From an optimization exercise on the open Yosys and OpenROAD flow, aimed at small area, a short achievable clock period and few clock cycles per item; shortcuts taken in it are not production practice.
At most, simulation tests tie the RTL to the original design; equivalence was not proved.
The series may have gaps, and a smaller design here may also do less where the tests do not look.
Function not checked in runs 1 to 3 and 13: the RTL went through the layout flow alone.

## flow/design.v in outline (module list and top-level ports)
// module SNN: 3271 lines
module SNN(
	clk,
	rst_n,
	in_valid,
	img,
	ker,
	weight,
	out_valid,
	out_data
);
  // ...
==> flow/run.sh <==
#!/bin/bash
# synth_recipe.tcl (not shown) runs the flow's synth.tcl, then flattens the netlist and writes it again
# the make line also repeats each setting of config.mk as NAME=value (left out here)
make -C /OpenROAD-flow-scripts/flow DESIGN_CONFIG=/design/flow/config.mk WORK_HOME=/design/flow/orfs CLKGATE_MAP_FILE= SYNTH_SCRIPT=/design/flow/synth_recipe.tcl finish
==> flow/config.mk <==
export PLATFORM = sky130hd
export DESIGN_NAME = SNN
export DESIGN_NICKNAME = SNN
export VERILOG_FILES = /design/flow/design.v
export SDC_FILE = /design/flow/constraint.sdc
export NUM_CORES = 4
export LEC_CHECK = 0
export CAP_MARGIN = 20
export CORE_MARGIN = 2
export CORE_UTILIZATION = 40
export SLEW_MARGIN = 20
==> flow/constraint.sdc <==
create_clock -name core_clock -period 16.0 [get_ports {clk}]
set_input_delay 3.2000 -clock core_clock [delete_from_list [all_inputs] [get_ports {clk}]]
set_output_delay 3.2000 -clock core_clock [all_outputs]
set_load 0.01 [all_outputs]
==> run_1/wires.png <==
(2 px per µm)
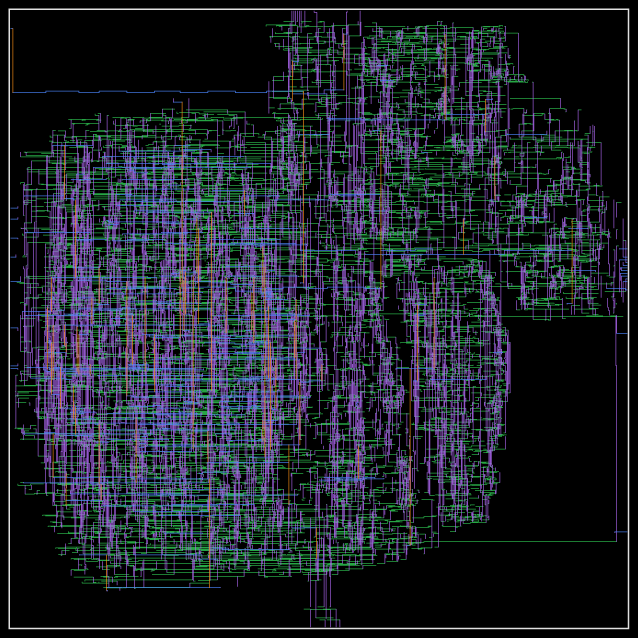
[blue] metal 3 | wire length: 5380 µm
[orange] metal 4 | wire length: 2140 µm
[green] metal 1 | wire length: 39.9 mm
[purple] metal 2 | wire length: 43.2 mm

==> run_1/logic_types.png <==
(1.5 px per µm)
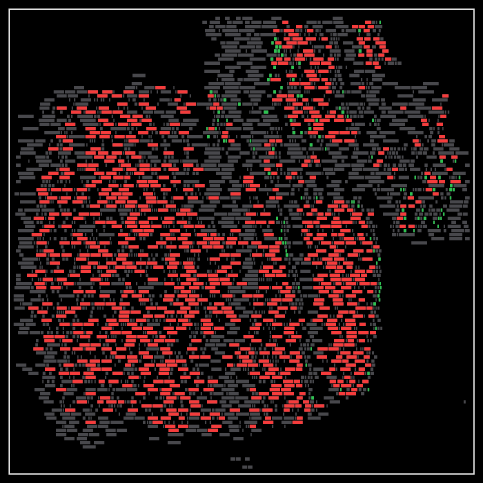
[green] NOR gates | cells: 111 | most used: nor2_1
[red] adder and majority cells | cells: 891 | most used: fa_1
Cell Count, Final, Fillers Out: 4647
multi-input combinational area share: 0.564
commonest non-fill, non-tap cell in the layout: inv_1

==> run_1/congestion.png <==
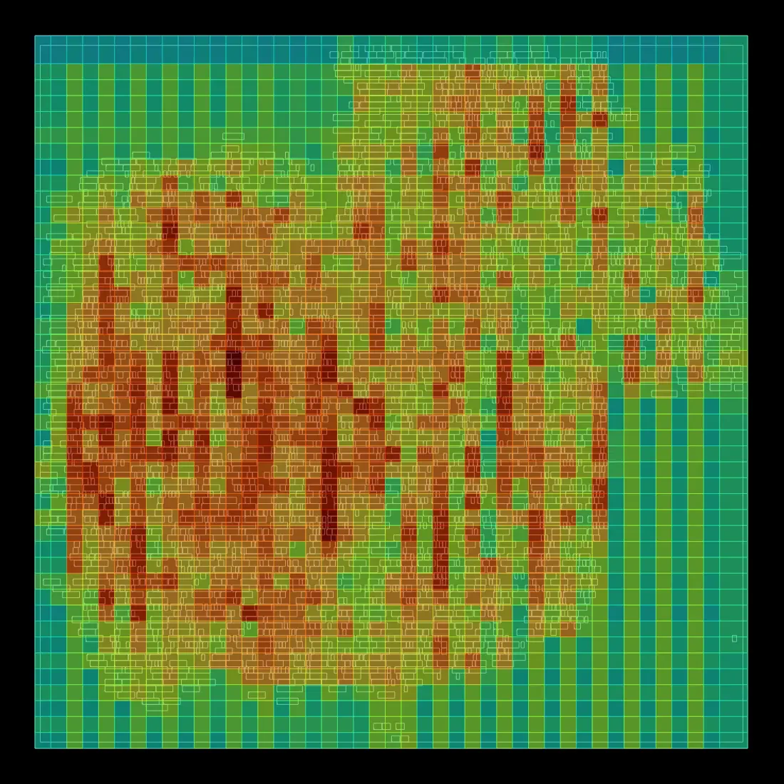
routing usage on met2: 0.336
grt met3 use: 0.0385
met1 GRT Util: 0.266

==> run_1/sizes.png <==
(1.5 px per µm)
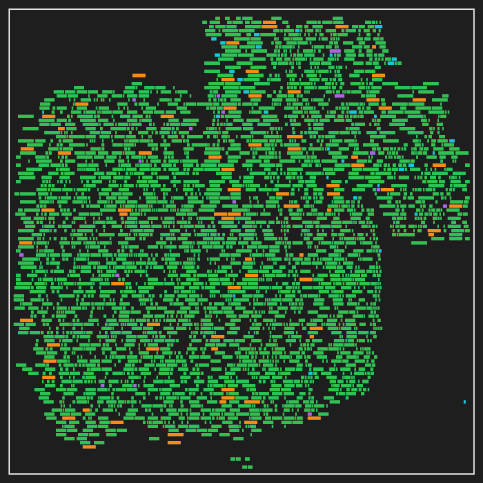
[green] _0 and _1 cells | cells: 3281 | share: 96%
[orange] _6 and larger | cells: 75 | share: 2.2%
[purple] _3 and _4 cells | cells: 16 | share: 0.47%
[cyan] _2 cells | cells: 32 | share: 0.94%

==> results.toml, run 1 <==
[run_status]
status = "finished clean"

[worst_setup_path]
worstPathCellList = "nor2_1, mux2i_1, nor2b_1, fa_1, inv_1, fa_1, fa_1, inv_1, fa_1, ha_1, a41oi_1, o21ai_0, a221oi_1, o21ai_0, a21oi_1, xor2_1"
worstRegToRegCells = 16
end_kind = "flop"
crit_slowest_cell = "mux2i_1"
path_buf_inv = 2
start_kind = "flop"
path_max_fanout = 10
crit_arrival_ns = 6.19
rrSetupSlack_ns = 10.35

[synth]
ys_async_sr_fraction = 0.0593
yosysSeqAreaShare = 0.304
synth-seq-cells = 472
syn_inst = 3267
synth_area_um2 = 37200
synth_warnings = 1
ys_types = 60

[run]
maxCapViolCount = 0

[global_route]
grt_pass1_wl_um = 144000
grt_pass1_vias = 24400
grt_max_degree = 34
grt-ovfl-total = 0
antenna_found_initial = 1

[clock_network]
root_buffer = "clkbuf_16"
cts_buffer_depth = 3
cts_tree = "done"
cts_hold_buf = 0
post-cts-setup-buffer-count = 0
clk_latency_ns = 0.63
clock-sinks = 472

[placed_design]
dp_hpwl_um = 74800
gp_routability_congestion = 0.940
io_buffers = 37

[floorplan]
io_pins = 38
die_area_um2 = 95400
row_count = 111
die_y_um = 309
die_width_um = 309

[routing]
drcViolationCount = 0
vias = 22200
routed_via_density = 4.78
drt-pass1-iter-count = 5
antenna_left = 0

[timing]
rsz0062_at_grt = "no"
worst_slew_pin_slew_ns = 0.945
final_max_slew_viol_count = 0
fmax_ghz = 0.177
finalHoldViolCount = 0
whs_ns = 0.322
setup_violations = 0
finalCritPeriodShare = 0.353

[finish]
largest_reg_flops = 20
antenna_cells = 0
final_util = 0.446
final_nets = 4276
multi_input_area_um2 = 23100
seq_area_um2 = 11300
n_fill_cell = 8667
run 1: Yosys cell counts (6+ instances only):
master,number,area (µm²)
o21ai_0,40,200
o21bai_1,14,105
and3_1,16,100
inv_1,729,2740
nand2_1,256,961
nand2b_1,14,87.6
xor2_1,22,193
fa_1,684,13700
edfxtp_1,171,5130
dfrtp_1,28,701
and2_1,416,2600
xnor2_1,46,403
dfxtp_1,273,5470
o21ai_1,6,30.0
nand3_1,19,95.1
a21o_1,37,278
o21a_1,6,45.0
nor3_1,10,50.1
a21oi_1,71,355
a211oi_1,9,67.6
mux2_2,11,124
nor4_1,6,37.5
mux2i_1,8,80.1
ha_1,207,2590
nand4_1,12,75.1
nor2b_1,45,282
nor2_1,49,184
run 1: metrics by stage:
step	instance area (µm²)	setup WS, ns
2_1_floorplan	37200	10.98
3_5_place_dp	39100	10.36
5_1_grt	41000	9.89
6_report	41000	10.35
3_3_place_gp	39100	10.48
4_1_cts	41000	10.33
run 1: kinds of logic (layout without fill, tap and decap cells):
logic type | count (synthesis) | in the layout | share of synthesized area
adder cells (fa/ha/maj) | 891 | 891 | 0.438
AND/OR/NAND/NOR | 854 | 854 | 0.122
buffers and inverters | 737 | 874 | 0.0745
flip-flops | 472 | 472 | 0.304
AO/OA/AOI/OAI | 226 | 226 | 0.0395
XOR/XNOR | 68 | 68 | 0.0160
multiplexers | 19 | 19 | 0.00549
run 1: placed cells by master, fill, tap and decap left out, types with 37 or more instances in the layout:
cell / synthesis / final
a21o_1: 37 / 37
a21oi_1: 71 / 71
and2_1: 416 / 416
clkbuf_16: 0 / 58
dfxtp_1: 273 / 273
edfxtp_1: 171 / 171
fa_1: 684 / 684
ha_1: 207 / 207
inv_1: 729 / 729
nand2_1: 256 / 256
nor2_1: 49 / 49
nor2b_1: 45 / 45
o21ai_0: 40 / 39
xnor2_1: 46 / 46
run 1: layout make-up:
cell class / instances / area share
multi-input combinational: 2058 / 0.564
tap: 1243 / 0.0379
sequential: 472 / 0.276
clock buffer: 79 / 0.0388
inverter: 729 / 0.0667
clock inverter: 24 / 0.00736
timing repair buffer: 42 / 0.00983
run 1: per-layer routing:
metal | up-vias | global-route usage | part of all wire
met2 | 544 | 0.336 | 0.48
li1 | 10100 | - | -
met1 | 11400 | 0.266 | 0.44
met3 | 152 | 0.0385 | 0.059
met5 | - | 0 | 0
met4 | 0 | 0.0499 | 0.024
==> run_1/layer_met1.png <==
(2 px per µm) Supply wires on this layer in gray.
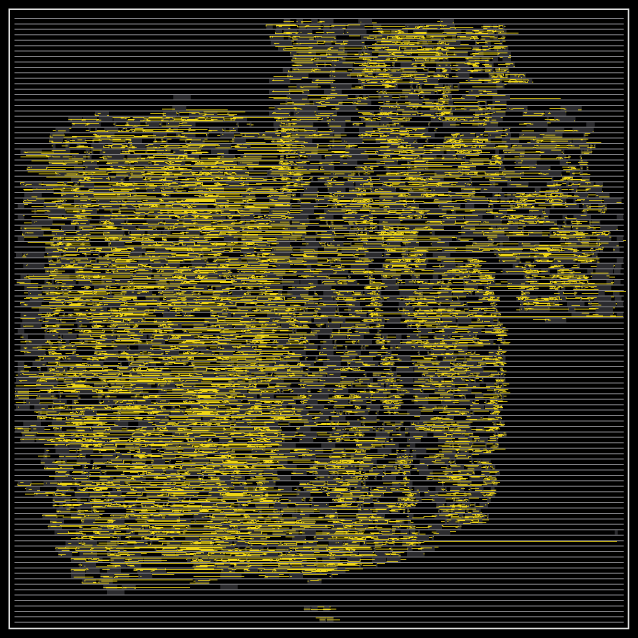

## Run 2: large edit since run 1, in outline
flow/design.v: 3271 -> 3094 lines; modules unchanged: 0
  SNN: edited, 3271 -> 3094 lines
==> run_2/layer_met1.png <==
(2 px per µm) Supply wires on this layer in gray.
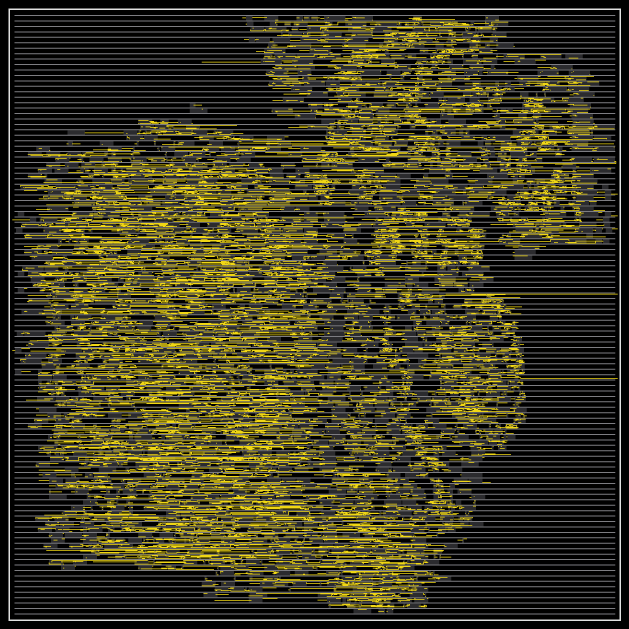
longest straight run: 86.0 µm
nets with wire on the layer: 3672
main direction: horizontal
wire length on this layer: 38.7 mm
share of all routed wire: 44%
met1 GRT Util: 0.266
Post-Route WL: 88300 µm
Via Count: 21200

==> results.toml, run 2 <==
[run]
maxCapViolCount = 0

[finish]
layout_common_cells = "651 x fa_1, 618 x inv_1, 495 x and2_1"
final_common_cell = "fa_1"
fin_cells = 4401
seq_area_um2 = 11800
n_fill_cell = 8329
final_nets = 4022

[clock_network]
clk_latency_ns = 0.66
root_buffer = "clkbuf_16"
cts_tree = "done"
clock-sinks = 501
cts_buffer_depth = 3
cts_hold_buf = 0

[placed_design]
io_buffers = 37
dp_hpwl_um = 72100
preCtsSetupSlack_ns = 10.61
gp_routability_congestion = 0.915

[worst_setup_path]
start_kind = "flop"
crit_arrival_ns = 5.88
rrSetupSlack_ns = 10.65
worstRegToRegCells = 24
path_max_fanout = 9

[global_route]
grt_pass1_wl_um = 139000
grt_max_degree = 34
antenna_found_initial = 2
use_met2 = 0.325
grt_use_met3 = 0.0414
global_route.peak_usage_layer = "met2"
grt-ovfl-total = 0
grt_pass1_vias = 23600

[synth]
synth_most_common_cell = "fa_1"
syn_inst = 3092
yosysSeqAreaShare = 0.327
synthTopCellsByCount = "651 x fa_1, 618 x inv_1, 495 x and2_1, 311 x dfxtp_1, 188 x nand2_1"
synth-seq-cells = 501
ys_async_sr_fraction = 0.0379
yosys.area.top_type = "fa_1"
synth_top_area_frac = 0.360
synth_area_um2 = 36200
ys_types = 63

[timing]
fin_ws_ns = 10.65
fmax_ghz = 0.187
finalCritPeriodShare = 0.334
finalHoldViolCount = 0
setup_violations = 0
final_max_slew_viol_count = 0
worst_slew_pin_slew_ns = 0.867

[routing]
drcViolationCount = 0
drt-pass1-iter-count = 5
routed_via_density = 4.82
antenna_left = 0

[run_status]
status = "finished clean"

[floorplan]
io_pins = 38
die_area_um2 = 92900
die_width_um = 305
row_count = 110
die_y_um = 305
==> run_2/wires.png <==
(2 px per µm)
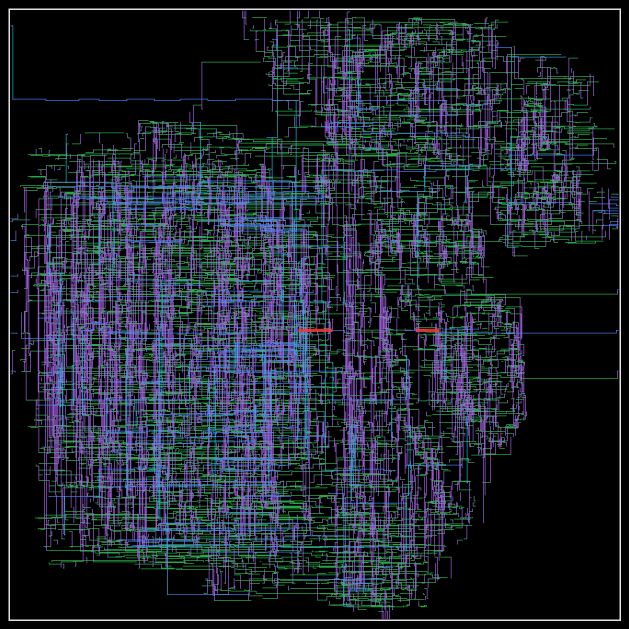
[red] metal 5 | wire length: 25.8 µm
[green] metal 1 | wire length: 38.7 mm
[cyan] metal 4 | wire length: 2270 µm
[blue] metal 3 | wire length: 5460 µm
[purple] metal 2 | wire length: 41.8 mm
Total GRT Usage: 0.198
drt wl/cell: 20.1 µm

[run 2: final cells by class]
| type | instances | area share |
|---|---|---|
| Antenna cell | 1 | 0.0000627 |
| Timing Repair Buffer | 42 | 0.0104 |
| Clock inverter | 31 | 0.00815 |
| Multi-Input combinational cell | 1959 | 0.551 |
| Clock buffer | 73 | 0.0391 |
| Sequential cell | 501 | 0.297 |
| Tap cell | 1176 | 0.0369 |
| Inverter | 618 | 0.0581 |
[run 2: kinds of logic (layout without fill, tap and decap cells)]
logic type	count (synthesis)	after routing	share of synthesized area
compound gates	198	198	0.0369
xor+xnor	62	62	0.0150
fa+ha+maj	817	817	0.418
buf+inv	632	764	0.0656
flops	501	501	0.327
mux	17	17	0.00502
other cells	0	1	0
simple gates	865	865	0.133
[run 2: metal layers]
layer | part of all wire | up-vias
met4 | 0.026 | 4
met1 | 0.44 | 10900
met3 | 0.062 | 159
met5 | 0.00028 | -
li1 | - | 9612
met2 | 0.47 | 506
[run 2: through the flow]
step / hold WS, ns / utilization
after floorplan: 0.310 / -
after global placement: 0.310 / 0.423
after detailed placement: 0.312 / 0.423
after CTS: 0.317 / 0.444
after global routing: 0.328 / 0.444
final: 0.314 / 0.444
[run 2: worst max-delay path, cell delays in order, from the launching register on]
cell and delay, ns:
dfxtp_1 0.46, ha_1 0.29, a21oi_1 0.12, a21boi_0 0.10
a2111oi_2 0.39, nor2_1 0.08, o21ai_0 0.15, nand2b_1 0.11
xor2_1 0.17, ha_1 0.22, fa_1 0.40, nand3b_1 0.19
a21oi_1 0.24, o21ai_4 0.15, a211oi_1 0.23, a21oi_1 0.07
xor2_1 0.17, ha_1 0.35, o21ai_0 0.13, o21ai_0 0.26
nand2_1 0.09, a21oi_1 0.17, mux2i_1 0.28, and4b_1 0.33
nor2_1 0.07
==> run_2/congestion.png <==
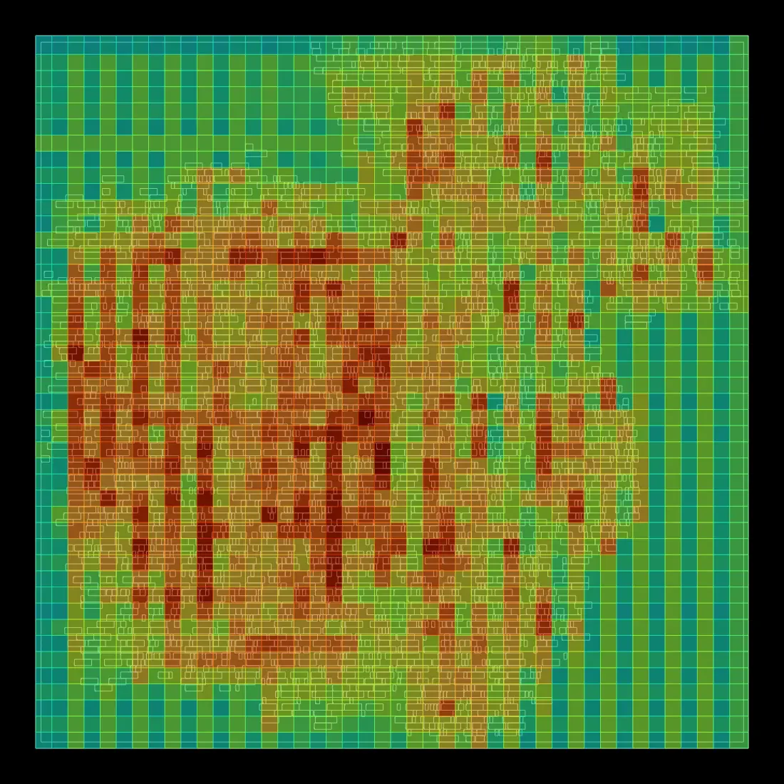

==> run 3, diff against run 2 <==
--- a/flow/config.mk
+++ b/flow/config.mk
@@ -10,2 +10,3 @@
 export CORE_UTILIZATION = 40
+export CTS_BUF_LIST = sky130_fd_sc_hd__clkbuf_4 sky130_fd_sc_hd__clkbuf_8
 export SLEW_MARGIN = 20
==> run_3/congestion.png <==
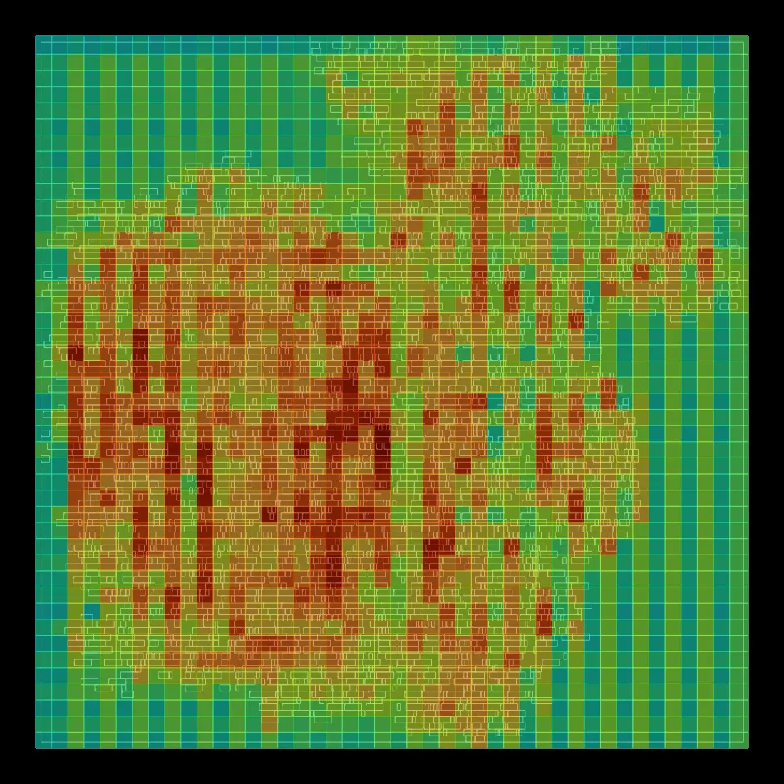
busiest layer in global routing: met2
grt met3 use: 0.0414
routing usage on met2: 0.326

==> results.toml, run 3 <==
[run_status]
status = "finished clean"

[floorplan]
die_width_um = 305
row_count = 110
fp.coreArea_um2 = 89900
io_pins = 38
die_area_um2 = 92900
initial_core_util = 0.402
die_y_um = 305

[hold_path]
hold_depth = 0
hold_path_class = "flop to flop"

[timing]
final.setup.tns_ns = 0
fmax_ghz = 0.187
whs_ns = 0.314
rsz0062_at_grt = "no"
finalHoldViolCount = 0
finalCritPeriodShare = 0.334
max_slew_margin = 0.420
finalClockSkew_ns = 0.0391
setup_violations = 0
fin_ws_ns = 10.66
min_period_ns = 5.34
worst_slew_pin_slew_ns = 0.867
final_max_slew_viol_count = 0

[worst_setup_path]
crit_type = "flop to flop"
end_kind = "flop"
crit_required_ns = 16.62
start_kind = "flop"
path_max_fanout = 9
crit_arrival_ns = 5.96
rrSetupSlack_ns = 10.66
worstRegToRegCells = 24

[synth]
avgSynthCellArea_um2 = 11.7
synth_area_leaders = "fa_1 36%, dfxtp_1 17%, edfxtp_1 14%, and2_1 8.6%, inv_1 6.4%"
synth_most_common_cell = "fa_1"
synth_top_area_frac = 0.360
synth_area_um2 = 36200
ys_types = 63
synth_nets = 3936
syn_inst = 3092
synth-seq-cells = 501
yosys.area.top_type = "fa_1"
yosysSeqAreaShare = 0.327
synth_edf_count = 171
ys_async_sr_fraction = 0.0379
synthTopCellsByCount = "651 x fa_1, 618 x inv_1, 495 x and2_1, 311 x dfxtp_1, 188 x nand2_1"
synth_warnings = 1
ys.flop_type = "dfxtp_1"

[clock_network]
cts_resized = 0
cts_tree = "done"
cts_made_buffers = 89
cts_hold_buf = 0
htree_levels = 3
cts_buffer_depth = 3
root_buffer = "clkbuf_8"
clock-sinks = 501
clk_latency_ns = 0.73
post-cts-setup-buffer-count = 0
clk_pin_slew_worst_paths_ns = 0.06

[placed_design]
gp_routability_congestion = 0.915
preCtsSetupSlack_ns = 10.61
io_buffers = 37
dp_hpwl_um = 72100

[routing]
drt_iter0_drc = 1084
avgRoutedWirePerCell_um = 19.9
drt-pass1-iter-count = 5
antenna_left = 0
routed_via_density = 4.81
vias = 21500
wl_um = 89000
drcViolationCount = 0

[run]
maxCapViolCount = 0

[finish]
drive_above_1_share = 0.0581
layout_common_cells = "651 x fa_1, 618 x inv_1, 495 x and2_1"
final_nets = 4055
largest_reg_flops = 20
area_growth_pct = 10.8

[global_route]
grt_pass1_vias = 23900
grt.total_usage = 0.199
grt_pass1_wl_um = 140000
antenna_found_initial = 2
grt_max_degree = 34
grt-ovfl-total = 0
==> run_3/logic_types.png <==
(1.5 px per µm)
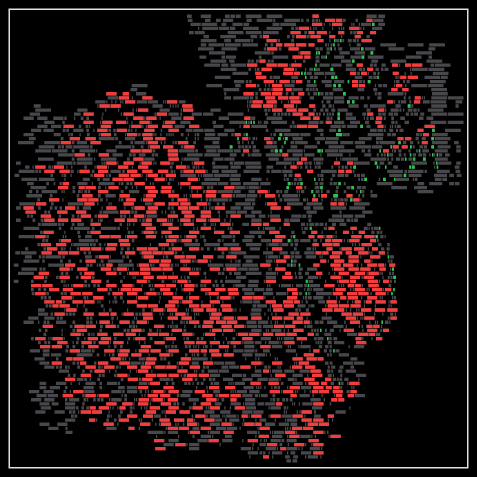
Cell Count, Final, Fillers Out: 4464
commonest non-fill, non-tap cell in the layout: fa_1
multi-input combinational area share: 0.549

run 3: cell counts after synthesis:
Identical to the previous run, type by type.
run 3: routing by layer:
metal | routed length, µm | track usage
met3 | 4780 | 0.0414
met1 | 39600 | 0.267
met5 | 10 | 0
met2 | 42100 | 0.326
met4 | 2450 | 0.0619
run 3: critical path, stage by stage (launching register included):
cell	delay (ns)
dfxtp_1	0.47
ha_1	0.30
a21oi_1	0.12
a21boi_0	0.10
a2111oi_2	0.39
nor2_1	0.08
o21ai_0	0.15
nand2b_1	0.11
xor2_1	0.17
ha_1	0.22
fa_1	0.40
nand3b_1	0.19
a21oi_1	0.24
o21ai_4	0.15
a211oi_1	0.23
a21oi_1	0.07
xor2_1	0.17
ha_1	0.35
o21ai_0	0.13
o21ai_0	0.25
nand2_1	0.09
a21oi_1	0.17
mux2i_1	0.29
and4b_1	0.32
nor2_1	0.07
run 3: per-stage QoR:
step,utilization,instance area (µm²),std cells
global route,0.446,40100,4463
floorplan,-,36200,3092
finish,0.446,40100,4464
CTS,0.445,40000,4460
global placement,0.423,38000,4295
detailed placement,0.423,38000,4295
run 3: cell type report:
cell class | count | area [µm²]
multi-input combinational | 1959 | 22000
clock buffer | 128 | 1590
fill | 8362 | 49800
clock inverter | 37 | 453
antenna | 3 | 7.51
timing repair buffer | 42 | 414
sequential | 501 | 11800
tap | 1176 | 1470
inverter | 618 | 2320
run 3: kinds of logic after synthesis:
logic type                 after synthesis  synth area share
AOI/OAI and AO/OA                      198            0.0369
muxes                                   17           0.00502
DFF                                    501             0.327
buffers and inverters                  632            0.0656
and+or+nand+nor                        865             0.133
xor gates and xnor gates                62            0.0150
adders and majority gates              817             0.418
==> run_3/layer_met1.png <==
(2 px per µm) Supply wires on this layer in gray.
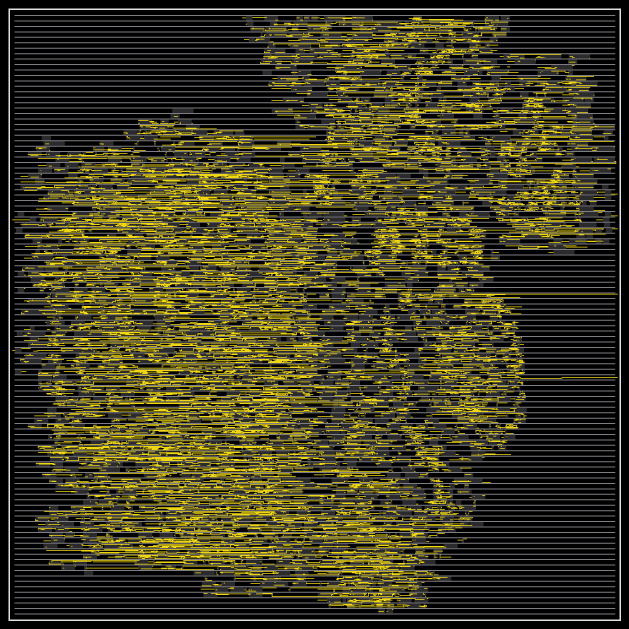

==> run 4, diff against run 3 <==
--- a/flow/design.v
+++ b/flow/design.v
@@ -58,3 +58,3 @@
 wire row1 = v_r & ~im & (ym == 3'd1);
-reg op0, op1, op2, op3, e2, e3;
+reg op0, op1, op2, op3, e2, e3, h;
 wire opany = op0 | op1 | op2 | op3;
@@ -78,6 +78,6 @@
 reg [1:0] cr, cc, qr, qc;
-reg cim, qim, opr, oim, epr, eim;
+reg cim, qim, opr, oim, epr, eim, hk, hpr;
 always @(posedge clk or negedge rst_n) begin
   if (!rst_n) begin cv <= 1'b0; qv <= 1'b0; op0 <= 1'b0; op1 <= 1'b0; op2 <= 1'b0; op3 <= 1'b0;
-    e2 <= 1'b0; e3 <= 1'b0; end
+    e2 <= 1'b0; e3 <= 1'b0; h <= 1'b0; end
   else begin
@@ -91,2 +91,3 @@
     e3 <= op3;
+    h <= (e2 | e3) & eim;
   end
@@ -98,2 +99,3 @@
   epr <= opr; eim <= oim;
+  hk <= e3; hpr <= epr;
 end
@@ -105,2 +107,3 @@
 reg [9:0] dsum;
+reg [7:0] dif;
 wire hs_1;
@@ -3068,5 +3071,4 @@
 wire [7:0] fcv = fsum[15:8];
-wire [7:0] dif = (f0 > fcv) ? f0 - fcv : fcv - f0;
-wire last = e3 & eim & epr;
-wire [9:0] tot = ((epr | e3) ? dsum : 10'd0) + {2'd0, dif};
+wire last = h & hpr & hk;
+wire [9:0] tot = ((hpr | hk) ? dsum : 10'd0) + {2'd0, dif};
 always @(posedge clk) begin
@@ -3084,3 +3086,4 @@
   end
-  if ((e2 | e3) & eim) dsum <= tot;
+  dif <= (f0 > fcv) ? f0 - fcv : fcv - f0;
+  if (h) dsum <= tot;
 end
--- a/flow/config.mk
+++ b/flow/config.mk
@@ -10,3 +10,2 @@
 export CORE_UTILIZATION = 40
-export CTS_BUF_LIST = sky130_fd_sc_hd__clkbuf_4 sky130_fd_sc_hd__clkbuf_8
 export SLEW_MARGIN = 20
==> run_4/layer_met1.png <==
(2 px per µm) Supply wires on this layer in gray.
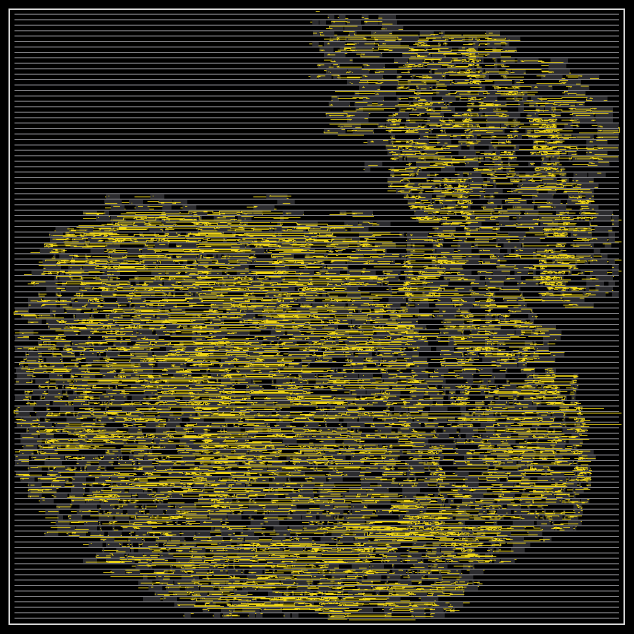
main direction: horizontal
wire length on this layer: 36.6 mm
met1 GRT Util: 0.255
Post-Route WL: 88600 µm

==> run_4/sizes.png <==
(1.5 px per µm)
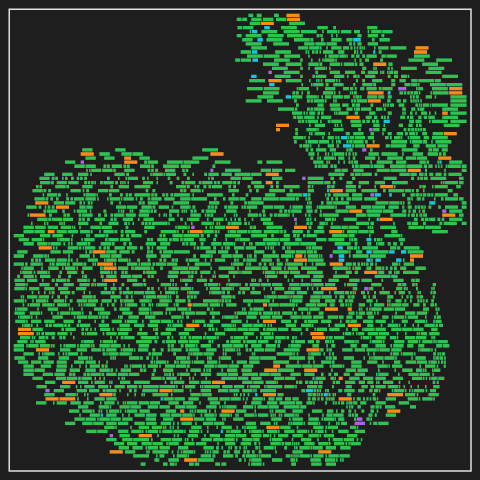
[green] _0 and _1 cells | cells: 3176 | share: 96%
[orange] _6 and larger | cells: 85 | share: 2.6%
[cyan] _2 cells | cells: 38 | share: 1.1%
[purple] _3 and _4 cells | cells: 17 | share: 0.51%
synthesis-to-finish area growth: 10.8%
nonclk buf count: 40
design area: 40600 µm²

==> results.toml, run 4 <==
[routing]
drt-pass1-iter-count = 7
vias = 21700
avgRoutedWirePerCell_um = 19.7
dr.max_layer_used = "met4"
wl_met2_um = 43500

[timing]
min_period_ns = 4.76
worst_slew_pin_slew_ns = 1.12
fmax_ghz = 0.210
final.setup.tns_ns = 0
setup_violations = 0
max_slew_margin = 0.249

[worst_setup_path]
max_stage_delay_ns = 0.59
worstRegToRegCells = 11
cp_common_cell = "fa_1"
worstPathCellList = "and2_1, fa_1, inv_1, fa_1, fa_1, inv_1, fa_1, fa_1, inv_1, fa_1, fa_1"
rrSetupSlack_ns = 11.24
crit_slowest_cell = "fa_1"
crit_type = "flop to flop"
path_max_fanout = 8
end_kind = "flop"

[global_route]
grt_pass1_vias = 23900
grt_pass1_wl_um = 140000
antenna_found_initial = 4

[placed_design]
dp_hpwl_um = 72600
gp_routability_congestion = 0.900
io_buffers = 37

[clock_network]
cts_made_buffers = 58
htree_levels = 2
cts_buffer_depth = 3
clk_latency_ns = 0.66
cts_tree = "done"
clk_pin_slew_worst_paths_ns = 0.06
post-cts-setup-buffer-count = 0
cts_resized = 0

[finish]
final_nets = 4112
layout_common_cells = "689 x inv_1, 651 x fa_1, 476 x and2_1"
largest_reg_flops = 20
antenna_cells = 0

[synth]
synth_area_um2 = 36700
yosys.area.top_type = "fa_1"
ys.flop_type = "dfxtp_1"
syn_inst = 3179
synth_most_common_cell = "inv_1"
synth_nets = 4024
yosysSeqAreaShare = 0.329
synth-seq-cells = 512
synth_warnings = 1

[floorplan]
initial_core_util = 0.402
fp.coreArea_um2 = 91200
die_area_um2 = 94100
io_pins = 38

[run_status]
status = "finished clean"

[hold_path]
hold_path_class = "flop to flop"
Testbench counts for the RTL of run 4, summed over its fixed seeds: cycles 38,400, items 480.
run 4: layout make-up:
cell class,count,area (µm²),share of cell area
clock buffers,75,1720,0.0424
repair buffers,40,393,0.00967
well taps,1186,1480,0.0365
inverters,690,2590,0.0637
multi-input cells,1965,22000,0.541
flip-flops and latches,512,12100,0.297
clock inverters,34,400,0.00985
run 4: kinds of logic after synthesis:
| group | Yosys count | share of synthesized area |
|---|---|---|
| AND/OR/NAND/NOR | 868 | 0.129 |
| adder cells (fa/ha/maj) | 818 | 0.412 |
| buffers and inverters | 702 | 0.0719 |
| flip-flops | 512 | 0.329 |
| AO/OA/AOI/OAI | 192 | 0.0352 |
| XOR/XNOR | 60 | 0.0143 |
| multiplexers | 27 | 0.00798 |
run 4: critical path: cells and delay by family, from the launching register on:
family	cells	cell delay, ns
and+or+nand+nor	1	0.23
buffers and inverters	3	0.18
adders and majority gates	7	3.67
DFF	1	0.55
run 4: routing by layer:
layer	global-route usage	vias up
li1	-	9809
met1	0.255	11200
met2	0.331	521
met3	0.0367	143
met4	0.0666	0
met5	0	-
run 4: metrics by stage:
step	instances	cell area [µm²]	util	setup slack [ns]
floorplan	3179	36700	-	11.51
global placement	4392	38500	0.422	10.85
detailed placement	4393	38500	0.422	10.83
CTS	4502	40600	0.445	11.21
global route	4502	40600	0.445	11.06
finish	4502	40600	0.445	11.24
==> run_4/logic_types.png <==
(1.5 px per µm)
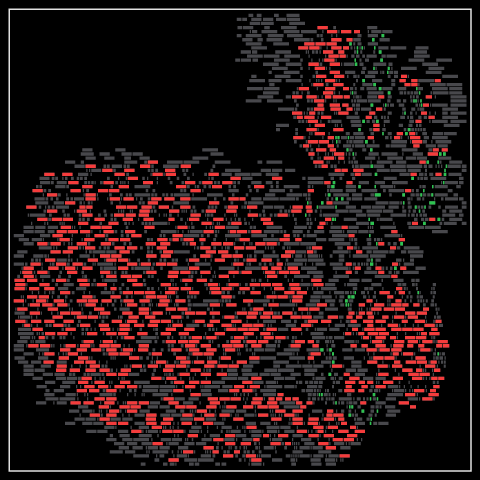

==> run 5, diff against run 4 <==
--- a/flow/config.mk
+++ b/flow/config.mk
@@ -7,2 +7,3 @@
 export LEC_CHECK = 0
+export ABC_AREA = 1
 export CAP_MARGIN = 20
==> run_5/logic_types.png <==
(1.5 px per µm)
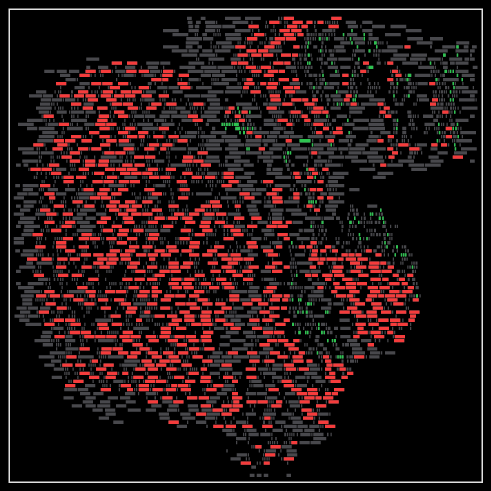
[red] adder and majority cells | cells: 818 | most used: fa_1
[green] NOR gates | cells: 151 | most used: nor2_1

==> results.toml, run 5 <==
[run_status]
status = "finished clean"

[global_route]
grt-ovfl-total = 0
grt_pass1_wl_um = 156000
grt_max_degree = 33
grt_pass1_vias = 26900
grt.total_usage = 0.209

[timing]
max_slew_margin = 0.227
min_period_ns = 4.73
final.setup.tns_ns = 0
rsz0062_at_grt = "no"
finalHoldViolCount = 0
final_max_slew_viol_count = 0
worst_slew_pin_slew_ns = 1.15

[clock_network]
htree_levels = 2
clock-sinks = 512
cts_buffer_depth = 3
cts_resized = 0
cts_made_buffers = 58
cts_hold_buf = 0
post-cts-setup-buffer-count = 0

[floorplan]
io_pins = 38
fp.coreArea_um2 = 95200
row_count = 113
initial_core_util = 0.405
die_y_um = 314
die_width_um = 314

[worst_setup_path]
max_stage_delay_ns = 0.55
rrSetupSlack_ns = 11.28
crit_slowest_cell = "clkdlybuf4s50_1"
crit_required_ns = 12.80
worstRegToRegCells = 10
worstPathCellList = "clkdlybuf4s50_1"
end_kind = "output pin"
crit_cells = 1
critPathTopFamily = "buffers and inverters"
crit_type = "flop to output pin"
crit_arrival_ns = 1.53

[finish]
layout_common_cells = "1279 x inv_1, 923 x nand2_1, 651 x fa_1"
largest_reg_flops = 20
final_util = 0.440
antenna_cells = 0
area_growth_pct = 8.71
drive_above_1_share = 0.0301

[synth]
synth_edf_count = 171
avgSynthCellArea_um2 = 9.30
synth_top_family_by_area = "adder cells"
synthMuxAreaShare = 0
syn_inst = 4141
synthTopCellsByCount = "1279 x inv_1, 923 x nand2_1, 651 x fa_1, 321 x dfxtp_1, 171 x edfxtp_1"
synth_top_area_frac = 0.338
synth-simple-area-share = 0.119
synth_most_common_cell = "inv_1"
synth_area_leaders = "fa_1 34%, dfxtp_1 17%, edfxtp_1 13%, inv_1 12%, nand2_1 9.0%"
ys_types = 40

[hold_path]
hold_depth = 0
hold_path_class = "flop to flop"

[routing]
antenna_left = 0
avgRoutedWirePerCell_um = 18.4
wl_um = 99400
vias = 24800
drcViolationCount = 0
drt-pass1-iter-count = 5
drt_iter0_drc = 1708

[placed_design]
io_buffers = 37
gp_routability_congestion = 0.954
dp_hpwl_um = 81700
==> run_5/layer_met1.png <==
(2 px per µm) Supply wires on this layer in gray.
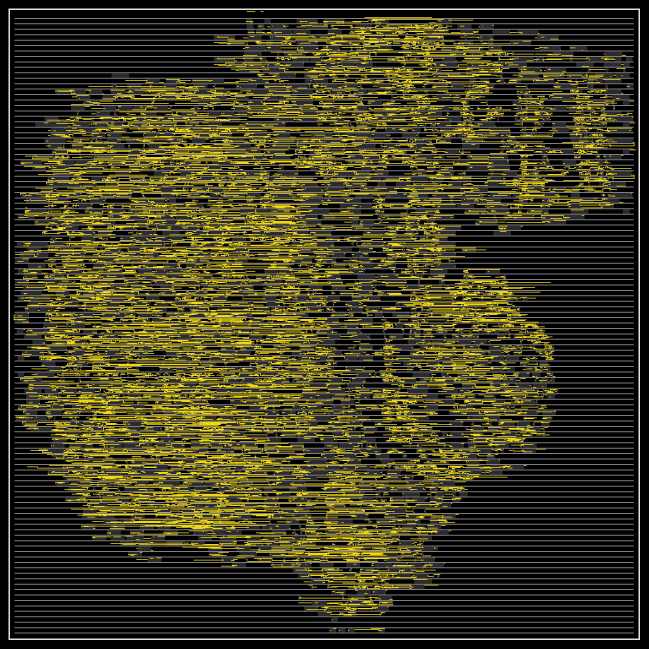
wire length on this layer: 41.8 mm
share of all routed wire: 42%

==> run 5: cell count changes after synthesis, sizes merged, moves of 15 or more <==
| cell | delta |
|---|---|
| nand2 | +709 |
| nor2b | -39 |
| xor2 | +21 |
| clkbuf | +141 |
| and2 | -476 |
| mux2 | -18 |
| nand3 | +45 |
| nor2 | +70 |
| a21oi | +28 |
| inv | +591 |
| xnor2 | -37 |
| o21a | -15 |
==> run 5: metal layers <==
metal | wire length (µm) | GRT usage
met3 | 6940 | 0.0368
met1 | 41800 | 0.275
met4 | 3580 | 0.0692
met5 | 0 | 0
met2 | 47100 | 0.350
==> run 5: cells by family after synthesis <==
logic type,Yosys count
XOR/XNOR,44
AND/OR/NAND/NOR,1161
buffers and inverters,1446
flip-flops,512
AO/OA/AOI/OAI,160
adder cells (fa/ha/maj),818
==> run 5: cell type report <==
type,instances,area (µm²),area share
clock inverters,32,390,0.00932
flip-flops and latches,512,12100,0.288
clock buffers,77,1620,0.0386
repair buffers,42,403,0.00962
multi-input cells,2183,21000,0.502
well taps,1265,1580,0.0378
inverters,1280,4800,0.115
==> run 5: stage by stage <==
step           std cells  instance area (µm²)  hold slack, ns  setup slack (ns)
6_report            5391                41900           0.316             11.27
5_1_grt             5391                41900           0.319             11.17
4_1_cts             5391                41900           0.316             11.20
3_5_place_dp        5282                39900           0.313             10.79
3_3_place_gp        5282                39900           0.310             10.83
2_1_floorplan       4141                38500           0.310             11.39
==> run_5/wires.png <==
(2 px per µm)
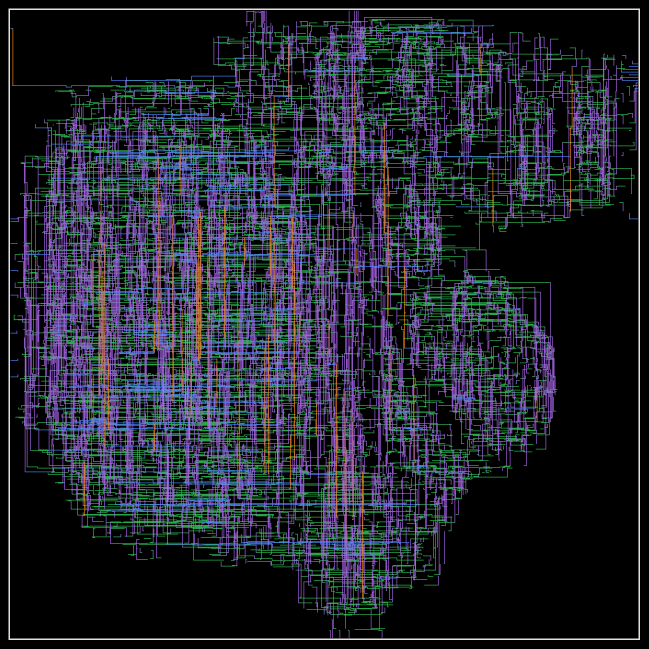

==> run 6, diff against run 5 <==
--- a/flow/config.mk
+++ b/flow/config.mk
@@ -7,3 +7,2 @@
 export LEC_CHECK = 0
-export ABC_AREA = 1
 export CAP_MARGIN = 20
@@ -11,2 +10,4 @@
 export CORE_UTILIZATION = 40
+export CTS_CLUSTER_DIAMETER = 120
+export CTS_CLUSTER_SIZE = 24
 export SLEW_MARGIN = 20
==> run_6/wires.png <==
(2 px per µm)
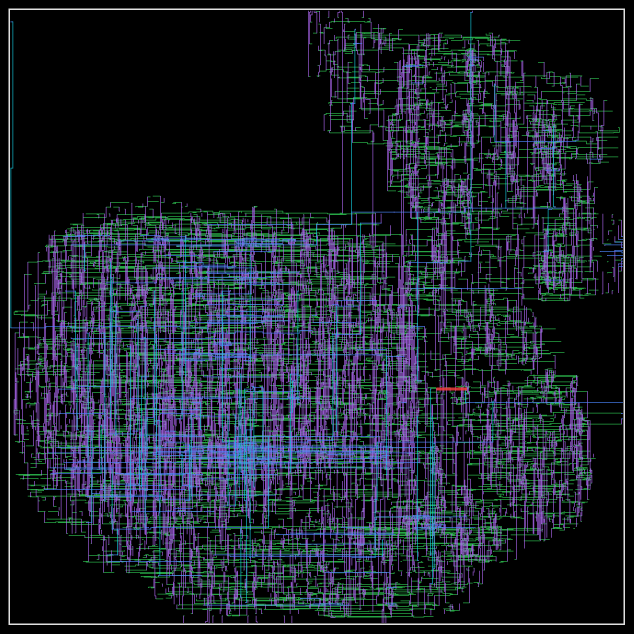
Total GRT Usage: 0.193
Via Count: 21400
drt wl/cell: 19.7 µm
Post-Route WL: 87700 µm

==> results.toml, run 6 <==
[run_status]
status = "finished clean"

[finish]
layout_common_cells = "689 x inv_1, 651 x fa_1, 476 x and2_1"
final_common_cell = "inv_1"
final_nets = 4081
n_fill_cell = 8552
fin_cells = 4445
drive_above_1_share = 0.0221
largest_reg_flops = 20

[worst_setup_path]
rrSetupSlack_ns = 11.26
start_kind = "flop"
worstRegToRegCells = 11
end_kind = "flop"
crit_arrival_ns = 5.26
path_max_fanout = 8
crit_required_ns = 16.52
crit_type = "flop to flop"

[synth]
syn_inst = 3179
synth-seq-cells = 512
synth_edf_count = 171
yosysSeqAreaShare = 0.329
yosys.area.top_type = "fa_1"
synth_area_um2 = 36700
synth_nets = 4024
ys_types = 64
synth_area_leaders = "fa_1 36%, dfxtp_1 18%, edfxtp_1 14%, and2_1 8.1%, inv_1 7.1%"
synth_warnings = 1
avgSynthCellArea_um2 = 11.5
synth_most_common_cell = "inv_1"
synth_top_area_frac = 0.355
ys.flop_type = "dfxtp_1"
synthTopCellsByCount = "689 x inv_1, 651 x fa_1, 476 x and2_1, 321 x dfxtp_1, 221 x nand2_1"
ys_async_sr_fraction = 0.0391

[routing]
drcViolationCount = 0
drt-pass1-iter-count = 5
drt_iter0_drc = 1318
routed_via_density = 4.81
antenna_left = 0

[global_route]
grt_max_degree = 34
grt-ovfl-total = 0
grt_pass1_vias = 23500
grt_pass1_wl_um = 138000
antenna_found_initial = 4

[clock_network]
cts_tree = "done"
cts_hold_buf = 0
clock-sinks = 512
clk_latency_ns = 0.64
cts_resized = 0
cts_made_buffers = 27
htree_levels = 1
root_buffer = "clkbuf_16"
clk_pin_slew_worst_paths_ns = 0.10
cts_buffer_depth = 3
post-cts-setup-buffer-count = 0

[floorplan]
die_y_um = 307
fp.coreArea_um2 = 91200
io_pins = 38
row_count = 111
die_width_um = 307
initial_core_util = 0.402
die_area_um2 = 94100

[placed_design]
dp_cells = 4393
preCtsSetupSlack_ns = 10.83
gp_routability_congestion = 0.900
dp_hpwl_um = 72600
io_buffers = 37

[timing]
fmax_ghz = 0.211
finalHoldViolCount = 0
finalCritPeriodShare = 0.296
setup_violations = 0
max_slew_margin = 0.234
finalClockSkew_ns = 0.0373
final_max_slew_viol_count = 0
final.setup.tns_ns = 0
worst_slew_pin_slew_ns = 1.14
rsz0062_at_grt = "no"
whs_ns = 0.305
min_period_ns = 4.74

[run]
maxCapViolCount = 0

[hold_path]
hold_path_class = "flop to flop"
hold_depth = 0
==> run_6/sizes.png <==
(1.5 px per µm)
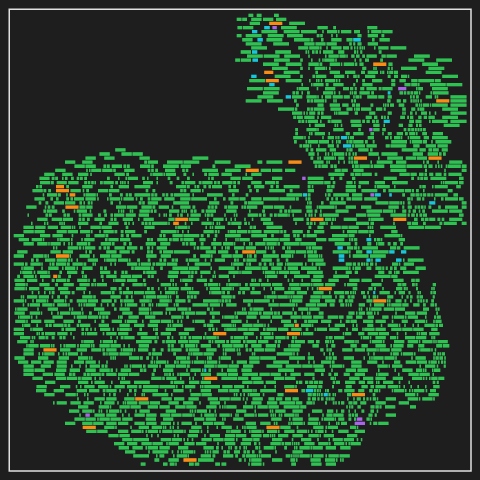
[orange] _6 and larger | cells: 33 | share: 1.0%
[purple] _3 and _4 cells | cells: 8 | share: 0.25%
[cyan] _2 cells | cells: 31 | share: 0.95%
[green] _0 and _1 cells | cells: 3184 | share: 98%
synthesis-to-finish area growth: 7.26%
final worst slack: 11.26 ns
design area: 39300 µm²

==> run 6: cell count changes in the layout (fill, tap and decap cells not counted), sizes merged, moves of 39 or more <==
cell and change:
inv -591, and2 +476, nand2 -709, nand3 -45, nor2b +39, nor2 -70
==> run 6: cell families (layout without fill, tap and decap cells) <==
logic type / Yosys count / count (layout) / synth area share
AO/OA/AOI/OAI: 192 / 192 / 0.0352
XOR/XNOR: 60 / 60 / 0.0143
adder cells (fa/ha/maj): 818 / 818 / 0.412
buffers and inverters: 702 / 779 / 0.0719
flip-flops: 512 / 512 / 0.329
multiplexers: 27 / 27 / 0.00798
other: 0 / 3 / 0
AND/OR/NAND/NOR: 868 / 868 / 0.129
==> run 6: area by class of cell <==
class / instances / area (µm²) / share of cell area
Inverter: 690 / 2590 / 0.0658
Antenna cell: 3 / 7.51 / 0.000191
Clock buffer: 39 / 721 / 0.0183
Timing Repair Buffer: 40 / 393 / 0.00999
Sequential cell: 512 / 12100 / 0.307
Tap cell: 1186 / 1480 / 0.0377
Multi-Input combinational cell: 1965 / 22000 / 0.559
Clock inverter: 10 / 101 / 0.00258
==> run 6: worst max-delay path: stages, from the launching register on <==
cell      delay, ns
edfxtp_1       0.56
and2_1         0.23
fa_1           0.53
inv_1          0.06
fa_1           0.53
fa_1           0.55
inv_1          0.06
fa_1           0.53
fa_1           0.59
inv_1          0.06
fa_1           0.46
fa_1           0.48
==> run 6: routing by layer <==
| layer | track usage | up-vias | share of wire | routed length (µm) |
|---|---|---|---|---|
| met5 | 0 | - | 0.00015 | 13 |
| met4 | 0.0674 | 2 | 0.038 | 3360 |
| met3 | 0.0351 | 141 | 0.061 | 5360 |
| met2 | 0.326 | 516 | 0.49 | 42700 |
| met1 | 0.251 | 11000 | 0.41 | 36300 |
| li1 | - | 9717 | - | - |
==> run 6: per-stage QoR <==
stage | utilization | cell area [µm²]
CTS | 0.431 | 39300
detailed placement | 0.422 | 38500
global placement | 0.422 | 38500
floorplan | - | 36700
global route | 0.431 | 39300
finish | 0.431 | 39300
==> run_6/layer_met1.png <==
(2 px per µm) Supply wires on this layer in gray.
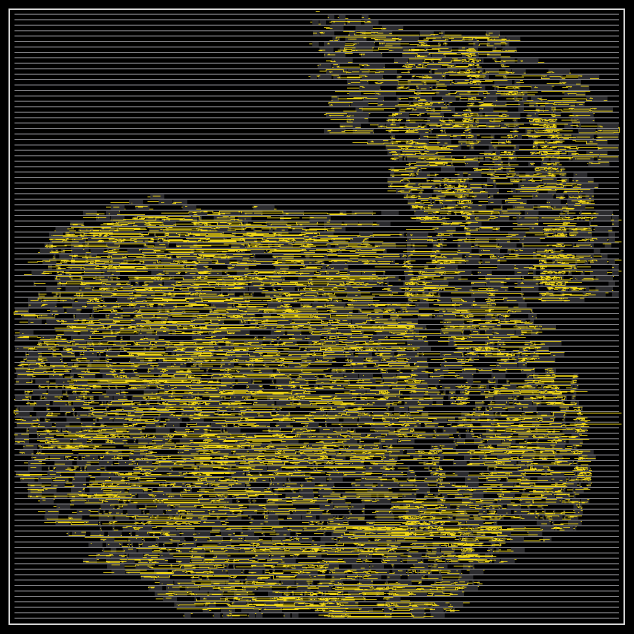

==> run 7, diff against run 6 <==
==> flow/flow/run.sh (new file) <==
#!/bin/bash
# Standard ORFS layout; the only change is the cell used to buffer the ports.
set -euo pipefail
export BUFFER_PORTS_ARGS="-buffer_cell sky130_fd_sc_hd__buf_2"
bash standard.sh > standard.log 2>&1
==> flow/standard.sh (new file) <==
#!/bin/bash
# synth_recipe.tcl (not shown) runs the flow's synth.tcl, then flattens the netlist and writes it again
# the make line also repeats each setting of config.mk as NAME=value (left out here)
make -C /OpenROAD-flow-scripts/flow DESIGN_CONFIG=/design/flow/config.mk WORK_HOME=/design/flow/orfs CLKGATE_MAP_FILE= SYNTH_SCRIPT=/design/flow/synth_recipe.tcl "${@:-finish}"
--- a/flow/config.mk
+++ b/flow/config.mk
@@ -10,4 +10,2 @@
 export CORE_UTILIZATION = 40
-export CTS_CLUSTER_DIAMETER = 120
-export CTS_CLUSTER_SIZE = 24
 export SLEW_MARGIN = 20
removed: flow/run.sh
==> run_7/layer_met1.png <==
(2 px per µm) Supply wires on this layer in gray.
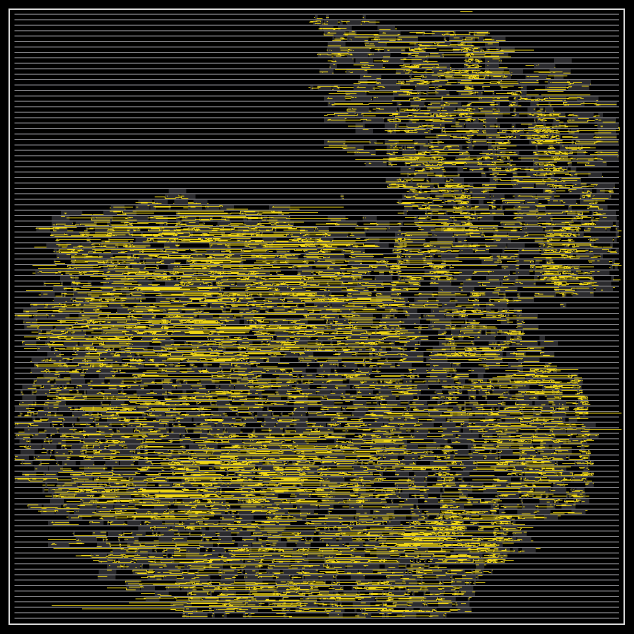
wire length on this layer: 37.4 mm
main direction: horizontal
share of all routed wire: 42%
Via Count: 21700
met1 GRT Util: 0.257
Post-Route WL: 89700 µm

==> results.toml, run 7 <==
[synth]
yosysSeqAreaShare = 0.329
synth_edf_count = 171
yosys.area.top_type = "fa_1"
syn_inst = 3179
ys_types = 64
synth-seq-cells = 512
synth_nets = 4024
synth_area_um2 = 36700
synth_most_common_cell = "inv_1"
synth_top_area_frac = 0.355
ys_async_sr_fraction = 0.0391

[worst_setup_path]
crit_slowest_cell = "fa_1"
start_kind = "flop"
crit_type = "flop to flop"
max_stage_delay_ns = 0.57
path_buf_inv = 2
crit_arrival_ns = 5.23
worstRegToRegCells = 13

[routing]
wl_met2_um = 42900
met3_length_um = 5380
antenna_left = 0
drt_iter0_drc = 1187

[floorplan]
io_pins = 38
fp.coreArea_um2 = 91200
die_area_um2 = 94100
initial_core_util = 0.402
die_width_um = 307

[finish]
area_growth_pct = 10.3
seq_area_um2 = 12100
final_nets = 4116
largest_reg_flops = 20
n_fill_cell = 8436

[clock_network]
clock-sinks = 512
cts_hold_buf = 0
htree_levels = 2
cts_buffer_depth = 3
clk_latency_ns = 0.69
cts_tree = "done"
post-cts-setup-buffer-count = 0
cts_resized = 0

[timing]
fmax_ghz = 0.213
whs_ns = 0.320
min_period_ns = 4.69
finalCritPeriodShare = 0.293
rsz0062_at_grt = "no"
finalHoldViolCount = 0
final_max_slew_viol_count = 0

[global_route]
grt_pass1_vias = 23500
grt-ovfl-total = 0
antenna_found_initial = 3
grt_pass1_wl_um = 140000

[hold_path]
hold_path_class = "flop to flop"

[placed_design]
preCtsSetupSlack_ns = 11.29
io_buffers = 37

[run_status]
status = "finished clean"
==> run_7/congestion.png <==
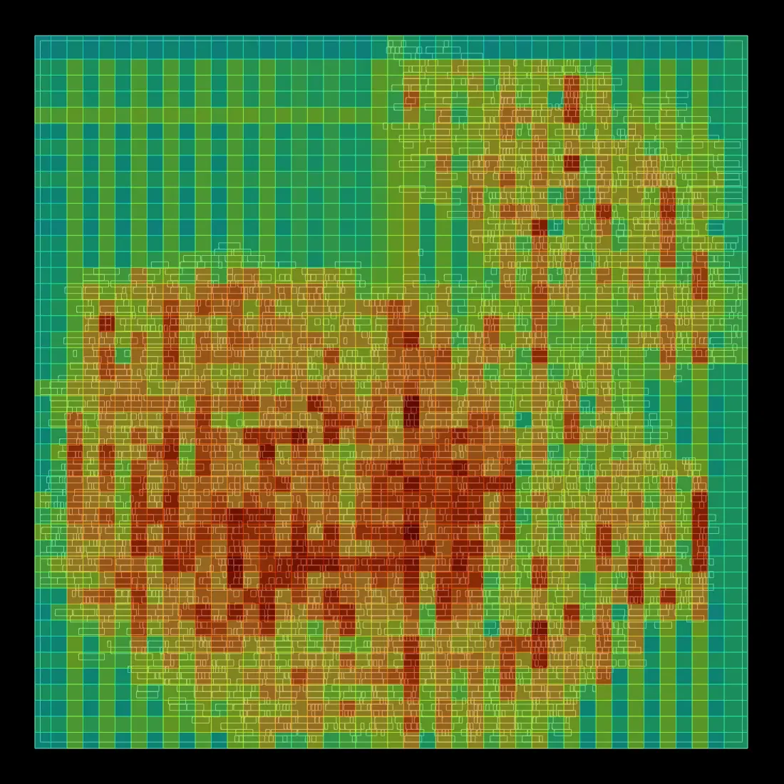
Total GRT Usage: 0.199
grt met3 use: 0.0420
drt wl/cell: 19.9 µm

==> run 7: cell counts after synthesis <==
Identical to the previous run, type by type.
==> run 7: area by class of cell <==
| type | instances | share of cell area |
|---|---|---|
| Multi-Input combinational cell | 1965 | 0.543 |
| Sequential cell | 512 | 0.298 |
| Inverter | 690 | 0.0640 |
| Clock buffer | 90 | 0.0459 |
| Tap cell | 1186 | 0.0367 |
| Clock inverter | 24 | 0.00622 |
| Timing Repair Buffer | 42 | 0.00551 |
| Antenna cell | 2 | 0.000124 |
==> run 7: layer usage <==
layer	vias to the layer above	global-route usage
li1	9832	-
met1	11100	0.257
met2	550	0.326
met3	181	0.0420
met4	2	0.0829
met5	-	0
==> run 7: cell families after synthesis <==
group,share of synthesized area
simple gates,0.129
compound gates,0.0352
buf+inv,0.0719
fa+ha+maj,0.412
mux,0.00798
flops,0.329
xor+xnor,0.0143
==> run 7: worst reg2reg max path, cell delays in order (launching register included) <==
cell	delay, ns
dfxtp_1	0.45
inv_1	0.19
fa_1	0.57
fa_1	0.55
fa_1	0.52
inv_1	0.05
fa_1	0.45
ha_1	0.33
nand4_1	0.13
a211oi_1	0.32
o311ai_1	0.26
a211oi_1	0.43
mux2i_1	0.24
nand3_1	0.09
==> run 7: stage by stage <==
step,utilization,cell area (µm²),instances
6_report,0.443,40500,4511
5_1_grt,0.443,40400,4509
4_1_cts,0.443,40400,4509
3_5_place_dp,0.420,38300,4395
3_3_place_gp,0.420,38300,4394
2_1_floorplan,-,36700,3179
==> run_7/wires.png <==
(2 px per µm)
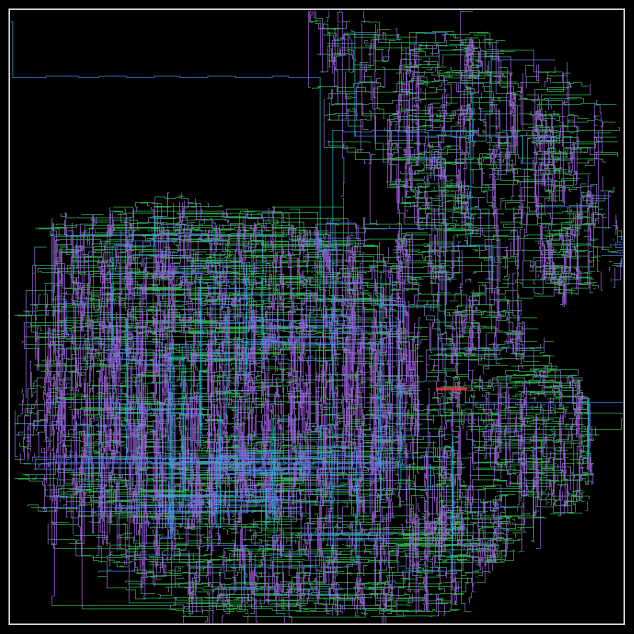

==> run 8, diff against run 7 <==
==> flow/flow/run.sh (replaced) <==
#!/bin/bash
# Standard ORFS layout with two changes: the ports are buffered with buf_2, and
# after the standard synthesis the inverters that extract_fa leaves around
# full adders are removed by choosing each full adder's polarity (invopt.py).
set -euo pipefail
export BUFFER_PORTS_ARGS="-buffer_cell sky130_fd_sc_hd__buf_2"
bash standard.sh synth > synth.log 2>&1
NET=orfs/results/sky130hd/SNN/base/1_2_yosys.v
cp "$NET" synth_netlist_before_invopt.log
python3 flow/invopt.py "$NET" > invopt.log 2>&1
bash standard.sh > standard.log 2>&1
==> flow/flow/invopt.py (new file) <==
#!/usr/bin/env python3
"""Remove inverters around full adders in a flat gate-level netlist.

A full adder is self-dual: FA(~a,~b,~c) = (~cout, ~sum).  Yosys' extract_fa
leaves many inverters between full-adder cells.  This pass chooses, for each
fa cell, whether to implement it in complemented polarity so that the number
of inverters needed is minimal, then rewrites the netlist.  The logic
function of every port and register input is unchanged.

usage: invopt.py netlist.v [out.v]
"""
import re, sys, random, collections

CELL_RE = re.compile(r'^(\s*)(sky130_fd_sc_hd__\w+)\s+(\S+)\s*\((.*?)\);\n', re.M | re.S)
PIN_RE = re.compile(r'\.(\w+)\(\s*((?:\\\S+\s*)|[^()]*?)\s*\)')
OUTPINS = {'X', 'Y', 'Q', 'Q_N', 'SUM', 'COUT', 'HI', 'LO'}
INV_TYPES = {'sky130_fd_sc_hd__inv_1'}


def fmt(net):
    return net + ' ' if net.startswith('\\') else net


def main():
    src = sys.argv[1]
    dst = sys.argv[2] if len(sys.argv) > 2 else src
    txt = open(src).read()
    mod_end = txt.rindex('endmodule')
    ports = set()
    for m in re.finditer(r'^\s*(input|output)\s+(\[[^\]]*\]\s*)?(\S+);', txt, re.M):
        ports.add(m.group(3))

    cells = []   # [type, name, {pin: net}, indent]
    for m in CELL_RE.finditer(txt):
        pins = {p: n.strip() for p, n in PIN_RE.findall(m.group(4))}
        cells.append([m.group(2), m.group(3), pins, m.group(1)])

    def base(net):
        return net.split('[')[0].strip().lstrip('\\')

    drv = {}
    loads = collections.defaultdict(list)
    for i, (t, n, p, _) in enumerate(cells):
        for pin, net in p.items():
            if pin in OUTPINS:
                drv[net] = (i, pin)
            else:
                loads[net].append((i, pin))

    # removable inverters: input and output internal nets
    removable = set()
    for i, (t, n, p, _) in enumerate(cells):
        if t in INV_TYPES:
            a, y = p['A'], p['Y']
            if base(a) in ports or base(y) in ports:
                continue
            removable.add(i)

    # resolve every net to (root net, polarity) through removable inverters
    root = {}
    def resolve(net):
        if net in root:
            return root[net]
        d = drv.get(net)
        if d is not None and d[0] in removable:
            r, pol = resolve(cells[d[0]][2]['A'])
            root[net] = (r, pol ^ 1)
        else:
            root[net] = (net, 0)
        return root[net]

    # load pins (non-removable cells) grouped by root net
    pinreq = collections.defaultdict(list)  # root -> [(cell, pin, pol)]
    for i, (t, n, p, _) in enumerate(cells):
        if i in removable:
            continue
        for pin, net in p.items():
            if pin in OUTPINS:
                continue
            r, pol = resolve(net)
            pinreq[r].append((i, pin, pol))

    isfa = [c[0].startswith('sky130_fd_sc_hd__fa_') for c in cells]
    flip = [0] * len(cells)
    # root nets driven by fa cells
    rootdrv = {}
    for r in pinreq:
        d = drv.get(r)
        rootdrv[r] = d[0] if d is not None else None

    fa_roots = collections.defaultdict(set)   # fa cell -> root nets it touches
    for r, lst in pinreq.items():
        d = rootdrv[r]
        if d is not None and isfa[d]:
            fa_roots[d].add(r)
        for (i, pin, pol) in lst:
            if isfa[i]:
                fa_roots[i].add(r)

    def cost_root(r):
        d = rootdrv[r]
        fd = flip[d] if d is not None else 0
        need = 0
        for (i, pin, pol) in pinreq[r]:
            if pol ^ flip[i] ^ fd:
                need = 1
                break
        # a root whose driver was flipped but which feeds a port directly is handled
        # by the rewrite (it needs an inverter to the port); count it too
        return need

    fas = [i for i in range(len(cells)) if isfa[i]]
    total0 = sum(cost_root(r) for r in pinreq)
    best = total0
    random.seed(1)
    improved = True
    it = 0
    while improved and it < 50:
        improved = False
        it += 1
        random.shuffle(fas)
        for i in fas:
            rs = fa_roots[i]
            before = sum(cost_root(r) for r in rs)
            flip[i] ^= 1
            after = sum(cost_root(r) for r in rs)
            if after < before:
                improved = True
            elif after == before and random.random() < 0.3:
                pass
            else:
                flip[i] ^= 1
    total = sum(cost_root(r) for r in pinreq)

    # nets that are outputs of cells we keep and are connected to ports need care:
    # a flipped fa never drives a port net directly (check)
    for i in fas:
        if flip[i]:
            for pin in ('SUM', 'COUT'):
                net = cells[i][2].get(pin)
                if net is not None and base(net) in ports:
                    flip[i] = 0
    total = sum(cost_root(r) for r in pinreq)

    # rewrite: new inverter per root that needs one
    newcells = []
    newwires = []
    invnet = {}
    k = 0
    for r, lst in pinreq.items():
        d = rootdrv[r]
        fd = flip[d] if d is not None else 0
        for (i, pin, pol) in lst:
            if pol ^ flip[i] ^ fd:
                if r not in invnet:
                    k += 1
                    nn = f'_invopt_n{k}_'
                    invnet[r] = nn
                    newwires.append(nn)
                    newcells.append(('sky130_fd_sc_hd__inv_1', f'_invopt_i{k}_', {'A': r, 'Y': nn}))
                cells[i][2][pin] = invnet[r]
            else:
                cells[i][2][pin] = r
    # removed inverters: drop them
    out = []
    pos = 0
    idx = 0
    pieces = []
    last = 0
    for m, c in zip(CELL_RE.finditer(txt), cells):
        pieces.append(txt[last:m.start()])
        i = idx
        idx += 1
        last = m.end()
        if i in removable:
            continue
        t, n, p, ind = c
        body = ',\n'.join(f'{ind}  .{pin}({fmt(net)})' for pin, net in p.items())
        pieces.append(f'{ind}{t} {n} (\n{body}\n{ind});\n')
    tail = txt[last:]
    body = ''.join(pieces)
    # declare new wires right after the module header port declarations
    decl = ''.join(f'  wire {w};\n' for w in newwires)
    cellsrc = ''.join(f'  {t} {n} (\n' + ',\n'.join(f'    .{pin}({fmt(net)})' for pin, net in p.items()) + '\n  );\n' for t, n, p in newcells)
    ei = tail.rindex('endmodule')
    tail = tail[:ei] + cellsrc + tail[ei:]
    first_cell = body.find('sky130_fd_sc_hd__')
    # insert declarations before the first cell instance line
    line_start = body.rfind('\n', 0, first_cell) + 1
    body = body[:line_start] + decl + body[line_start:]
    open(dst, 'w').write(body + tail)
    print(f'invopt: fa cells {len(fas)}, flipped {sum(flip[i] for i in fas)}, '
          f'removable inverters {len(removable)}, inverters before {total0} after {total}')


if __name__ == '__main__':
    main()
==> run_8/wires.png <==
(2 px per µm)
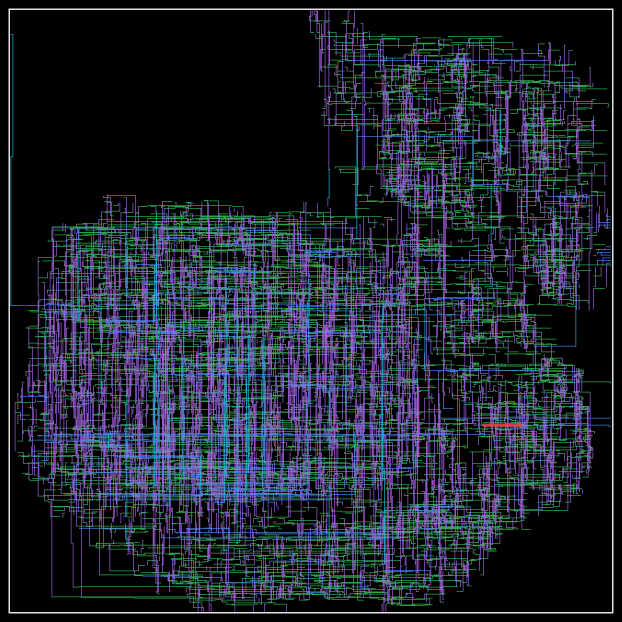
[cyan] metal 4 | wire length: 3240 µm
[blue] metal 3 | wire length: 5030 µm
[red] metal 5 | wire length: 18.4 µm
[green] metal 1 | wire length: 35.9 mm
[purple] metal 2 | wire length: 41.0 mm

==> results.toml, run 8 <==
[clock_network]
clk_pin_slew_worst_paths_ns = 0.06
cts_made_buffers = 57
clk_latency_ns = 0.68
cts_buffer_depth = 3
post-cts-setup-buffer-count = 0
root_buffer = "clkbuf_16"
cts_hold_buf = 0
clock-sinks = 512
htree_levels = 2
cts_tree = "done"
cts_resized = 0

[routing]
drcViolationCount = 0
vias = 20200
antenna_left = 0
avgRoutedWirePerCell_um = 20.8
wl_um = 85200
drt-pass1-iter-count = 5
routed_via_density = 4.91
drt_iter0_drc = 1169

[synth]
synth_warnings = 1
avgSynthCellArea_um2 = 12.6
syn_inst = 2810
synth_nets = 3655
synth_area_um2 = 35300

[timing]
max_slew_margin = 0.311
worst_slew_pin_slew_ns = 1.03
final.setup.tns_ns = 0
fmax_ghz = 0.211
min_period_ns = 4.74
whs_ns = 0.300
finalHoldViolCount = 0
rsz0062_at_grt = "no"
finalClockSkew_ns = 0.0449
final_max_slew_viol_count = 0
finalCritPeriodShare = 0.296
setup_violations = 0

[finish]
layout_common_cells = "651 x fa_1, 476 x and2_1, 321 x dfxtp_1"
final_common_cell = "fa_1"
seq_area_um2 = 12100
final_nets = 3743
largest_reg_flops = 20
area_growth_pct = 10.3
drive_above_1_share = 0.0580
fin_cells = 4103
multi_input_area_um2 = 22000
fin_area_um2 = 38900
n_fill_cell = 8004

[worst_setup_path]
worstRegToRegCells = 14
crit_type = "flop to flop"
start_kind = "flop"
end_kind = "flop"
crit_required_ns = 16.55
crit_arrival_ns = 5.29
rrSetupSlack_ns = 11.26
path_max_fanout = 5

[run_status]
status = "finished clean"

[floorplan]
die_y_um = 301
fp.coreArea_um2 = 87200
die_area_um2 = 90600
die_width_um = 301
initial_core_util = 0.405
io_pins = 38
row_count = 108

[global_route]
grt_pass1_vias = 22300
grt.total_usage = 0.196
grt-ovfl-total = 0
grt_max_degree = 34
grt_pass1_wl_um = 133000
antenna_found_initial = 3

[placed_design]
placed_area_um2 = 36900
io_buffers = 37
dp_cells = 3994
gp_routability_congestion = 0.925
dp_hpwl_um = 70400

[hold_path]
hold_depth = 0
hold_path_class = "flop to flop"

[run]
maxCapViolCount = 0
==> run_8/congestion.png <==
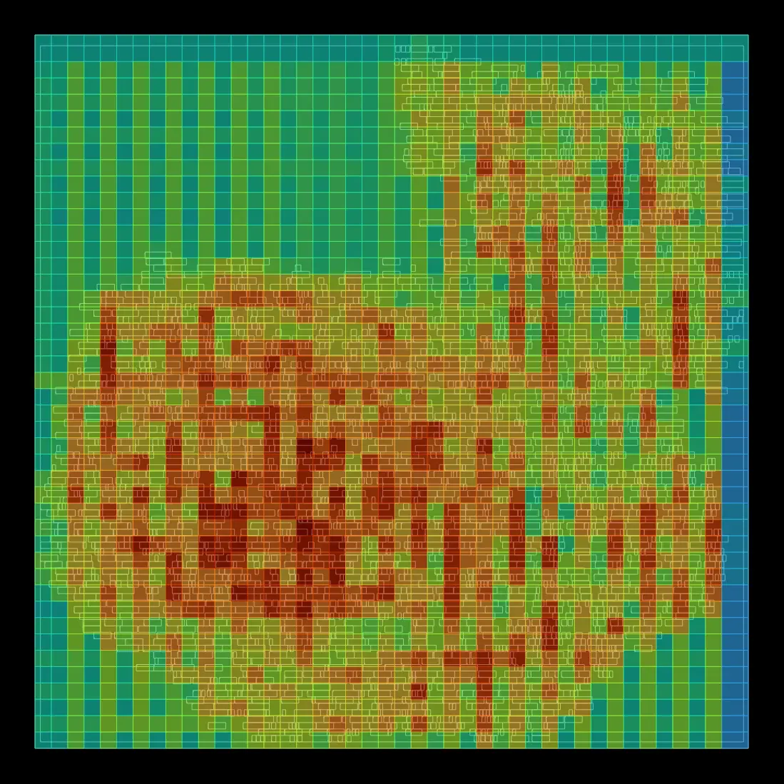
grt met3 use: 0.0392
routing usage on met2: 0.324
met1 GRT Util: 0.254
Final Util: 0.447

-- run 8: worst max-delay path: stages, from the launching register on --
cell,delay (ns)
dfxtp_1,0.53
inv_1,0.21
fa_1,0.53
fa_1,0.49
inv_1,0.05
fa_1,0.52
fa_1,0.52
inv_1,0.04
ha_1,0.33
nand4_1,0.15
a211oi_1,0.26
o311ai_1,0.22
a211oi_1,0.46
mux2i_1,0.24
nand3_1,0.08
-- run 8: area by class of cell --
| type | instances | share of cell area |
|---|---|---|
| diodes | 1 | 0.0000643 |
| clock buffers | 68 | 0.0403 |
| clock inverters | 40 | 0.0113 |
| inverters | 321 | 0.0310 |
| multi-input cells | 1965 | 0.565 |
| flip-flops and latches | 512 | 0.310 |
| well taps | 1155 | 0.0371 |
| repair buffers | 41 | 0.00553 |
-- run 8: routing by layer --
metal  GRT usage  wire, µm  up-vias
met5           0        18        -
met3      0.0392      5030      128
met2       0.324     41000      515
met4      0.0753      3240        2
li1            -         -     9074
met1       0.254     35900    10400
-- run 8: per-stage QoR --
stage | setup slack (ns)
4_1_cts | 11.22
3_3_place_gp | 11.28
2_1_floorplan | 11.49
3_5_place_dp | 11.26
6_report | 11.26
5_1_grt | 11.03
==> run_8/logic_types.png <==
(1.5 px per µm)
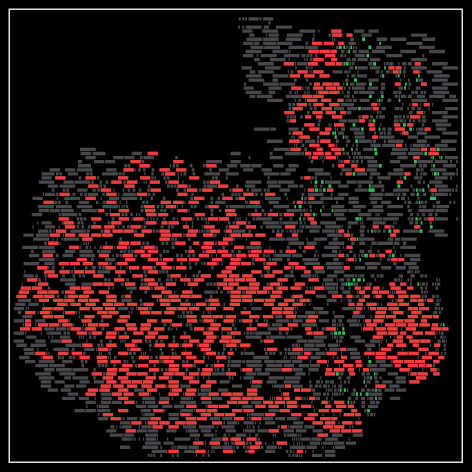

==> run 9, diff against run 8 <==
--- a/flow/flow/run.sh
+++ b/flow/flow/run.sh
@@ -6,2 +6,3 @@
 export BUFFER_PORTS_ARGS="-buffer_cell sky130_fd_sc_hd__buf_2"
+export SETUP_SLACK_MARGIN=11.6
 bash standard.sh synth > synth.log 2>&1
--- a/flow/flow/invopt.py
+++ b/flow/flow/invopt.py
@@ -11,3 +11,3 @@
 """
-import re, sys, random, collections
+import re, sys, random, collections, os
 
@@ -83,2 +83,31 @@
     isfa = [c[0].startswith('sky130_fd_sc_hd__fa_') for c in cells]
+    # gates whose output polarity may be chosen: type -> (complement type, output pin map)
+    PAIRS = [('and2_1', 'nand2_1', 6.256, 3.754), ('or2_1', 'nor2_1', 6.256, 3.754),
+             ('xor2_1', 'xnor2_1', 8.758, 8.758), ('a21o_1', 'a21oi_1', 7.507, 5.005),
+             ('o21a_1', 'o21ai_0', 7.507, 5.005), ('and3_1', 'nand3_1', 6.256, 5.005),
+             ('or3_1', 'nor3_1', 6.256, 5.005), ('a22o_1', 'a22oi_1', 8.758, 7.507),
+             ('o22a_1', 'o22ai_1', 8.758, 6.256), ('and4_1', 'nand4_1', 8.758, 6.256),
+             ('or4_1', 'nor4_1', 7.507, 6.256), ('a211o_1', 'a211oi_1', 8.758, 7.507),
+             ('o211a_1', 'o211ai_1', 10.010, 7.507), ('a31o_1', 'a31oi_1', 8.758, 6.256),
+             ('o31a_1', 'o31ai_1', 8.758, 7.507), ('mux2_1', 'mux2i_1', 11.261, 10.010),
+             ('or2b_1', 'nor2b_1', 7.507, 6.256), ('and2b_1', 'nand2b_1', 7.507, 6.256)]
+    DUAL = {}
+    AREA = {}
+    for pos, neg, apos, aneg in PAIRS:
+        P = 'sky130_fd_sc_hd__' + pos
+        N = 'sky130_fd_sc_hd__' + neg
+        DUAL[P] = (N, {'X': 'Y'})
+        DUAL[N] = (P, {'Y': 'X'})
+        AREA[P] = apos
+        AREA[N] = aneg
+    # o21ai_1 is flipped to o21a_1 (o21a_1 flips back to o21ai_0)
+    DUAL['sky130_fd_sc_hd__o21ai_1'] = ('sky130_fd_sc_hd__o21a_1', {'Y': 'X'})
+    AREA['sky130_fd_sc_hd__o21ai_1'] = 5.005
+    INV_AREA = 3.754
+    isgate = [False] * len(cells)
+    for i, c in enumerate(cells):
+        if c[0] in DUAL and i not in removable:
+            outnet = [n for pin, n in c[2].items() if pin in OUTPINS][0]
+            if base(outnet) not in ports:
+                isgate[i] = True
     flip = [0] * len(cells)
@@ -90,6 +119,6 @@
 
-    fa_roots = collections.defaultdict(set)   # fa cell -> root nets it touches
+    fa_roots = collections.defaultdict(set)   # flippable cell -> root nets it touches
     for r, lst in pinreq.items():
         d = rootdrv[r]
-        if d is not None and isfa[d]:
+        if d is not None and (isfa[d] or isgate[d]):
             fa_roots[d].add(r)
@@ -98,2 +127,6 @@
                 fa_roots[i].add(r)
+
+    def gate_area(i):
+        t = cells[i][0]
+        return AREA[DUAL[t][0]] if flip[i] else AREA[t]
 
@@ -104,3 +137,3 @@
         for (i, pin, pol) in pinreq[r]:
-            if pol ^ flip[i] ^ fd:
+            if pol ^ (flip[i] if isfa[i] else 0) ^ fd:
                 need = 1
@@ -111,21 +144,48 @@
 
-    fas = [i for i in range(len(cells)) if isfa[i]]
+    fas = [i for i in range(len(cells)) if isfa[i] or isgate[i]]
+    def cell_cost(i):
+        return gate_area(i) if isgate[i] else 0.0
+    def total_cost():
+        return INV_AREA * sum(cost_root(r) for r in pinreq) + sum(cell_cost(i) for i in fas)
+    area0 = total_cost()
     total0 = sum(cost_root(r) for r in pinreq)
     best = total0
-    random.seed(1)
+    random.seed(int(os.environ.get('INVOPT_SEED', '1')))
+    import math
+    def local(i):
+        return INV_AREA * sum(cost_root(r) for r in fa_roots[i]) + cell_cost(i)
+    if os.environ.get('INVOPT_INIT') == 'inv':
+        for i in fas:
+            if isfa[i] or cells[i][0] == 'sky130_fd_sc_hd__and2_1':
+                flip[i] = 1
+    cur = total_cost()
+    best_cost = cur
+    best_flip = list(flip)
+    n = len(fas)
+    iters = int(os.environ.get('INVOPT_ITERS', '3000')) * n
+    T0, T1 = float(os.environ.get('INVOPT_T0', '3.0')), 0.01
+    for k in range(iters):
+        T = T0 * (T1 / T0) ** (k / iters)
+        i = fas[random.randrange(n)]
+        before = local(i)
+        flip[i] ^= 1
+        after = local(i)
+        d = after - before
+        if d <= 0 or random.random() < math.exp(-d / T):
+            cur += d
+            if cur < best_cost - 1e-9:
+                best_cost = cur
+                best_flip = list(flip)
+        else:
+            flip[i] ^= 1
+    flip[:] = best_flip
+    # final greedy clean-up
     improved = True
-    it = 0
-    while improved and it < 50:
+    while improved:
         improved = False
-        it += 1
-        random.shuffle(fas)
         for i in fas:
-            rs = fa_roots[i]
-            before = sum(cost_root(r) for r in rs)
+            before = local(i)
             flip[i] ^= 1
-            after = sum(cost_root(r) for r in rs)
-            if after < before:
+            if local(i) < before - 1e-9:
                 improved = True
-            elif after == before and random.random() < 0.3:
-                pass
             else:
@@ -137,3 +197,3 @@
     for i in fas:
-        if flip[i]:
+        if flip[i] and isfa[i]:
             for pin in ('SUM', 'COUT'):
@@ -153,3 +213,3 @@
         for (i, pin, pol) in lst:
-            if pol ^ flip[i] ^ fd:
+            if pol ^ (flip[i] if isfa[i] else 0) ^ fd:
                 if r not in invnet:
@@ -163,2 +223,8 @@
                 cells[i][2][pin] = r
+    for i in fas:
+        if isgate[i] and flip[i]:
+            t = cells[i][0]
+            nt, pm = DUAL[t]
+            cells[i][0] = nt
+            cells[i][2] = {pm.get(pin, pin): net for pin, net in cells[i][2].items()}
     # removed inverters: drop them
@@ -191,4 +257,5 @@
     open(dst, 'w').write(body + tail)
-    print(f'invopt: fa cells {len(fas)}, flipped {sum(flip[i] for i in fas)}, '
-          f'removable inverters {len(removable)}, inverters before {total0} after {total}')
+    print(f'invopt: flippable cells {len(fas)}, flipped {sum(flip[i] for i in fas)}, '
+          f'removable inverters {len(removable)}, inverters before {total0} after {total}, '
+          f'area of inverters+gates {area0:.1f} -> {total_cost():.1f}')
 
--- a/flow/config.mk
+++ b/flow/config.mk
@@ -10,2 +10,4 @@
 export CORE_UTILIZATION = 40
+export CTS_CLUSTER_DIAMETER = 120
+export CTS_CLUSTER_SIZE = 24
 export SLEW_MARGIN = 20
==> run_9/logic_types.png <==
(1.5 px per µm)
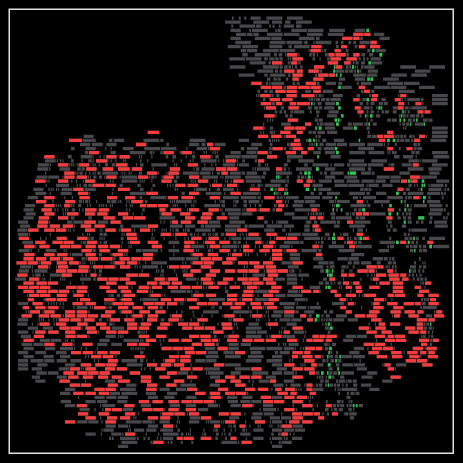
multi-input combinational area share: 0.563
Cell Count, Final, Fillers Out: 4038

==> results.toml, run 9 <==
[run_status]
status = "finished clean"

[routing]
drt_iter0_drc = 1564
antenna_left = 0
routed_via_density = 5.13
vias = 20700
drcViolationCount = 0
avgRoutedWirePerCell_um = 22.4
drt-pass1-iter-count = 5

[floorplan]
die_y_um = 295
io_pins = 38
fp.coreArea_um2 = 83800
initial_core_util = 0.404

[placed_design]
dp_hpwl_um = 72600
io_buffers = 37
gp_routability_congestion = 0.948
preCtsSetupSlack_ns = 11.22

[run]
maxCapViolCount = 0

[worst_setup_path]
crit_arrival_ns = 5.01
end_kind = "flop"
rrSetupSlack_ns = 11.58
start_kind = "flop"
crit_type = "flop to flop"
crit_required_ns = 16.59

[timing]
fin_ws_ns = 11.58
max_slew_margin = 0.404
whs_ns = 0.302
fmax_ghz = 0.226
finalClockSkew_ns = 0.0531
worst_slew_pin_slew_ns = 0.892
finalCritPeriodShare = 0.276
final_max_slew_viol_count = 0
rsz0062_at_grt = "yes"
setup_violations = 0

[clock_network]
cts_hold_buf = 0
cts_tree = "done"
clock-sinks = 512
root_buffer = "clkbuf_16"
clk_pin_slew_worst_paths_ns = 0.11
htree_levels = 1
cts_buffer_depth = 3
clk_latency_ns = 0.65
cts_made_buffers = 28

[hold_path]
hold_depth = 0

[global_route]
grt_pass1_vias = 23200
grt.total_usage = 0.214
grt_pass1_wl_um = 139000

[finish]
layout_common_cells = "627 x fa_1, 603 x nand2_1, 263 x dfxtp_1"
final_nets = 3724
largest_reg_flops = 20
==> run_9/congestion.png <==
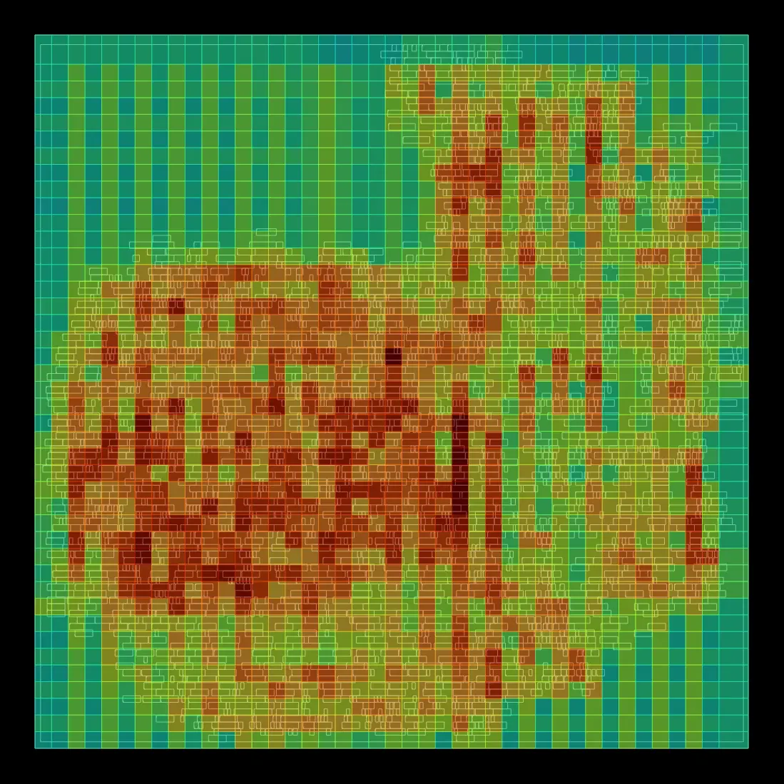
met1 GRT Util: 0.273
Final Util: 0.449
routing usage on met2: 0.358

## run 9: layout make-up
| class | instances | area [µm²] | share of cell area |
|---|---|---|---|
| timing repair buffer | 167 | 1200 | 0.0318 |
| multi-input combinational | 1965 | 21200 | 0.563 |
| sequential | 512 | 12100 | 0.322 |
| antenna | 3 | 7.51 | 0.000199 |
| tap | 1134 | 1420 | 0.0377 |
| clock buffer | 44 | 803 | 0.0213 |
| inverter | 205 | 769 | 0.0204 |
| clock inverter | 8 | 126 | 0.00336 |
## run 9: per-stage QoR
stage	cells
after floorplan	2694
after global placement	3856
after detailed placement	3856
after CTS	3995
after global routing	4035
final	4038
## run 9: repair_timing
| item | CTS | global route |
|---|---|---|
| setup buffers | 87 | 39 |
| gates resized for setup | 67 | 49 |
| setup endpoints to repair | 33 | 33 |
| pin swaps | 16 | 52 |
## run 9: layer usage
metal | global-route usage | up-vias | share of wire
met2 | 0.358 | 756 | 0.48
met5 | 0 | - | 0
met4 | 0.0956 | 0 | 0.053
li1 | - | 8992 | -
met1 | 0.273 | 10800 | 0.39
met3 | 0.0352 | 199 | 0.072
## run 9: worst max-delay path, stage by stage (launching register included)
cell and delay, ns:
edfxtp_1 0.51, buf_6 0.16, nand2_4 0.04, fa_2 0.62, fa_1 0.47, fa_1 0.54
fa_1 0.44, fa_1 0.57, fa_1 0.46, fa_2 0.54
==> run_9/sizes.png <==
(1.5 px per µm)
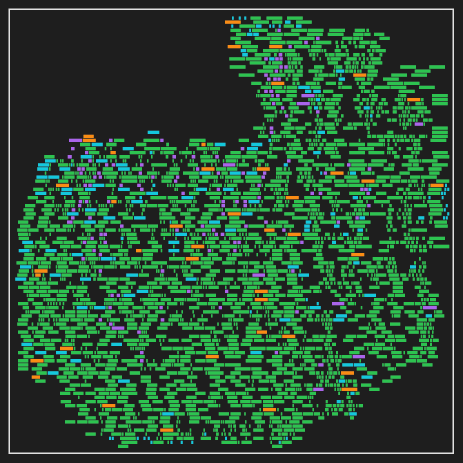

==> run 10, diff against run 9 <==
--- a/flow/flow/run.sh
+++ b/flow/flow/run.sh
@@ -6,3 +6,2 @@
 export BUFFER_PORTS_ARGS="-buffer_cell sky130_fd_sc_hd__buf_2"
-export SETUP_SLACK_MARGIN=11.6
 bash standard.sh synth > synth.log 2>&1
==> run_10/sizes.png <==
(1.5 px per µm)
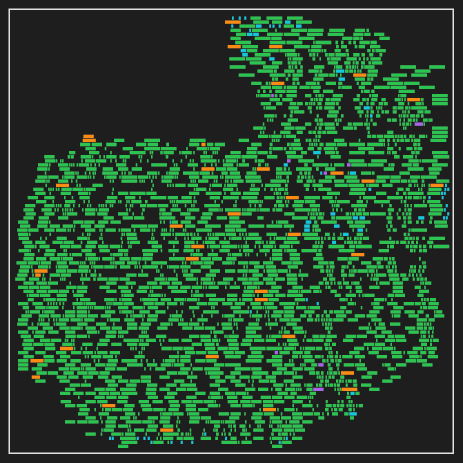
[purple] _3 and _4 cells | cells: 8 | share: 0.29%
[orange] _6 and larger | cells: 36 | share: 1.3%
[green] _0 and _1 cells | cells: 2664 | share: 96%
[cyan] _2 cells | cells: 67 | share: 2.4%

==> results.toml, run 10 <==
[finish]
largest_reg_flops = 20
final_util = 0.434
final_common_cell = "fa_1"
layout_common_cells = "651 x fa_1, 610 x nand2_1, 321 x dfxtp_1"
area_growth_pct = 7.46
drive_above_1_share = 0.0400
final_nets = 3598
fin_cells = 3911

[timing]
rsz0062_at_grt = "no"
fmax_ghz = 0.210
finalCritPeriodShare = 0.298
max_slew_margin = 0.401
min_period_ns = 4.76
setup_violations = 0
finalClockSkew_ns = 0.0513
final_max_slew_viol_count = 0
whs_ns = 0.308
finalHoldViolCount = 0
final.setup.tns_ns = 0
worst_slew_pin_slew_ns = 0.897

[clock_network]
root_buffer = "clkbuf_16"
cts_hold_buf = 0
clk_latency_ns = 0.65
cts_buffer_depth = 3
cts_tree = "done"
clock-sinks = 512
post-cts-setup-buffer-count = 0
clk_pin_slew_worst_paths_ns = 0.10
htree_levels = 1
cts_resized = 0
cts_made_buffers = 28

[synth]
avgSynthCellArea_um2 = 12.6
syn_inst = 2694
synth_nets = 3539
synth_area_um2 = 33900
synth_warnings = 1

[hold_path]
hold_depth = 0
hold_path_class = "flop to flop"

[global_route]
grt_pass1_wl_um = 135000
grt_pass1_vias = 22800
antenna_found_initial = 4
grt-ovfl-total = 0
grt_max_degree = 34

[run]
maxCapViolCount = 0

[worst_setup_path]
crit_arrival_ns = 5.31
path_max_fanout = 7
rrSetupSlack_ns = 11.24
crit_type = "flop to flop"
worstPathCellList = "inv_1, fa_1, fa_1, fa_1, fa_1, ha_1, nand4_1, a211oi_1, o311ai_1, a211oi_1, nor2_1, mux2i_1"
crit_required_ns = 16.54
start_kind = "flop"
end_kind = "flop"
crit_slowest_cell = "fa_1"
critPathTopFamily = "adder cells"
max_stage_delay_ns = 0.72
worstRegToRegCells = 12
path_buf_inv = 1
cp_common_cell = "fa_1"
crit_cells = 12

[routing]
drt-pass1-iter-count = 7
drcViolationCount = 0
wl_um = 87500
antenna_left = 0
vias = 20200
avgRoutedWirePerCell_um = 22.4
routed_via_density = 5.16
drt_iter0_drc = 1489

[placed_design]
io_buffers = 37
dp_hpwl_um = 72600
gp_routability_congestion = 0.948
dp_cells = 3856

[floorplan]
row_count = 106
io_pins = 38
die_width_um = 295
initial_core_util = 0.404
die_area_um2 = 87000
fp.coreArea_um2 = 83800
die_y_um = 295

[run_status]
status = "finished clean"
==> run_10/congestion.png <==
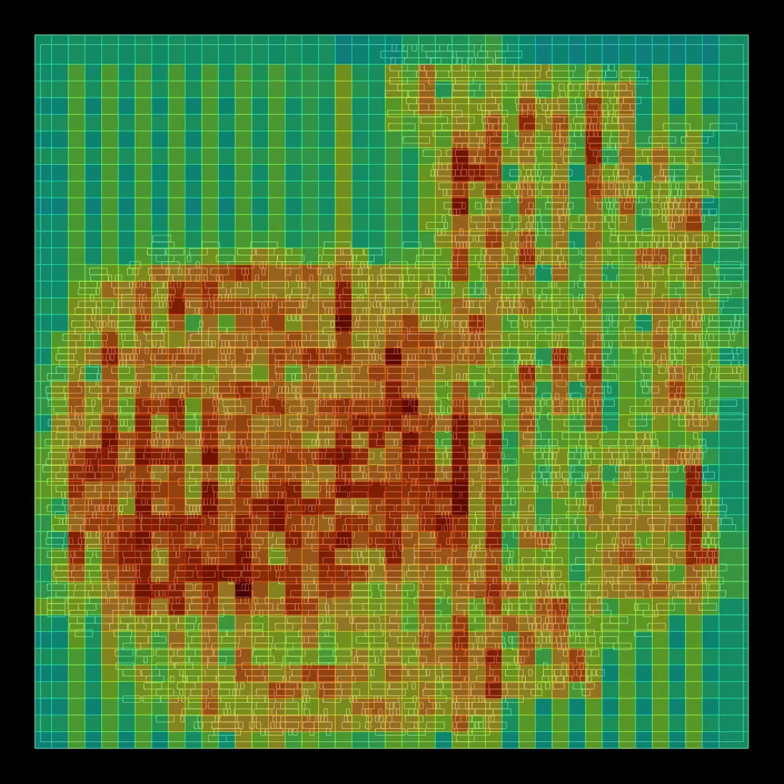
grt met3 use: 0.0293
Total GRT Usage: 0.208
met1 GRT Util: 0.268
routing usage on met2: 0.349

[run 10: changes by cell type in the layout (fill, tap and decap cells not counted), sizes merged]
cell	previous run	this run
buf	167	41
diode	3	2
[run 10: stage by stage]
stage          cell area, µm²  setup slack (ns)
2_1_floorplan           33900             11.61
3_3_place_gp            35500             11.28
3_5_place_dp            35500             11.22
4_1_cts                 36400             11.18
5_1_grt                 36400             10.99
6_report                36400             11.24
[run 10: routing by layer]
| metal | wire length (µm) | global-route usage | share of wire |
|---|---|---|---|
| met5 | 0 | 0 | 0 |
| met1 | 34900 | 0.268 | 0.40 |
| met4 | 4790 | 0.0957 | 0.055 |
| met3 | 5640 | 0.0293 | 0.064 |
| met2 | 42200 | 0.349 | 0.48 |
[run 10: final cells by class]
cell class / count / area (µm²)
inverters: 205 / 769
fillers: 7852 / 47400
clock buffers: 44 / 803
clock inverters: 8 / 126
well taps: 1134 / 1420
multi-input cells: 1965 / 21000
repair buffers: 41 / 215
flip-flops and latches: 512 / 12100
diodes: 2 / 5.00
==> run_10/wires.png <==
(2 px per µm)
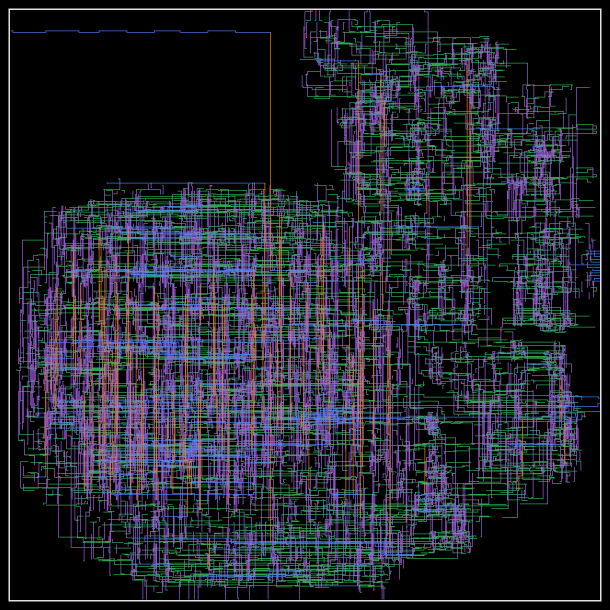

==> run 11, diff against run 10 <==
--- a/flow/config.mk
+++ b/flow/config.mk
@@ -9,3 +9,3 @@
 export CORE_MARGIN = 2
-export CORE_UTILIZATION = 40
+export CORE_UTILIZATION = 55
 export CTS_CLUSTER_DIAMETER = 120
==> run_11/wires.png <==
(2 px per µm)
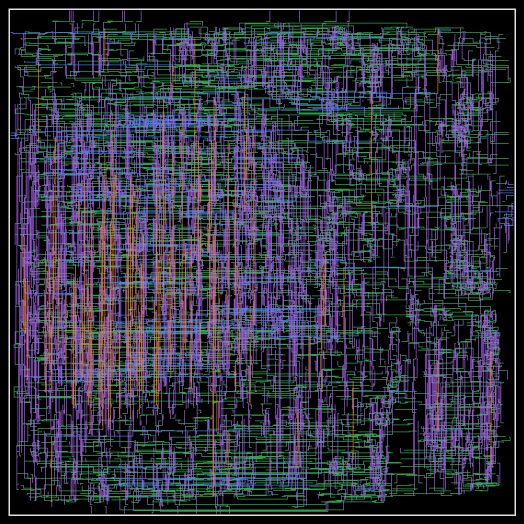
[green] metal 1 | wire length: 34.9 mm
[orange] metal 4 | wire length: 4910 µm
[purple] metal 2 | wire length: 42.8 mm
[blue] metal 3 | wire length: 4890 µm

==> results.toml, run 11 <==
[run_status]
status = "finished clean"

[worst_setup_path]
worstPathCellList = "inv_1, fa_1, fa_1, fa_1, fa_1, ha_1, nand4_1, a211oi_1, o311ai_1, a211oi_1, nor2_1, mux2i_1"
start_kind = "flop"
end_kind = "flop"
crit_type = "flop to flop"
max_stage_delay_ns = 0.59
path_max_fanout = 5
crit_required_ns = 16.48
crit_slowest_cell = "fa_1"
rrSetupSlack_ns = 11.19
crit_arrival_ns = 5.30
cp_common_cell = "fa_1"
worstRegToRegCells = 12

[timing]
final.setup.tns_ns = 0
fmax_ghz = 0.208
finalHoldViolCount = 0
setup_violations = 0
final_max_slew_viol_count = 0
worst_slew_pin_slew_ns = 1.09
finalClockSkew_ns = 0.0399
finalCritPeriodShare = 0.301
min_period_ns = 4.81
max_slew_margin = 0.272
rsz0062_at_grt = "no"

[floorplan]
die_area_um2 = 63600
die_width_um = 252
initial_core_util = 0.559
io_pins = 38
die_y_um = 252
row_count = 90
fp.coreArea_um2 = 60600

[clock_network]
htree_levels = 1
post-cts-setup-buffer-count = 0
clk_latency_ns = 0.62
cts_tree = "done"
cts_made_buffers = 26
cts_buffer_depth = 3
cts_resized = 0
clk_pin_slew_worst_paths_ns = 0.11
clock-sinks = 512
cts_hold_buf = 0
root_buffer = "clkbuf_16"

[finish]
largest_reg_flops = 20
final_nets = 3594
layout_common_cells = "651 x fa_1, 610 x nand2_1, 321 x dfxtp_1"
drive_above_1_share = 0.0372
area_growth_pct = 5.69
antenna_cells = 0
final_common_cell = "fa_1"

[routing]
routed_via_density = 5.67
drcViolationCount = 0
wl_um = 87500
drt_iter0_drc = 1420
vias = 20100
antenna_left = 0
avgRoutedWirePerCell_um = 24.6
drt-pass1-iter-count = 6

[run]
maxCapViolCount = 0

[global_route]
grt_max_degree = 34
antenna_found_initial = 1
grt-ovfl-total = 0
grt_pass1_vias = 22500
grt.total_usage = 0.291
grt_pass1_wl_um = 136000

[hold_path]
hold_depth = 0
hold_path_class = "flop to flop"

[synth]
synth_area_um2 = 33900
synth_nets = 3539
synth_warnings = 1
syn_inst = 2694
avgSynthCellArea_um2 = 12.6

[placed_design]
io_buffers = 37
dp_hpwl_um = 72200
dp_cells = 3503
gp_routability_congestion = 0.960
==> run_11/logic_types.png <==
(2 px per µm)
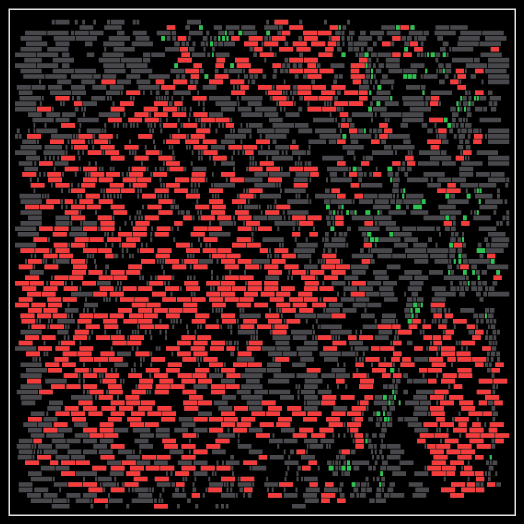
Cell Count, Final, Fillers Out: 3550
multi-input combinational area share: 0.587

-- run 11: stage by stage --
| step | setup WS (ns) | instance area (µm²) | util | hold WS [ns] |
|---|---|---|---|---|
| after floorplan | 11.61 | 33900 | - | 0.310 |
| after global placement | 11.21 | 35000 | 0.578 | 0.310 |
| after detailed placement | 11.20 | 35000 | 0.578 | 0.312 |
| after CTS | 11.16 | 35800 | 0.591 | 0.329 |
| after global routing | 10.89 | 35800 | 0.591 | 0.328 |
| final | 11.19 | 35800 | 0.591 | 0.325 |
-- run 11: final cells by class --
type	instances	area (µm²)
Fill cell	4991	24800
Multi-Input combinational cell	1965	21000
Sequential cell	512	12100
Tap cell	782	978
Inverter	205	769
Clock buffer	44	739
Timing Repair Buffer	39	200
Clock inverter	3	48.8
-- run 11: per-layer routing --
| layer | GRT usage | share of wire | up-vias |
|---|---|---|---|
| li1 | - | - | 8722 |
| met1 | 0.384 | 0.40 | 10600 |
| met2 | 0.485 | 0.49 | 660 |
| met3 | 0.0368 | 0.056 | 194 |
| met4 | 0.134 | 0.056 | 0 |
| met5 | 0 | 0 | - |
-- run 11: critical path, delay by kind of cell, from the launching register on --
family / cells / cell delay (ns)
simple gates: 2 / 0.30
flops: 1 / 0.56
buf+inv: 1 / 0.22
compound gates: 3 / 1.04
mux: 1 / 0.15
fa+ha+maj: 5 / 2.42
==> run_11/layer_met1.png <==
(2 px per µm) Supply wires on this layer in gray.
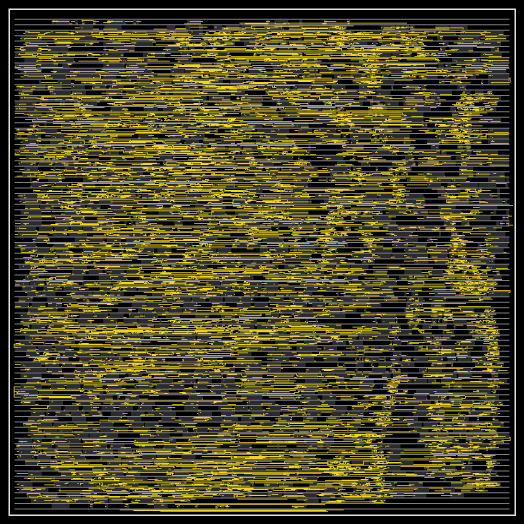

==> run 12, diff against run 11 <==
--- a/flow/config.mk
+++ b/flow/config.mk
@@ -9,5 +9,5 @@
 export CORE_MARGIN = 2
-export CORE_UTILIZATION = 55
-export CTS_CLUSTER_DIAMETER = 120
-export CTS_CLUSTER_SIZE = 24
+export CORE_UTILIZATION = 40
+export CTS_CLUSTER_DIAMETER = 100
+export CTS_CLUSTER_SIZE = 30
 export SLEW_MARGIN = 20
==> run_12/layer_met1.png <==
(2 px per µm) Supply wires on this layer in gray.
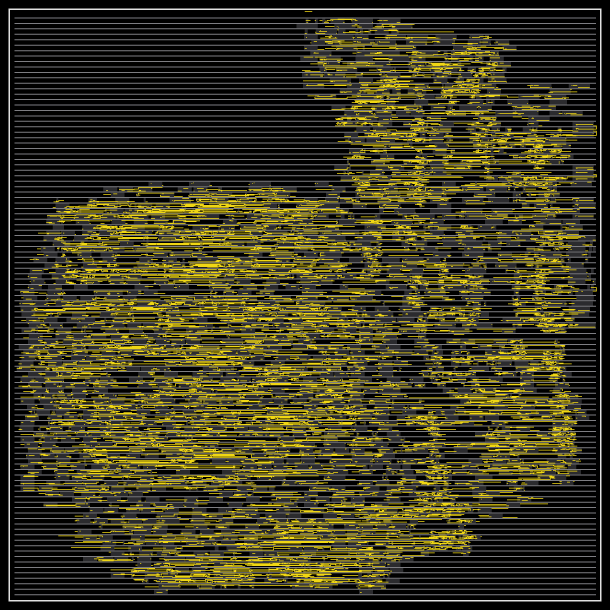
main direction: horizontal
longest straight run: 113 µm
share of all routed wire: 40%
wire length on this layer: 34.4 mm

==> results.toml, run 12 <==
[run_status]
status = "finished clean"

[clock_network]
clk_pin_slew_worst_paths_ns = 0.11
root_buffer = "clkbuf_16"
htree_levels = 1
cts_buffer_depth = 3
cts_resized = 0
clock-sinks = 512
cts_hold_buf = 0
cts_tree = "done"
cts_made_buffers = 28
post-cts-setup-buffer-count = 0
clk_latency_ns = 0.62

[hold_path]
hold_path_class = "flop to flop"

[timing]
final.setup.tns_ns = 0
finalClockSkew_ns = 0.0357
min_period_ns = 4.75
max_slew_margin = 0.395
rsz0062_at_grt = "no"
setup_violations = 0
worst_slew_pin_slew_ns = 0.905
fmax_ghz = 0.211
finalHoldViolCount = 0

[finish]
n_fill_cell = 7851
largest_reg_flops = 20
drive_above_1_share = 0.0436
final_common_cell = "fa_1"

[synth]
synth_warnings = 1
synth_nets = 3539
syn_inst = 2694
synth_area_um2 = 33900
avgSynthCellArea_um2 = 12.6

[floorplan]
die_area_um2 = 87000
io_pins = 38
die_width_um = 295
die_y_um = 295
fp.coreArea_um2 = 83800
row_count = 106
initial_core_util = 0.404

[worst_setup_path]
crit_arrival_ns = 5.30
rrSetupSlack_ns = 11.25
worstRegToRegCells = 12
cp_common_cell = "fa_1"
end_kind = "flop"
max_stage_delay_ns = 0.73
path_max_fanout = 7
crit_required_ns = 16.56
start_kind = "flop"
worstPathCellList = "inv_1, fa_1, fa_1, fa_1, fa_1, ha_1, nand4_1, a211oi_1, o311ai_1, a211oi_1, nor2_1, mux2i_1"

[global_route]
grt_pass1_vias = 22500
grt-ovfl-total = 0
grt.total_usage = 0.207
grt_pass1_wl_um = 135000
antenna_found_initial = 4

[placed_design]
dp_hpwl_um = 72600
gp_routability_congestion = 0.948

[routing]
vias = 20100
antenna_left = 0
wl_um = 87100
drt_iter0_drc = 1338
drcViolationCount = 0
avgRoutedWirePerCell_um = 22.3
==> run_12/sizes.png <==
(1.5 px per µm)
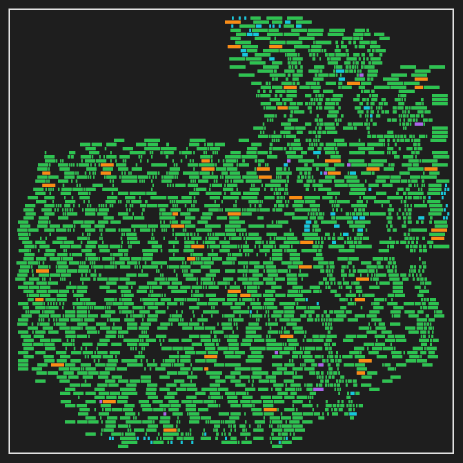
[orange] _6 and larger | cells: 45 | share: 1.6%
[purple] _3 and _4 cells | cells: 10 | share: 0.36%
[green] _0 and _1 cells | cells: 2654 | share: 96%
[cyan] _2 cells | cells: 66 | share: 2.4%
synthesis-to-finish area growth: 7.88%
design area: 36600 µm²
nonclk buf count: 41

-- run 12: cell type report --
cell class | instances | area (µm²) | area share
Antenna cell | 2 | 5.00 | 0.000137
Clock buffer | 34 | 766 | 0.0209
Clock inverter | 18 | 309 | 0.00845
Inverter | 205 | 769 | 0.0211
Multi-Input combinational cell | 1965 | 21000 | 0.575
Sequential cell | 512 | 12100 | 0.330
Tap cell | 1134 | 1420 | 0.0388
Timing Repair Buffer | 41 | 215 | 0.00589
-- run 12: layer usage --
layer	global-route usage	up-vias	wire length [µm]
met1	0.268	10500	34400
met2	0.345	749	42000
met3	0.0307	185	5970
li1	-	8730	-
met5	0	-	0
met4	0.0958	0	4700
-- run 12: per-stage QoR --
| stage | utilization | hold WS, ns | setup slack [ns] | std cells |
|---|---|---|---|---|
| after CTS | 0.436 | 0.332 | 11.19 | 3908 |
| after floorplan | - | 0.310 | 11.61 | 2694 |
| after global routing | 0.436 | 0.341 | 11.01 | 3909 |
| final | 0.436 | 0.335 | 11.25 | 3911 |
| after global placement | 0.423 | 0.310 | 11.28 | 3856 |
| after detailed placement | 0.423 | 0.312 | 11.22 | 3856 |
-- run 12: critical path, delay by kind of cell, from the launching register on --
family,cells,cell delay (ns)
muxes,1,0.21
DFF,1,0.58
buffers and inverters,1,0.14
adders and majority gates,5,2.51
and+or+nand+nor,2,0.38
AOI/OAI and AO/OA,3,0.87
==> run_12/wires.png <==
(2 px per µm)
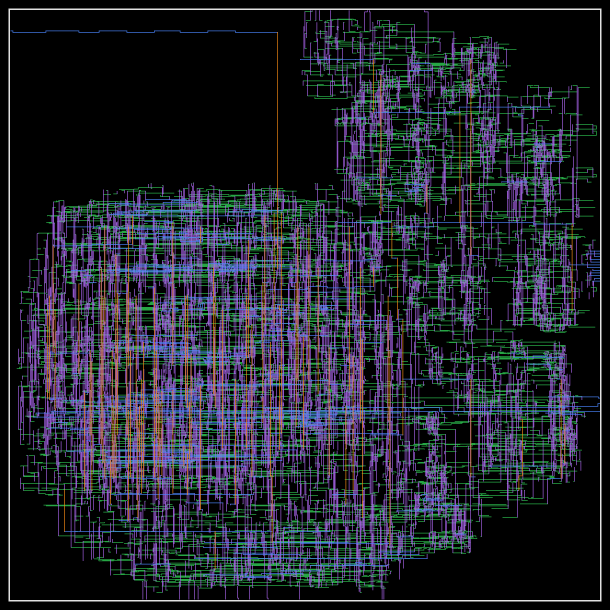

==> run 13, diff against run 12 <==
--- a/flow/design.v
+++ b/flow/design.v
@@ -23,3 +23,3 @@
 reg [7:0] k0, k1, k2, k3, k4, k5, k6, k7, k8;
-reg [7:0] w_in, wr0, wr1, wr2, wr3;
+reg [7:0] wr0, wr1, wr2, wr3;
 always @(posedge clk or negedge rst_n) begin
@@ -40,3 +40,2 @@
     img_r <= img;
-    w_in <= weight;
     sr0 <= img_r;
@@ -58,5 +57,5 @@
 wire row1 = v_r & ~im & (ym == 3'd1);
-reg op0, op1, op2, op3, e2, e3, h;
+reg op0, op1, op2, op3, e2, e3;
 wire opany = op0 | op1 | op2 | op3;
-wire wshift = (row0 & (x <= 3'd3)) | opany;
+wire wshift = first | (row0 & (x <= 3'd2)) | opany;
 always @(posedge clk) begin
@@ -73,3 +72,3 @@
     wr0 <= wr1; wr1 <= wr2; wr2 <= wr3;
-    wr3 <= opany ? wr0 : w_in;
+    wr3 <= opany ? wr0 : weight;
   end
@@ -78,6 +77,6 @@
 reg [1:0] cr, cc, qr, qc;
-reg cim, qim, opr, oim, epr, eim, hk, hpr;
+reg cim, qim, opr, oim, epr, eim;
 always @(posedge clk or negedge rst_n) begin
   if (!rst_n) begin cv <= 1'b0; qv <= 1'b0; op0 <= 1'b0; op1 <= 1'b0; op2 <= 1'b0; op3 <= 1'b0;
-    e2 <= 1'b0; e3 <= 1'b0; h <= 1'b0; end
+    e2 <= 1'b0; e3 <= 1'b0; end
   else begin
@@ -91,3 +90,2 @@
     e3 <= op3;
-    h <= (e2 | e3) & eim;
   end
@@ -99,3 +97,2 @@
   epr <= opr; eim <= oim;
-  hk <= e3; hpr <= epr;
 end
@@ -107,3 +104,2 @@
 reg [9:0] dsum;
-reg [7:0] dif;
 wire hs_1;
@@ -3071,4 +3067,7 @@
 wire [7:0] fcv = fsum[15:8];
-wire last = h & hpr & hk;
-wire [9:0] tot = ((hpr | hk) ? dsum : 10'd0) + {2'd0, dif};
+wire last = e3 & eim & epr;
+wire [9:0] dbase = (epr | e3) ? dsum : 10'd0;
+wire [9:0] tot_a = dbase + {2'd0, f0} - {2'd0, fcv};
+wire [9:0] tot_b = dbase + {2'd0, fcv} - {2'd0, f0};
+wire [9:0] tot = (f0 >= fcv) ? tot_a : tot_b;
 always @(posedge clk) begin
@@ -3086,4 +3085,3 @@
   end
-  dif <= (f0 > fcv) ? f0 - fcv : fcv - f0;
-  if (h) dsum <= tot;
+  if ((e2 | e3) & eim) dsum <= tot;
 end
--- a/flow/config.mk
+++ b/flow/config.mk
@@ -10,4 +10,4 @@
 export CORE_UTILIZATION = 40
-export CTS_CLUSTER_DIAMETER = 100
-export CTS_CLUSTER_SIZE = 30
+export CTS_CLUSTER_DIAMETER = 120
+export CTS_CLUSTER_SIZE = 24
 export SLEW_MARGIN = 20
==> run_13/wires.png <==
(2 px per µm)
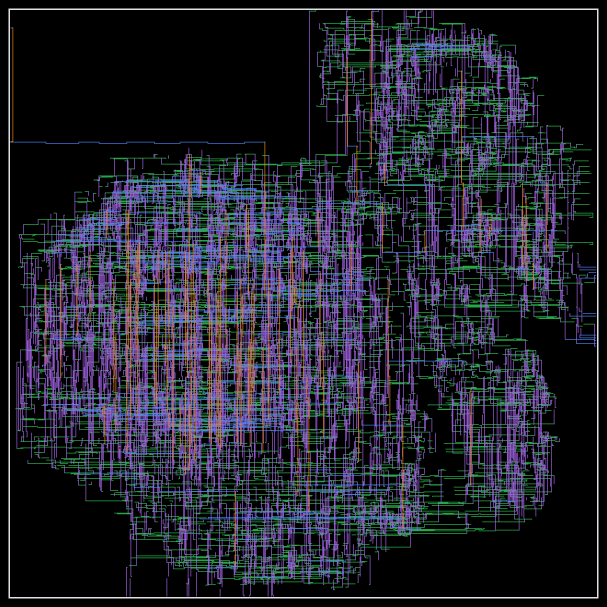
Post-Route WL: 84000 µm
Total GRT Usage: 0.202

==> results.toml, run 13 <==
[run_status]
status = "finished clean"

[worst_setup_path]
rrSetupSlack_ns = 10.79
worstPathCellList = "ha_1, o21ai_1, a221oi_2, o2111ai_2, a21boi_2, and2_1, nand3_1, nor2_1, xor2_1, inv_1, fa_1, ha_1, or3_1, o22ai_1, xnor2_1, or4_1, nor3_1, a211o_2, a21boi_1"
cp_common_cell = "ha_1"
crit_type = "flop to flop"
worstRegToRegCells = 19
max_stage_delay_ns = 0.55
end_kind = "flop"
crit_arrival_ns = 5.68
crit_slowest_cell = "or4_1"
crit_required_ns = 16.46
start_kind = "flop"
path_buf_inv = 1
path_max_fanout = 5
crit_cells = 19

[floorplan]
initial_core_util = 0.403
io_pins = 38
fp.coreArea_um2 = 83300
die_width_um = 294
die_area_um2 = 86200
row_count = 106
die_y_um = 294

[finish]
final_nets = 3554
layout_common_cells = "663 x fa_1, 594 x nand2_1, 303 x dfxtp_1"
area_growth_pct = 6.85
largest_reg_flops = 20
final_common_cell = "fa_1"
drive_above_1_share = 0.0385

[timing]
fmax_ghz = 0.192
final.setup.tns_ns = 0
max_slew_margin = 0.438
setup_violations = 0
final_max_slew_viol_count = 0
whs_ns = 0.334
worst_slew_pin_slew_ns = 0.842
rsz0062_at_grt = "no"
finalClockSkew_ns = 0.0268
finalHoldViolCount = 0
min_period_ns = 5.21
finalCritPeriodShare = 0.326

[global_route]
antenna_found_initial = 2
grt_pass1_vias = 22500
grt_max_degree = 34
grt-ovfl-total = 0
grt_pass1_wl_um = 132000

[clock_network]
htree_levels = 1
clock-sinks = 493
cts_resized = 0
clk_pin_slew_worst_paths_ns = 0.10
cts_made_buffers = 25
clk_latency_ns = 0.61
root_buffer = "clkbuf_16"
cts_tree = "done"
cts_hold_buf = 0
cts_buffer_depth = 3
post-cts-setup-buffer-count = 0

[run]
maxCapViolCount = 0

[synth]
synth_area_um2 = 33500
avgSynthCellArea_um2 = 12.7
synth_nets = 3498
syn_inst = 2630

[placed_design]
dp_hpwl_um = 69900
gp_routability_congestion = 0.958
io_buffers = 37

[hold_path]
hold_path_class = "flop to flop"

[routing]
drcViolationCount = 0
drt-pass1-iter-count = 8
drt_iter0_drc = 1409
routed_via_density = 5.19
antenna_left = 0
==> run_13/layer_met1.png <==
(2 px per µm) Supply wires on this layer in gray.
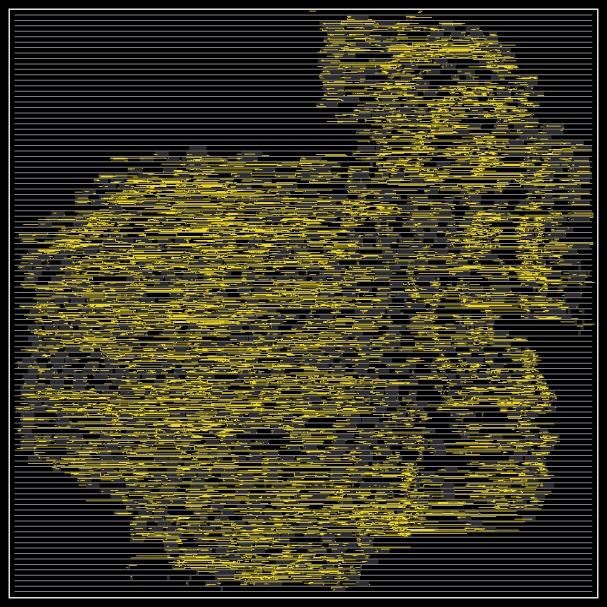
longest straight run: 140 µm
wire length on this layer: 32.6 mm
share of all routed wire: 39%
nets with wire on the layer: 3121
met1 GRT Util: 0.255
Via Count: 19700

## run 13: per-stage QoR
stage,setup WS (ns),instance area [µm²],std cells,util
after floorplan,11.08,33500,2630,-
after global placement,11.07,35000,3739,0.421
after global routing,10.39,35800,3785,0.430
after CTS,10.79,35800,3784,0.430
final,10.79,35800,3785,0.430
after detailed placement,10.82,35000,3739,0.421
## run 13: layout make-up
type                       count  area [µm²]
sequential                   493       11700
tap                         1080        1350
clock inverter                 7         103
inverter                     210         788
timing repair buffer          39         200
multi-input combinational   1917       21000
clock buffer                  38         676
fill                        7658       47500
antenna                        1        2.50
## run 13: per-layer routing
| metal | share of wire | wire [µm] | global-route usage |
|---|---|---|---|
| met5 | 0 | 0 | 0 |
| met4 | 0.049 | 4080 | 0.0849 |
| met3 | 0.057 | 4780 | 0.0266 |
| met2 | 0.51 | 42600 | 0.351 |
| met1 | 0.39 | 32600 | 0.255 |
## run 13: worst reg2reg max path, stage by stage, from the launching register on
cell       delay [ns]
dfxtp_1          0.37
ha_1             0.29
o21ai_1          0.08
a221oi_2         0.29
o2111ai_2        0.15
a21boi_2         0.25
and2_1           0.26
nand3_1          0.14
nor2_1           0.23
xor2_1           0.39
inv_1            0.15
fa_1             0.52
ha_1             0.26
or3_1            0.38
o22ai_1          0.23
xnor2_1          0.12
or4_1            0.55
nor3_1           0.19
a211o_2          0.18
a21boi_1         0.08
==> run_13/congestion.png <==
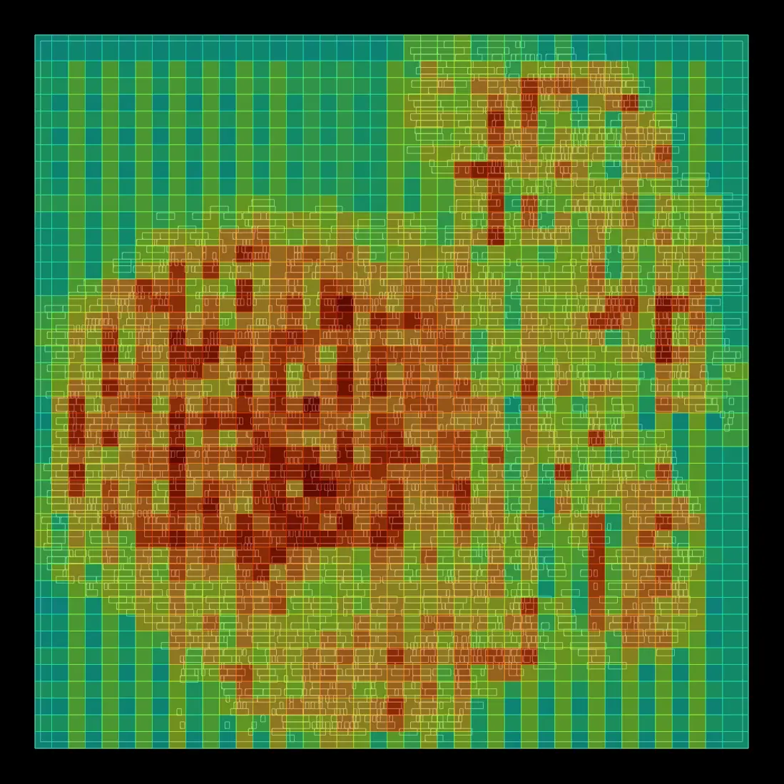

--- run 14: outline of the changes from run 13 ---
flow/design.v: 3095 -> 3101 lines; modules unchanged: 0
  SNN: edited, 3095 -> 3101 lines
--- a/flow/config.mk
+++ b/flow/config.mk
@@ -8,5 +8,5 @@
 export CAP_MARGIN = 20
 export CORE_MARGIN = 2
-export CORE_UTILIZATION = 40
+export CORE_UTILIZATION = 55
 export CTS_CLUSTER_DIAMETER = 120
 export CTS_CLUSTER_SIZE = 24
==> run_14/congestion.png <==
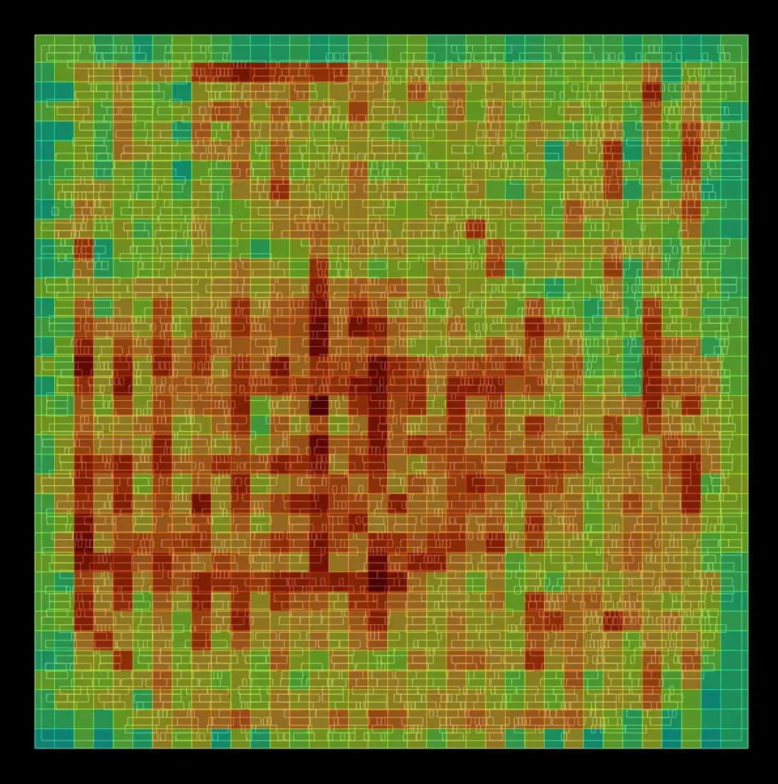
drt wl/cell: 24.4 µm
met1 GRT Util: 0.414

==> results.toml, run 14 <==
[finish]
drive_above_1_share = 0.0366
layout_common_cells = "653 x fa_1, 584 x nand2_1, 330 x dfxtp_1"
final_common_cell = "fa_1"
final_nets = 3510
area_growth_pct = 5.53
largest_reg_flops = 20
antenna_cells = 0

[floorplan]
initial_core_util = 0.556
die_y_um = 251
row_count = 90
fp.coreArea_um2 = 60400
die_width_um = 251
die_area_um2 = 63100
io_pins = 38

[routing]
drt_iter0_drc = 1640
vias = 19600
routed_via_density = 5.65
drcViolationCount = 0
wl_um = 84700
antenna_left = 0
drt-pass1-iter-count = 7

[hold_path]
hold_depth = 0
hold_path_class = "flop to flop"

[clock_network]
cts_buffer_depth = 3
cts_resized = 0
cts_tree = "done"
post-cts-setup-buffer-count = 0
clock-sinks = 521
cts_made_buffers = 25
clk_latency_ns = 0.59
cts_hold_buf = 0
htree_levels = 1
clk_pin_slew_worst_paths_ns = 0.10

[worst_setup_path]
end_kind = "flop"
crit_cells = 18
path_max_fanout = 10
crit_slowest_cell = "o22ai_1"
worstPathCellList = "ha_1, a21oi_1, a21boi_1, a2111oi_0, nor2_1, o21ai_0, nand2b_1, xor2_1, ha_1, inv_1, fa_1, a21o_1, a21oi_1, o22ai_1, o22ai_1, mux2_1, a211oi_2, xnor2_1"
max_stage_delay_ns = 0.78
critPathTopFamily = "compound AO/OA/AOI/OAI gates"
path_buf_inv = 1
worstRegToRegCells = 18
start_kind = "flop"
crit_required_ns = 16.52
rrSetupSlack_ns = 11.07
crit_type = "flop to flop"

[run_status]
status = "finished clean"

[global_route]
grt-ovfl-total = 0
grt.total_usage = 0.281
grt_pass1_wl_um = 131000
grt_pass1_vias = 21600
grt_max_degree = 34

[timing]
finalClockSkew_ns = 0.0243
whs_ns = 0.333
worst_slew_pin_slew_ns = 0.995
fin_ws_ns = 11.07
fmax_ghz = 0.203
rsz0062_at_grt = "no"
final.setup.tns_ns = 0
max_slew_margin = 0.337
finalCritPeriodShare = 0.308
finalHoldViolCount = 0
min_period_ns = 4.93

[placed_design]
io_buffers = 37
dp_hpwl_um = 70500
preCtsSetupSlack_ns = 11.14
gp_routability_congestion = 0.934

[synth]
synth_warnings = 1
synth_nets = 3454
avgSynthCellArea_um2 = 12.9
synth_area_um2 = 33600
syn_inst = 2609

[run]
maxCapViolCount = 0
Testbench counts for the RTL of run 14, summed over its fixed seeds: cycles 38,400, items 480.
==> run_14/layer_met1.png <==
(2 px per µm) Supply wires on this layer in gray.
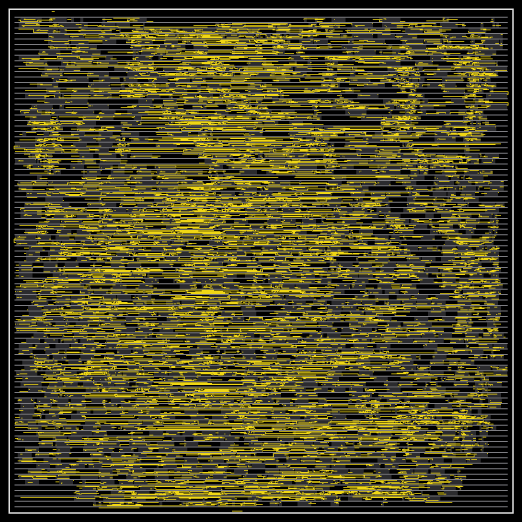
longest straight run: 117 µm
share of all routed wire: 43%

-- run 14: metrics by stage --
step | util | cell area, µm² | std cells
after global placement | 0.575 | 34700 | 3420
after floorplan | - | 33600 | 2609
after global routing | 0.587 | 35400 | 3463
final | 0.587 | 35400 | 3463
after CTS | 0.587 | 35400 | 3463
after detailed placement | 0.575 | 34700 | 3420
-- run 14: worst reg2reg max path, stage by stage, from the launching register on --
cell and delay (ns):
dfxtp_1 0.44, ha_1 0.29, a21oi_1 0.15, a21boi_1 0.08
a2111oi_0 0.57, nor2_1 0.11, o21ai_0 0.17, nand2b_1 0.12
xor2_1 0.22, ha_1 0.19, inv_1 0.06, fa_1 0.41
a21o_1 0.19, a21oi_1 0.19, o22ai_1 0.11, o22ai_1 0.78
mux2_1 0.40, a211oi_2 0.25, xnor2_1 0.13
-- run 14: final cells by class --
type                    instances  area, µm²
multi-input cells            1875      20500
repair buffers                 41        215
well taps                     782        978
fillers                      4913      24900
clock buffers                  41        696
clock inverters                 2       15.0
inverters                     201        754
flip-flops and latches        521      12200
-- run 14: layer usage --
| layer | up-vias | global-route usage | part of all wire |
|---|---|---|---|
| met5 | - | 0 | 0 |
| met4 | 0 | 0.0985 | 0.041 |
| met3 | 160 | 0.0355 | 0.072 |
| met2 | 802 | 0.436 | 0.46 |
| met1 | 10200 | 0.414 | 0.43 |
| li1 | 8372 | - | - |

-- separate check: timing with driven ports --
The flow's constraints put no driver on any port. The routed layouts listed below were extracted and timed again, unchanged, in two steps.
Step 1: set_driving_cell puts a clkbuf_16 on clk and a buf_2 on each other input, an assumption about the parent block.
Step 2 times the ports against the registers' clock, not the clock port: input delays grow and output delays shrink by t, the midpoint of the rising clock arrivals with the driver on.
a / b / c = no drivers / after step 1 / after step 2; a / b = the first two.
| run | t (ns) | slack for setup (ns) | worst hold slack (ns) | clock arrival spread, ns |
|---|---|---|---|---|
| run 1 | 0.681 | 10.354 / 10.354 / 10.354 | 0.322 / 0.322 / 0.322 | 0.029 / 0.029 |
| run 2 | 0.711 | 10.654 / 10.654 / 10.654 | 0.314 / 0.314 / 0.314 | 0.035 / 0.034 |
| run 3 | 0.776 | 10.657 / 10.657 / 10.657 | 0.314 / 0.314 / 0.314 | 0.042 / 0.043 |
| run 4 | 0.703 | 11.243 / 11.232 / 10.831 | 0.312 / 0.312 / 0.312 | 0.043 / 0.043 |
| run 5 | 0.709 | 11.275 / 11.210 / 10.809 | 0.316 / 0.316 / 0.316 | 0.055 / 0.055 |
| run 6 | 0.690 | 11.260 / 11.251 / 10.831 | 0.305 / 0.305 / 0.305 | 0.041 / 0.041 |
| run 7 | 0.730 | 11.310 / 11.310 / 11.294 | 0.320 / 0.320 / 0.320 | 0.040 / 0.041 |
| run 8 | 0.716 | 11.258 / 11.258 / 11.248 | 0.300 / 0.300 / 0.300 | 0.046 / 0.046 |
| run 9 | 0.675 | 11.579 / 11.579 / 11.349 | 0.302 / 0.302 / 0.302 | 0.075 / 0.075 |
| run 10 | 0.672 | 11.240 / 11.240 / 11.240 | 0.308 / 0.308 / 0.308 | 0.071 / 0.071 |
| run 11 | 0.665 | 11.188 / 11.188 / 11.188 | 0.325 / 0.325 / 0.325 | 0.043 / 0.043 |
| run 12 | 0.668 | 11.255 / 11.255 / 11.255 | 0.335 / 0.335 / 0.335 | 0.048 / 0.048 |
| run 13 | 0.661 | 10.788 / 10.788 / 10.788 | 0.334 / 0.334 / 0.334 | 0.029 / 0.029 |
| run 14 | 0.646 | 11.072 / 11.072 / 11.072 | 0.333 / 0.333 / 0.333 | 0.024 / 0.024 |
After both steps every run listed still meets setup and hold. For run 5, which loses most, drivers alone change the setup slack by -0.065 ns; drivers and shift together by -0.466 ns.
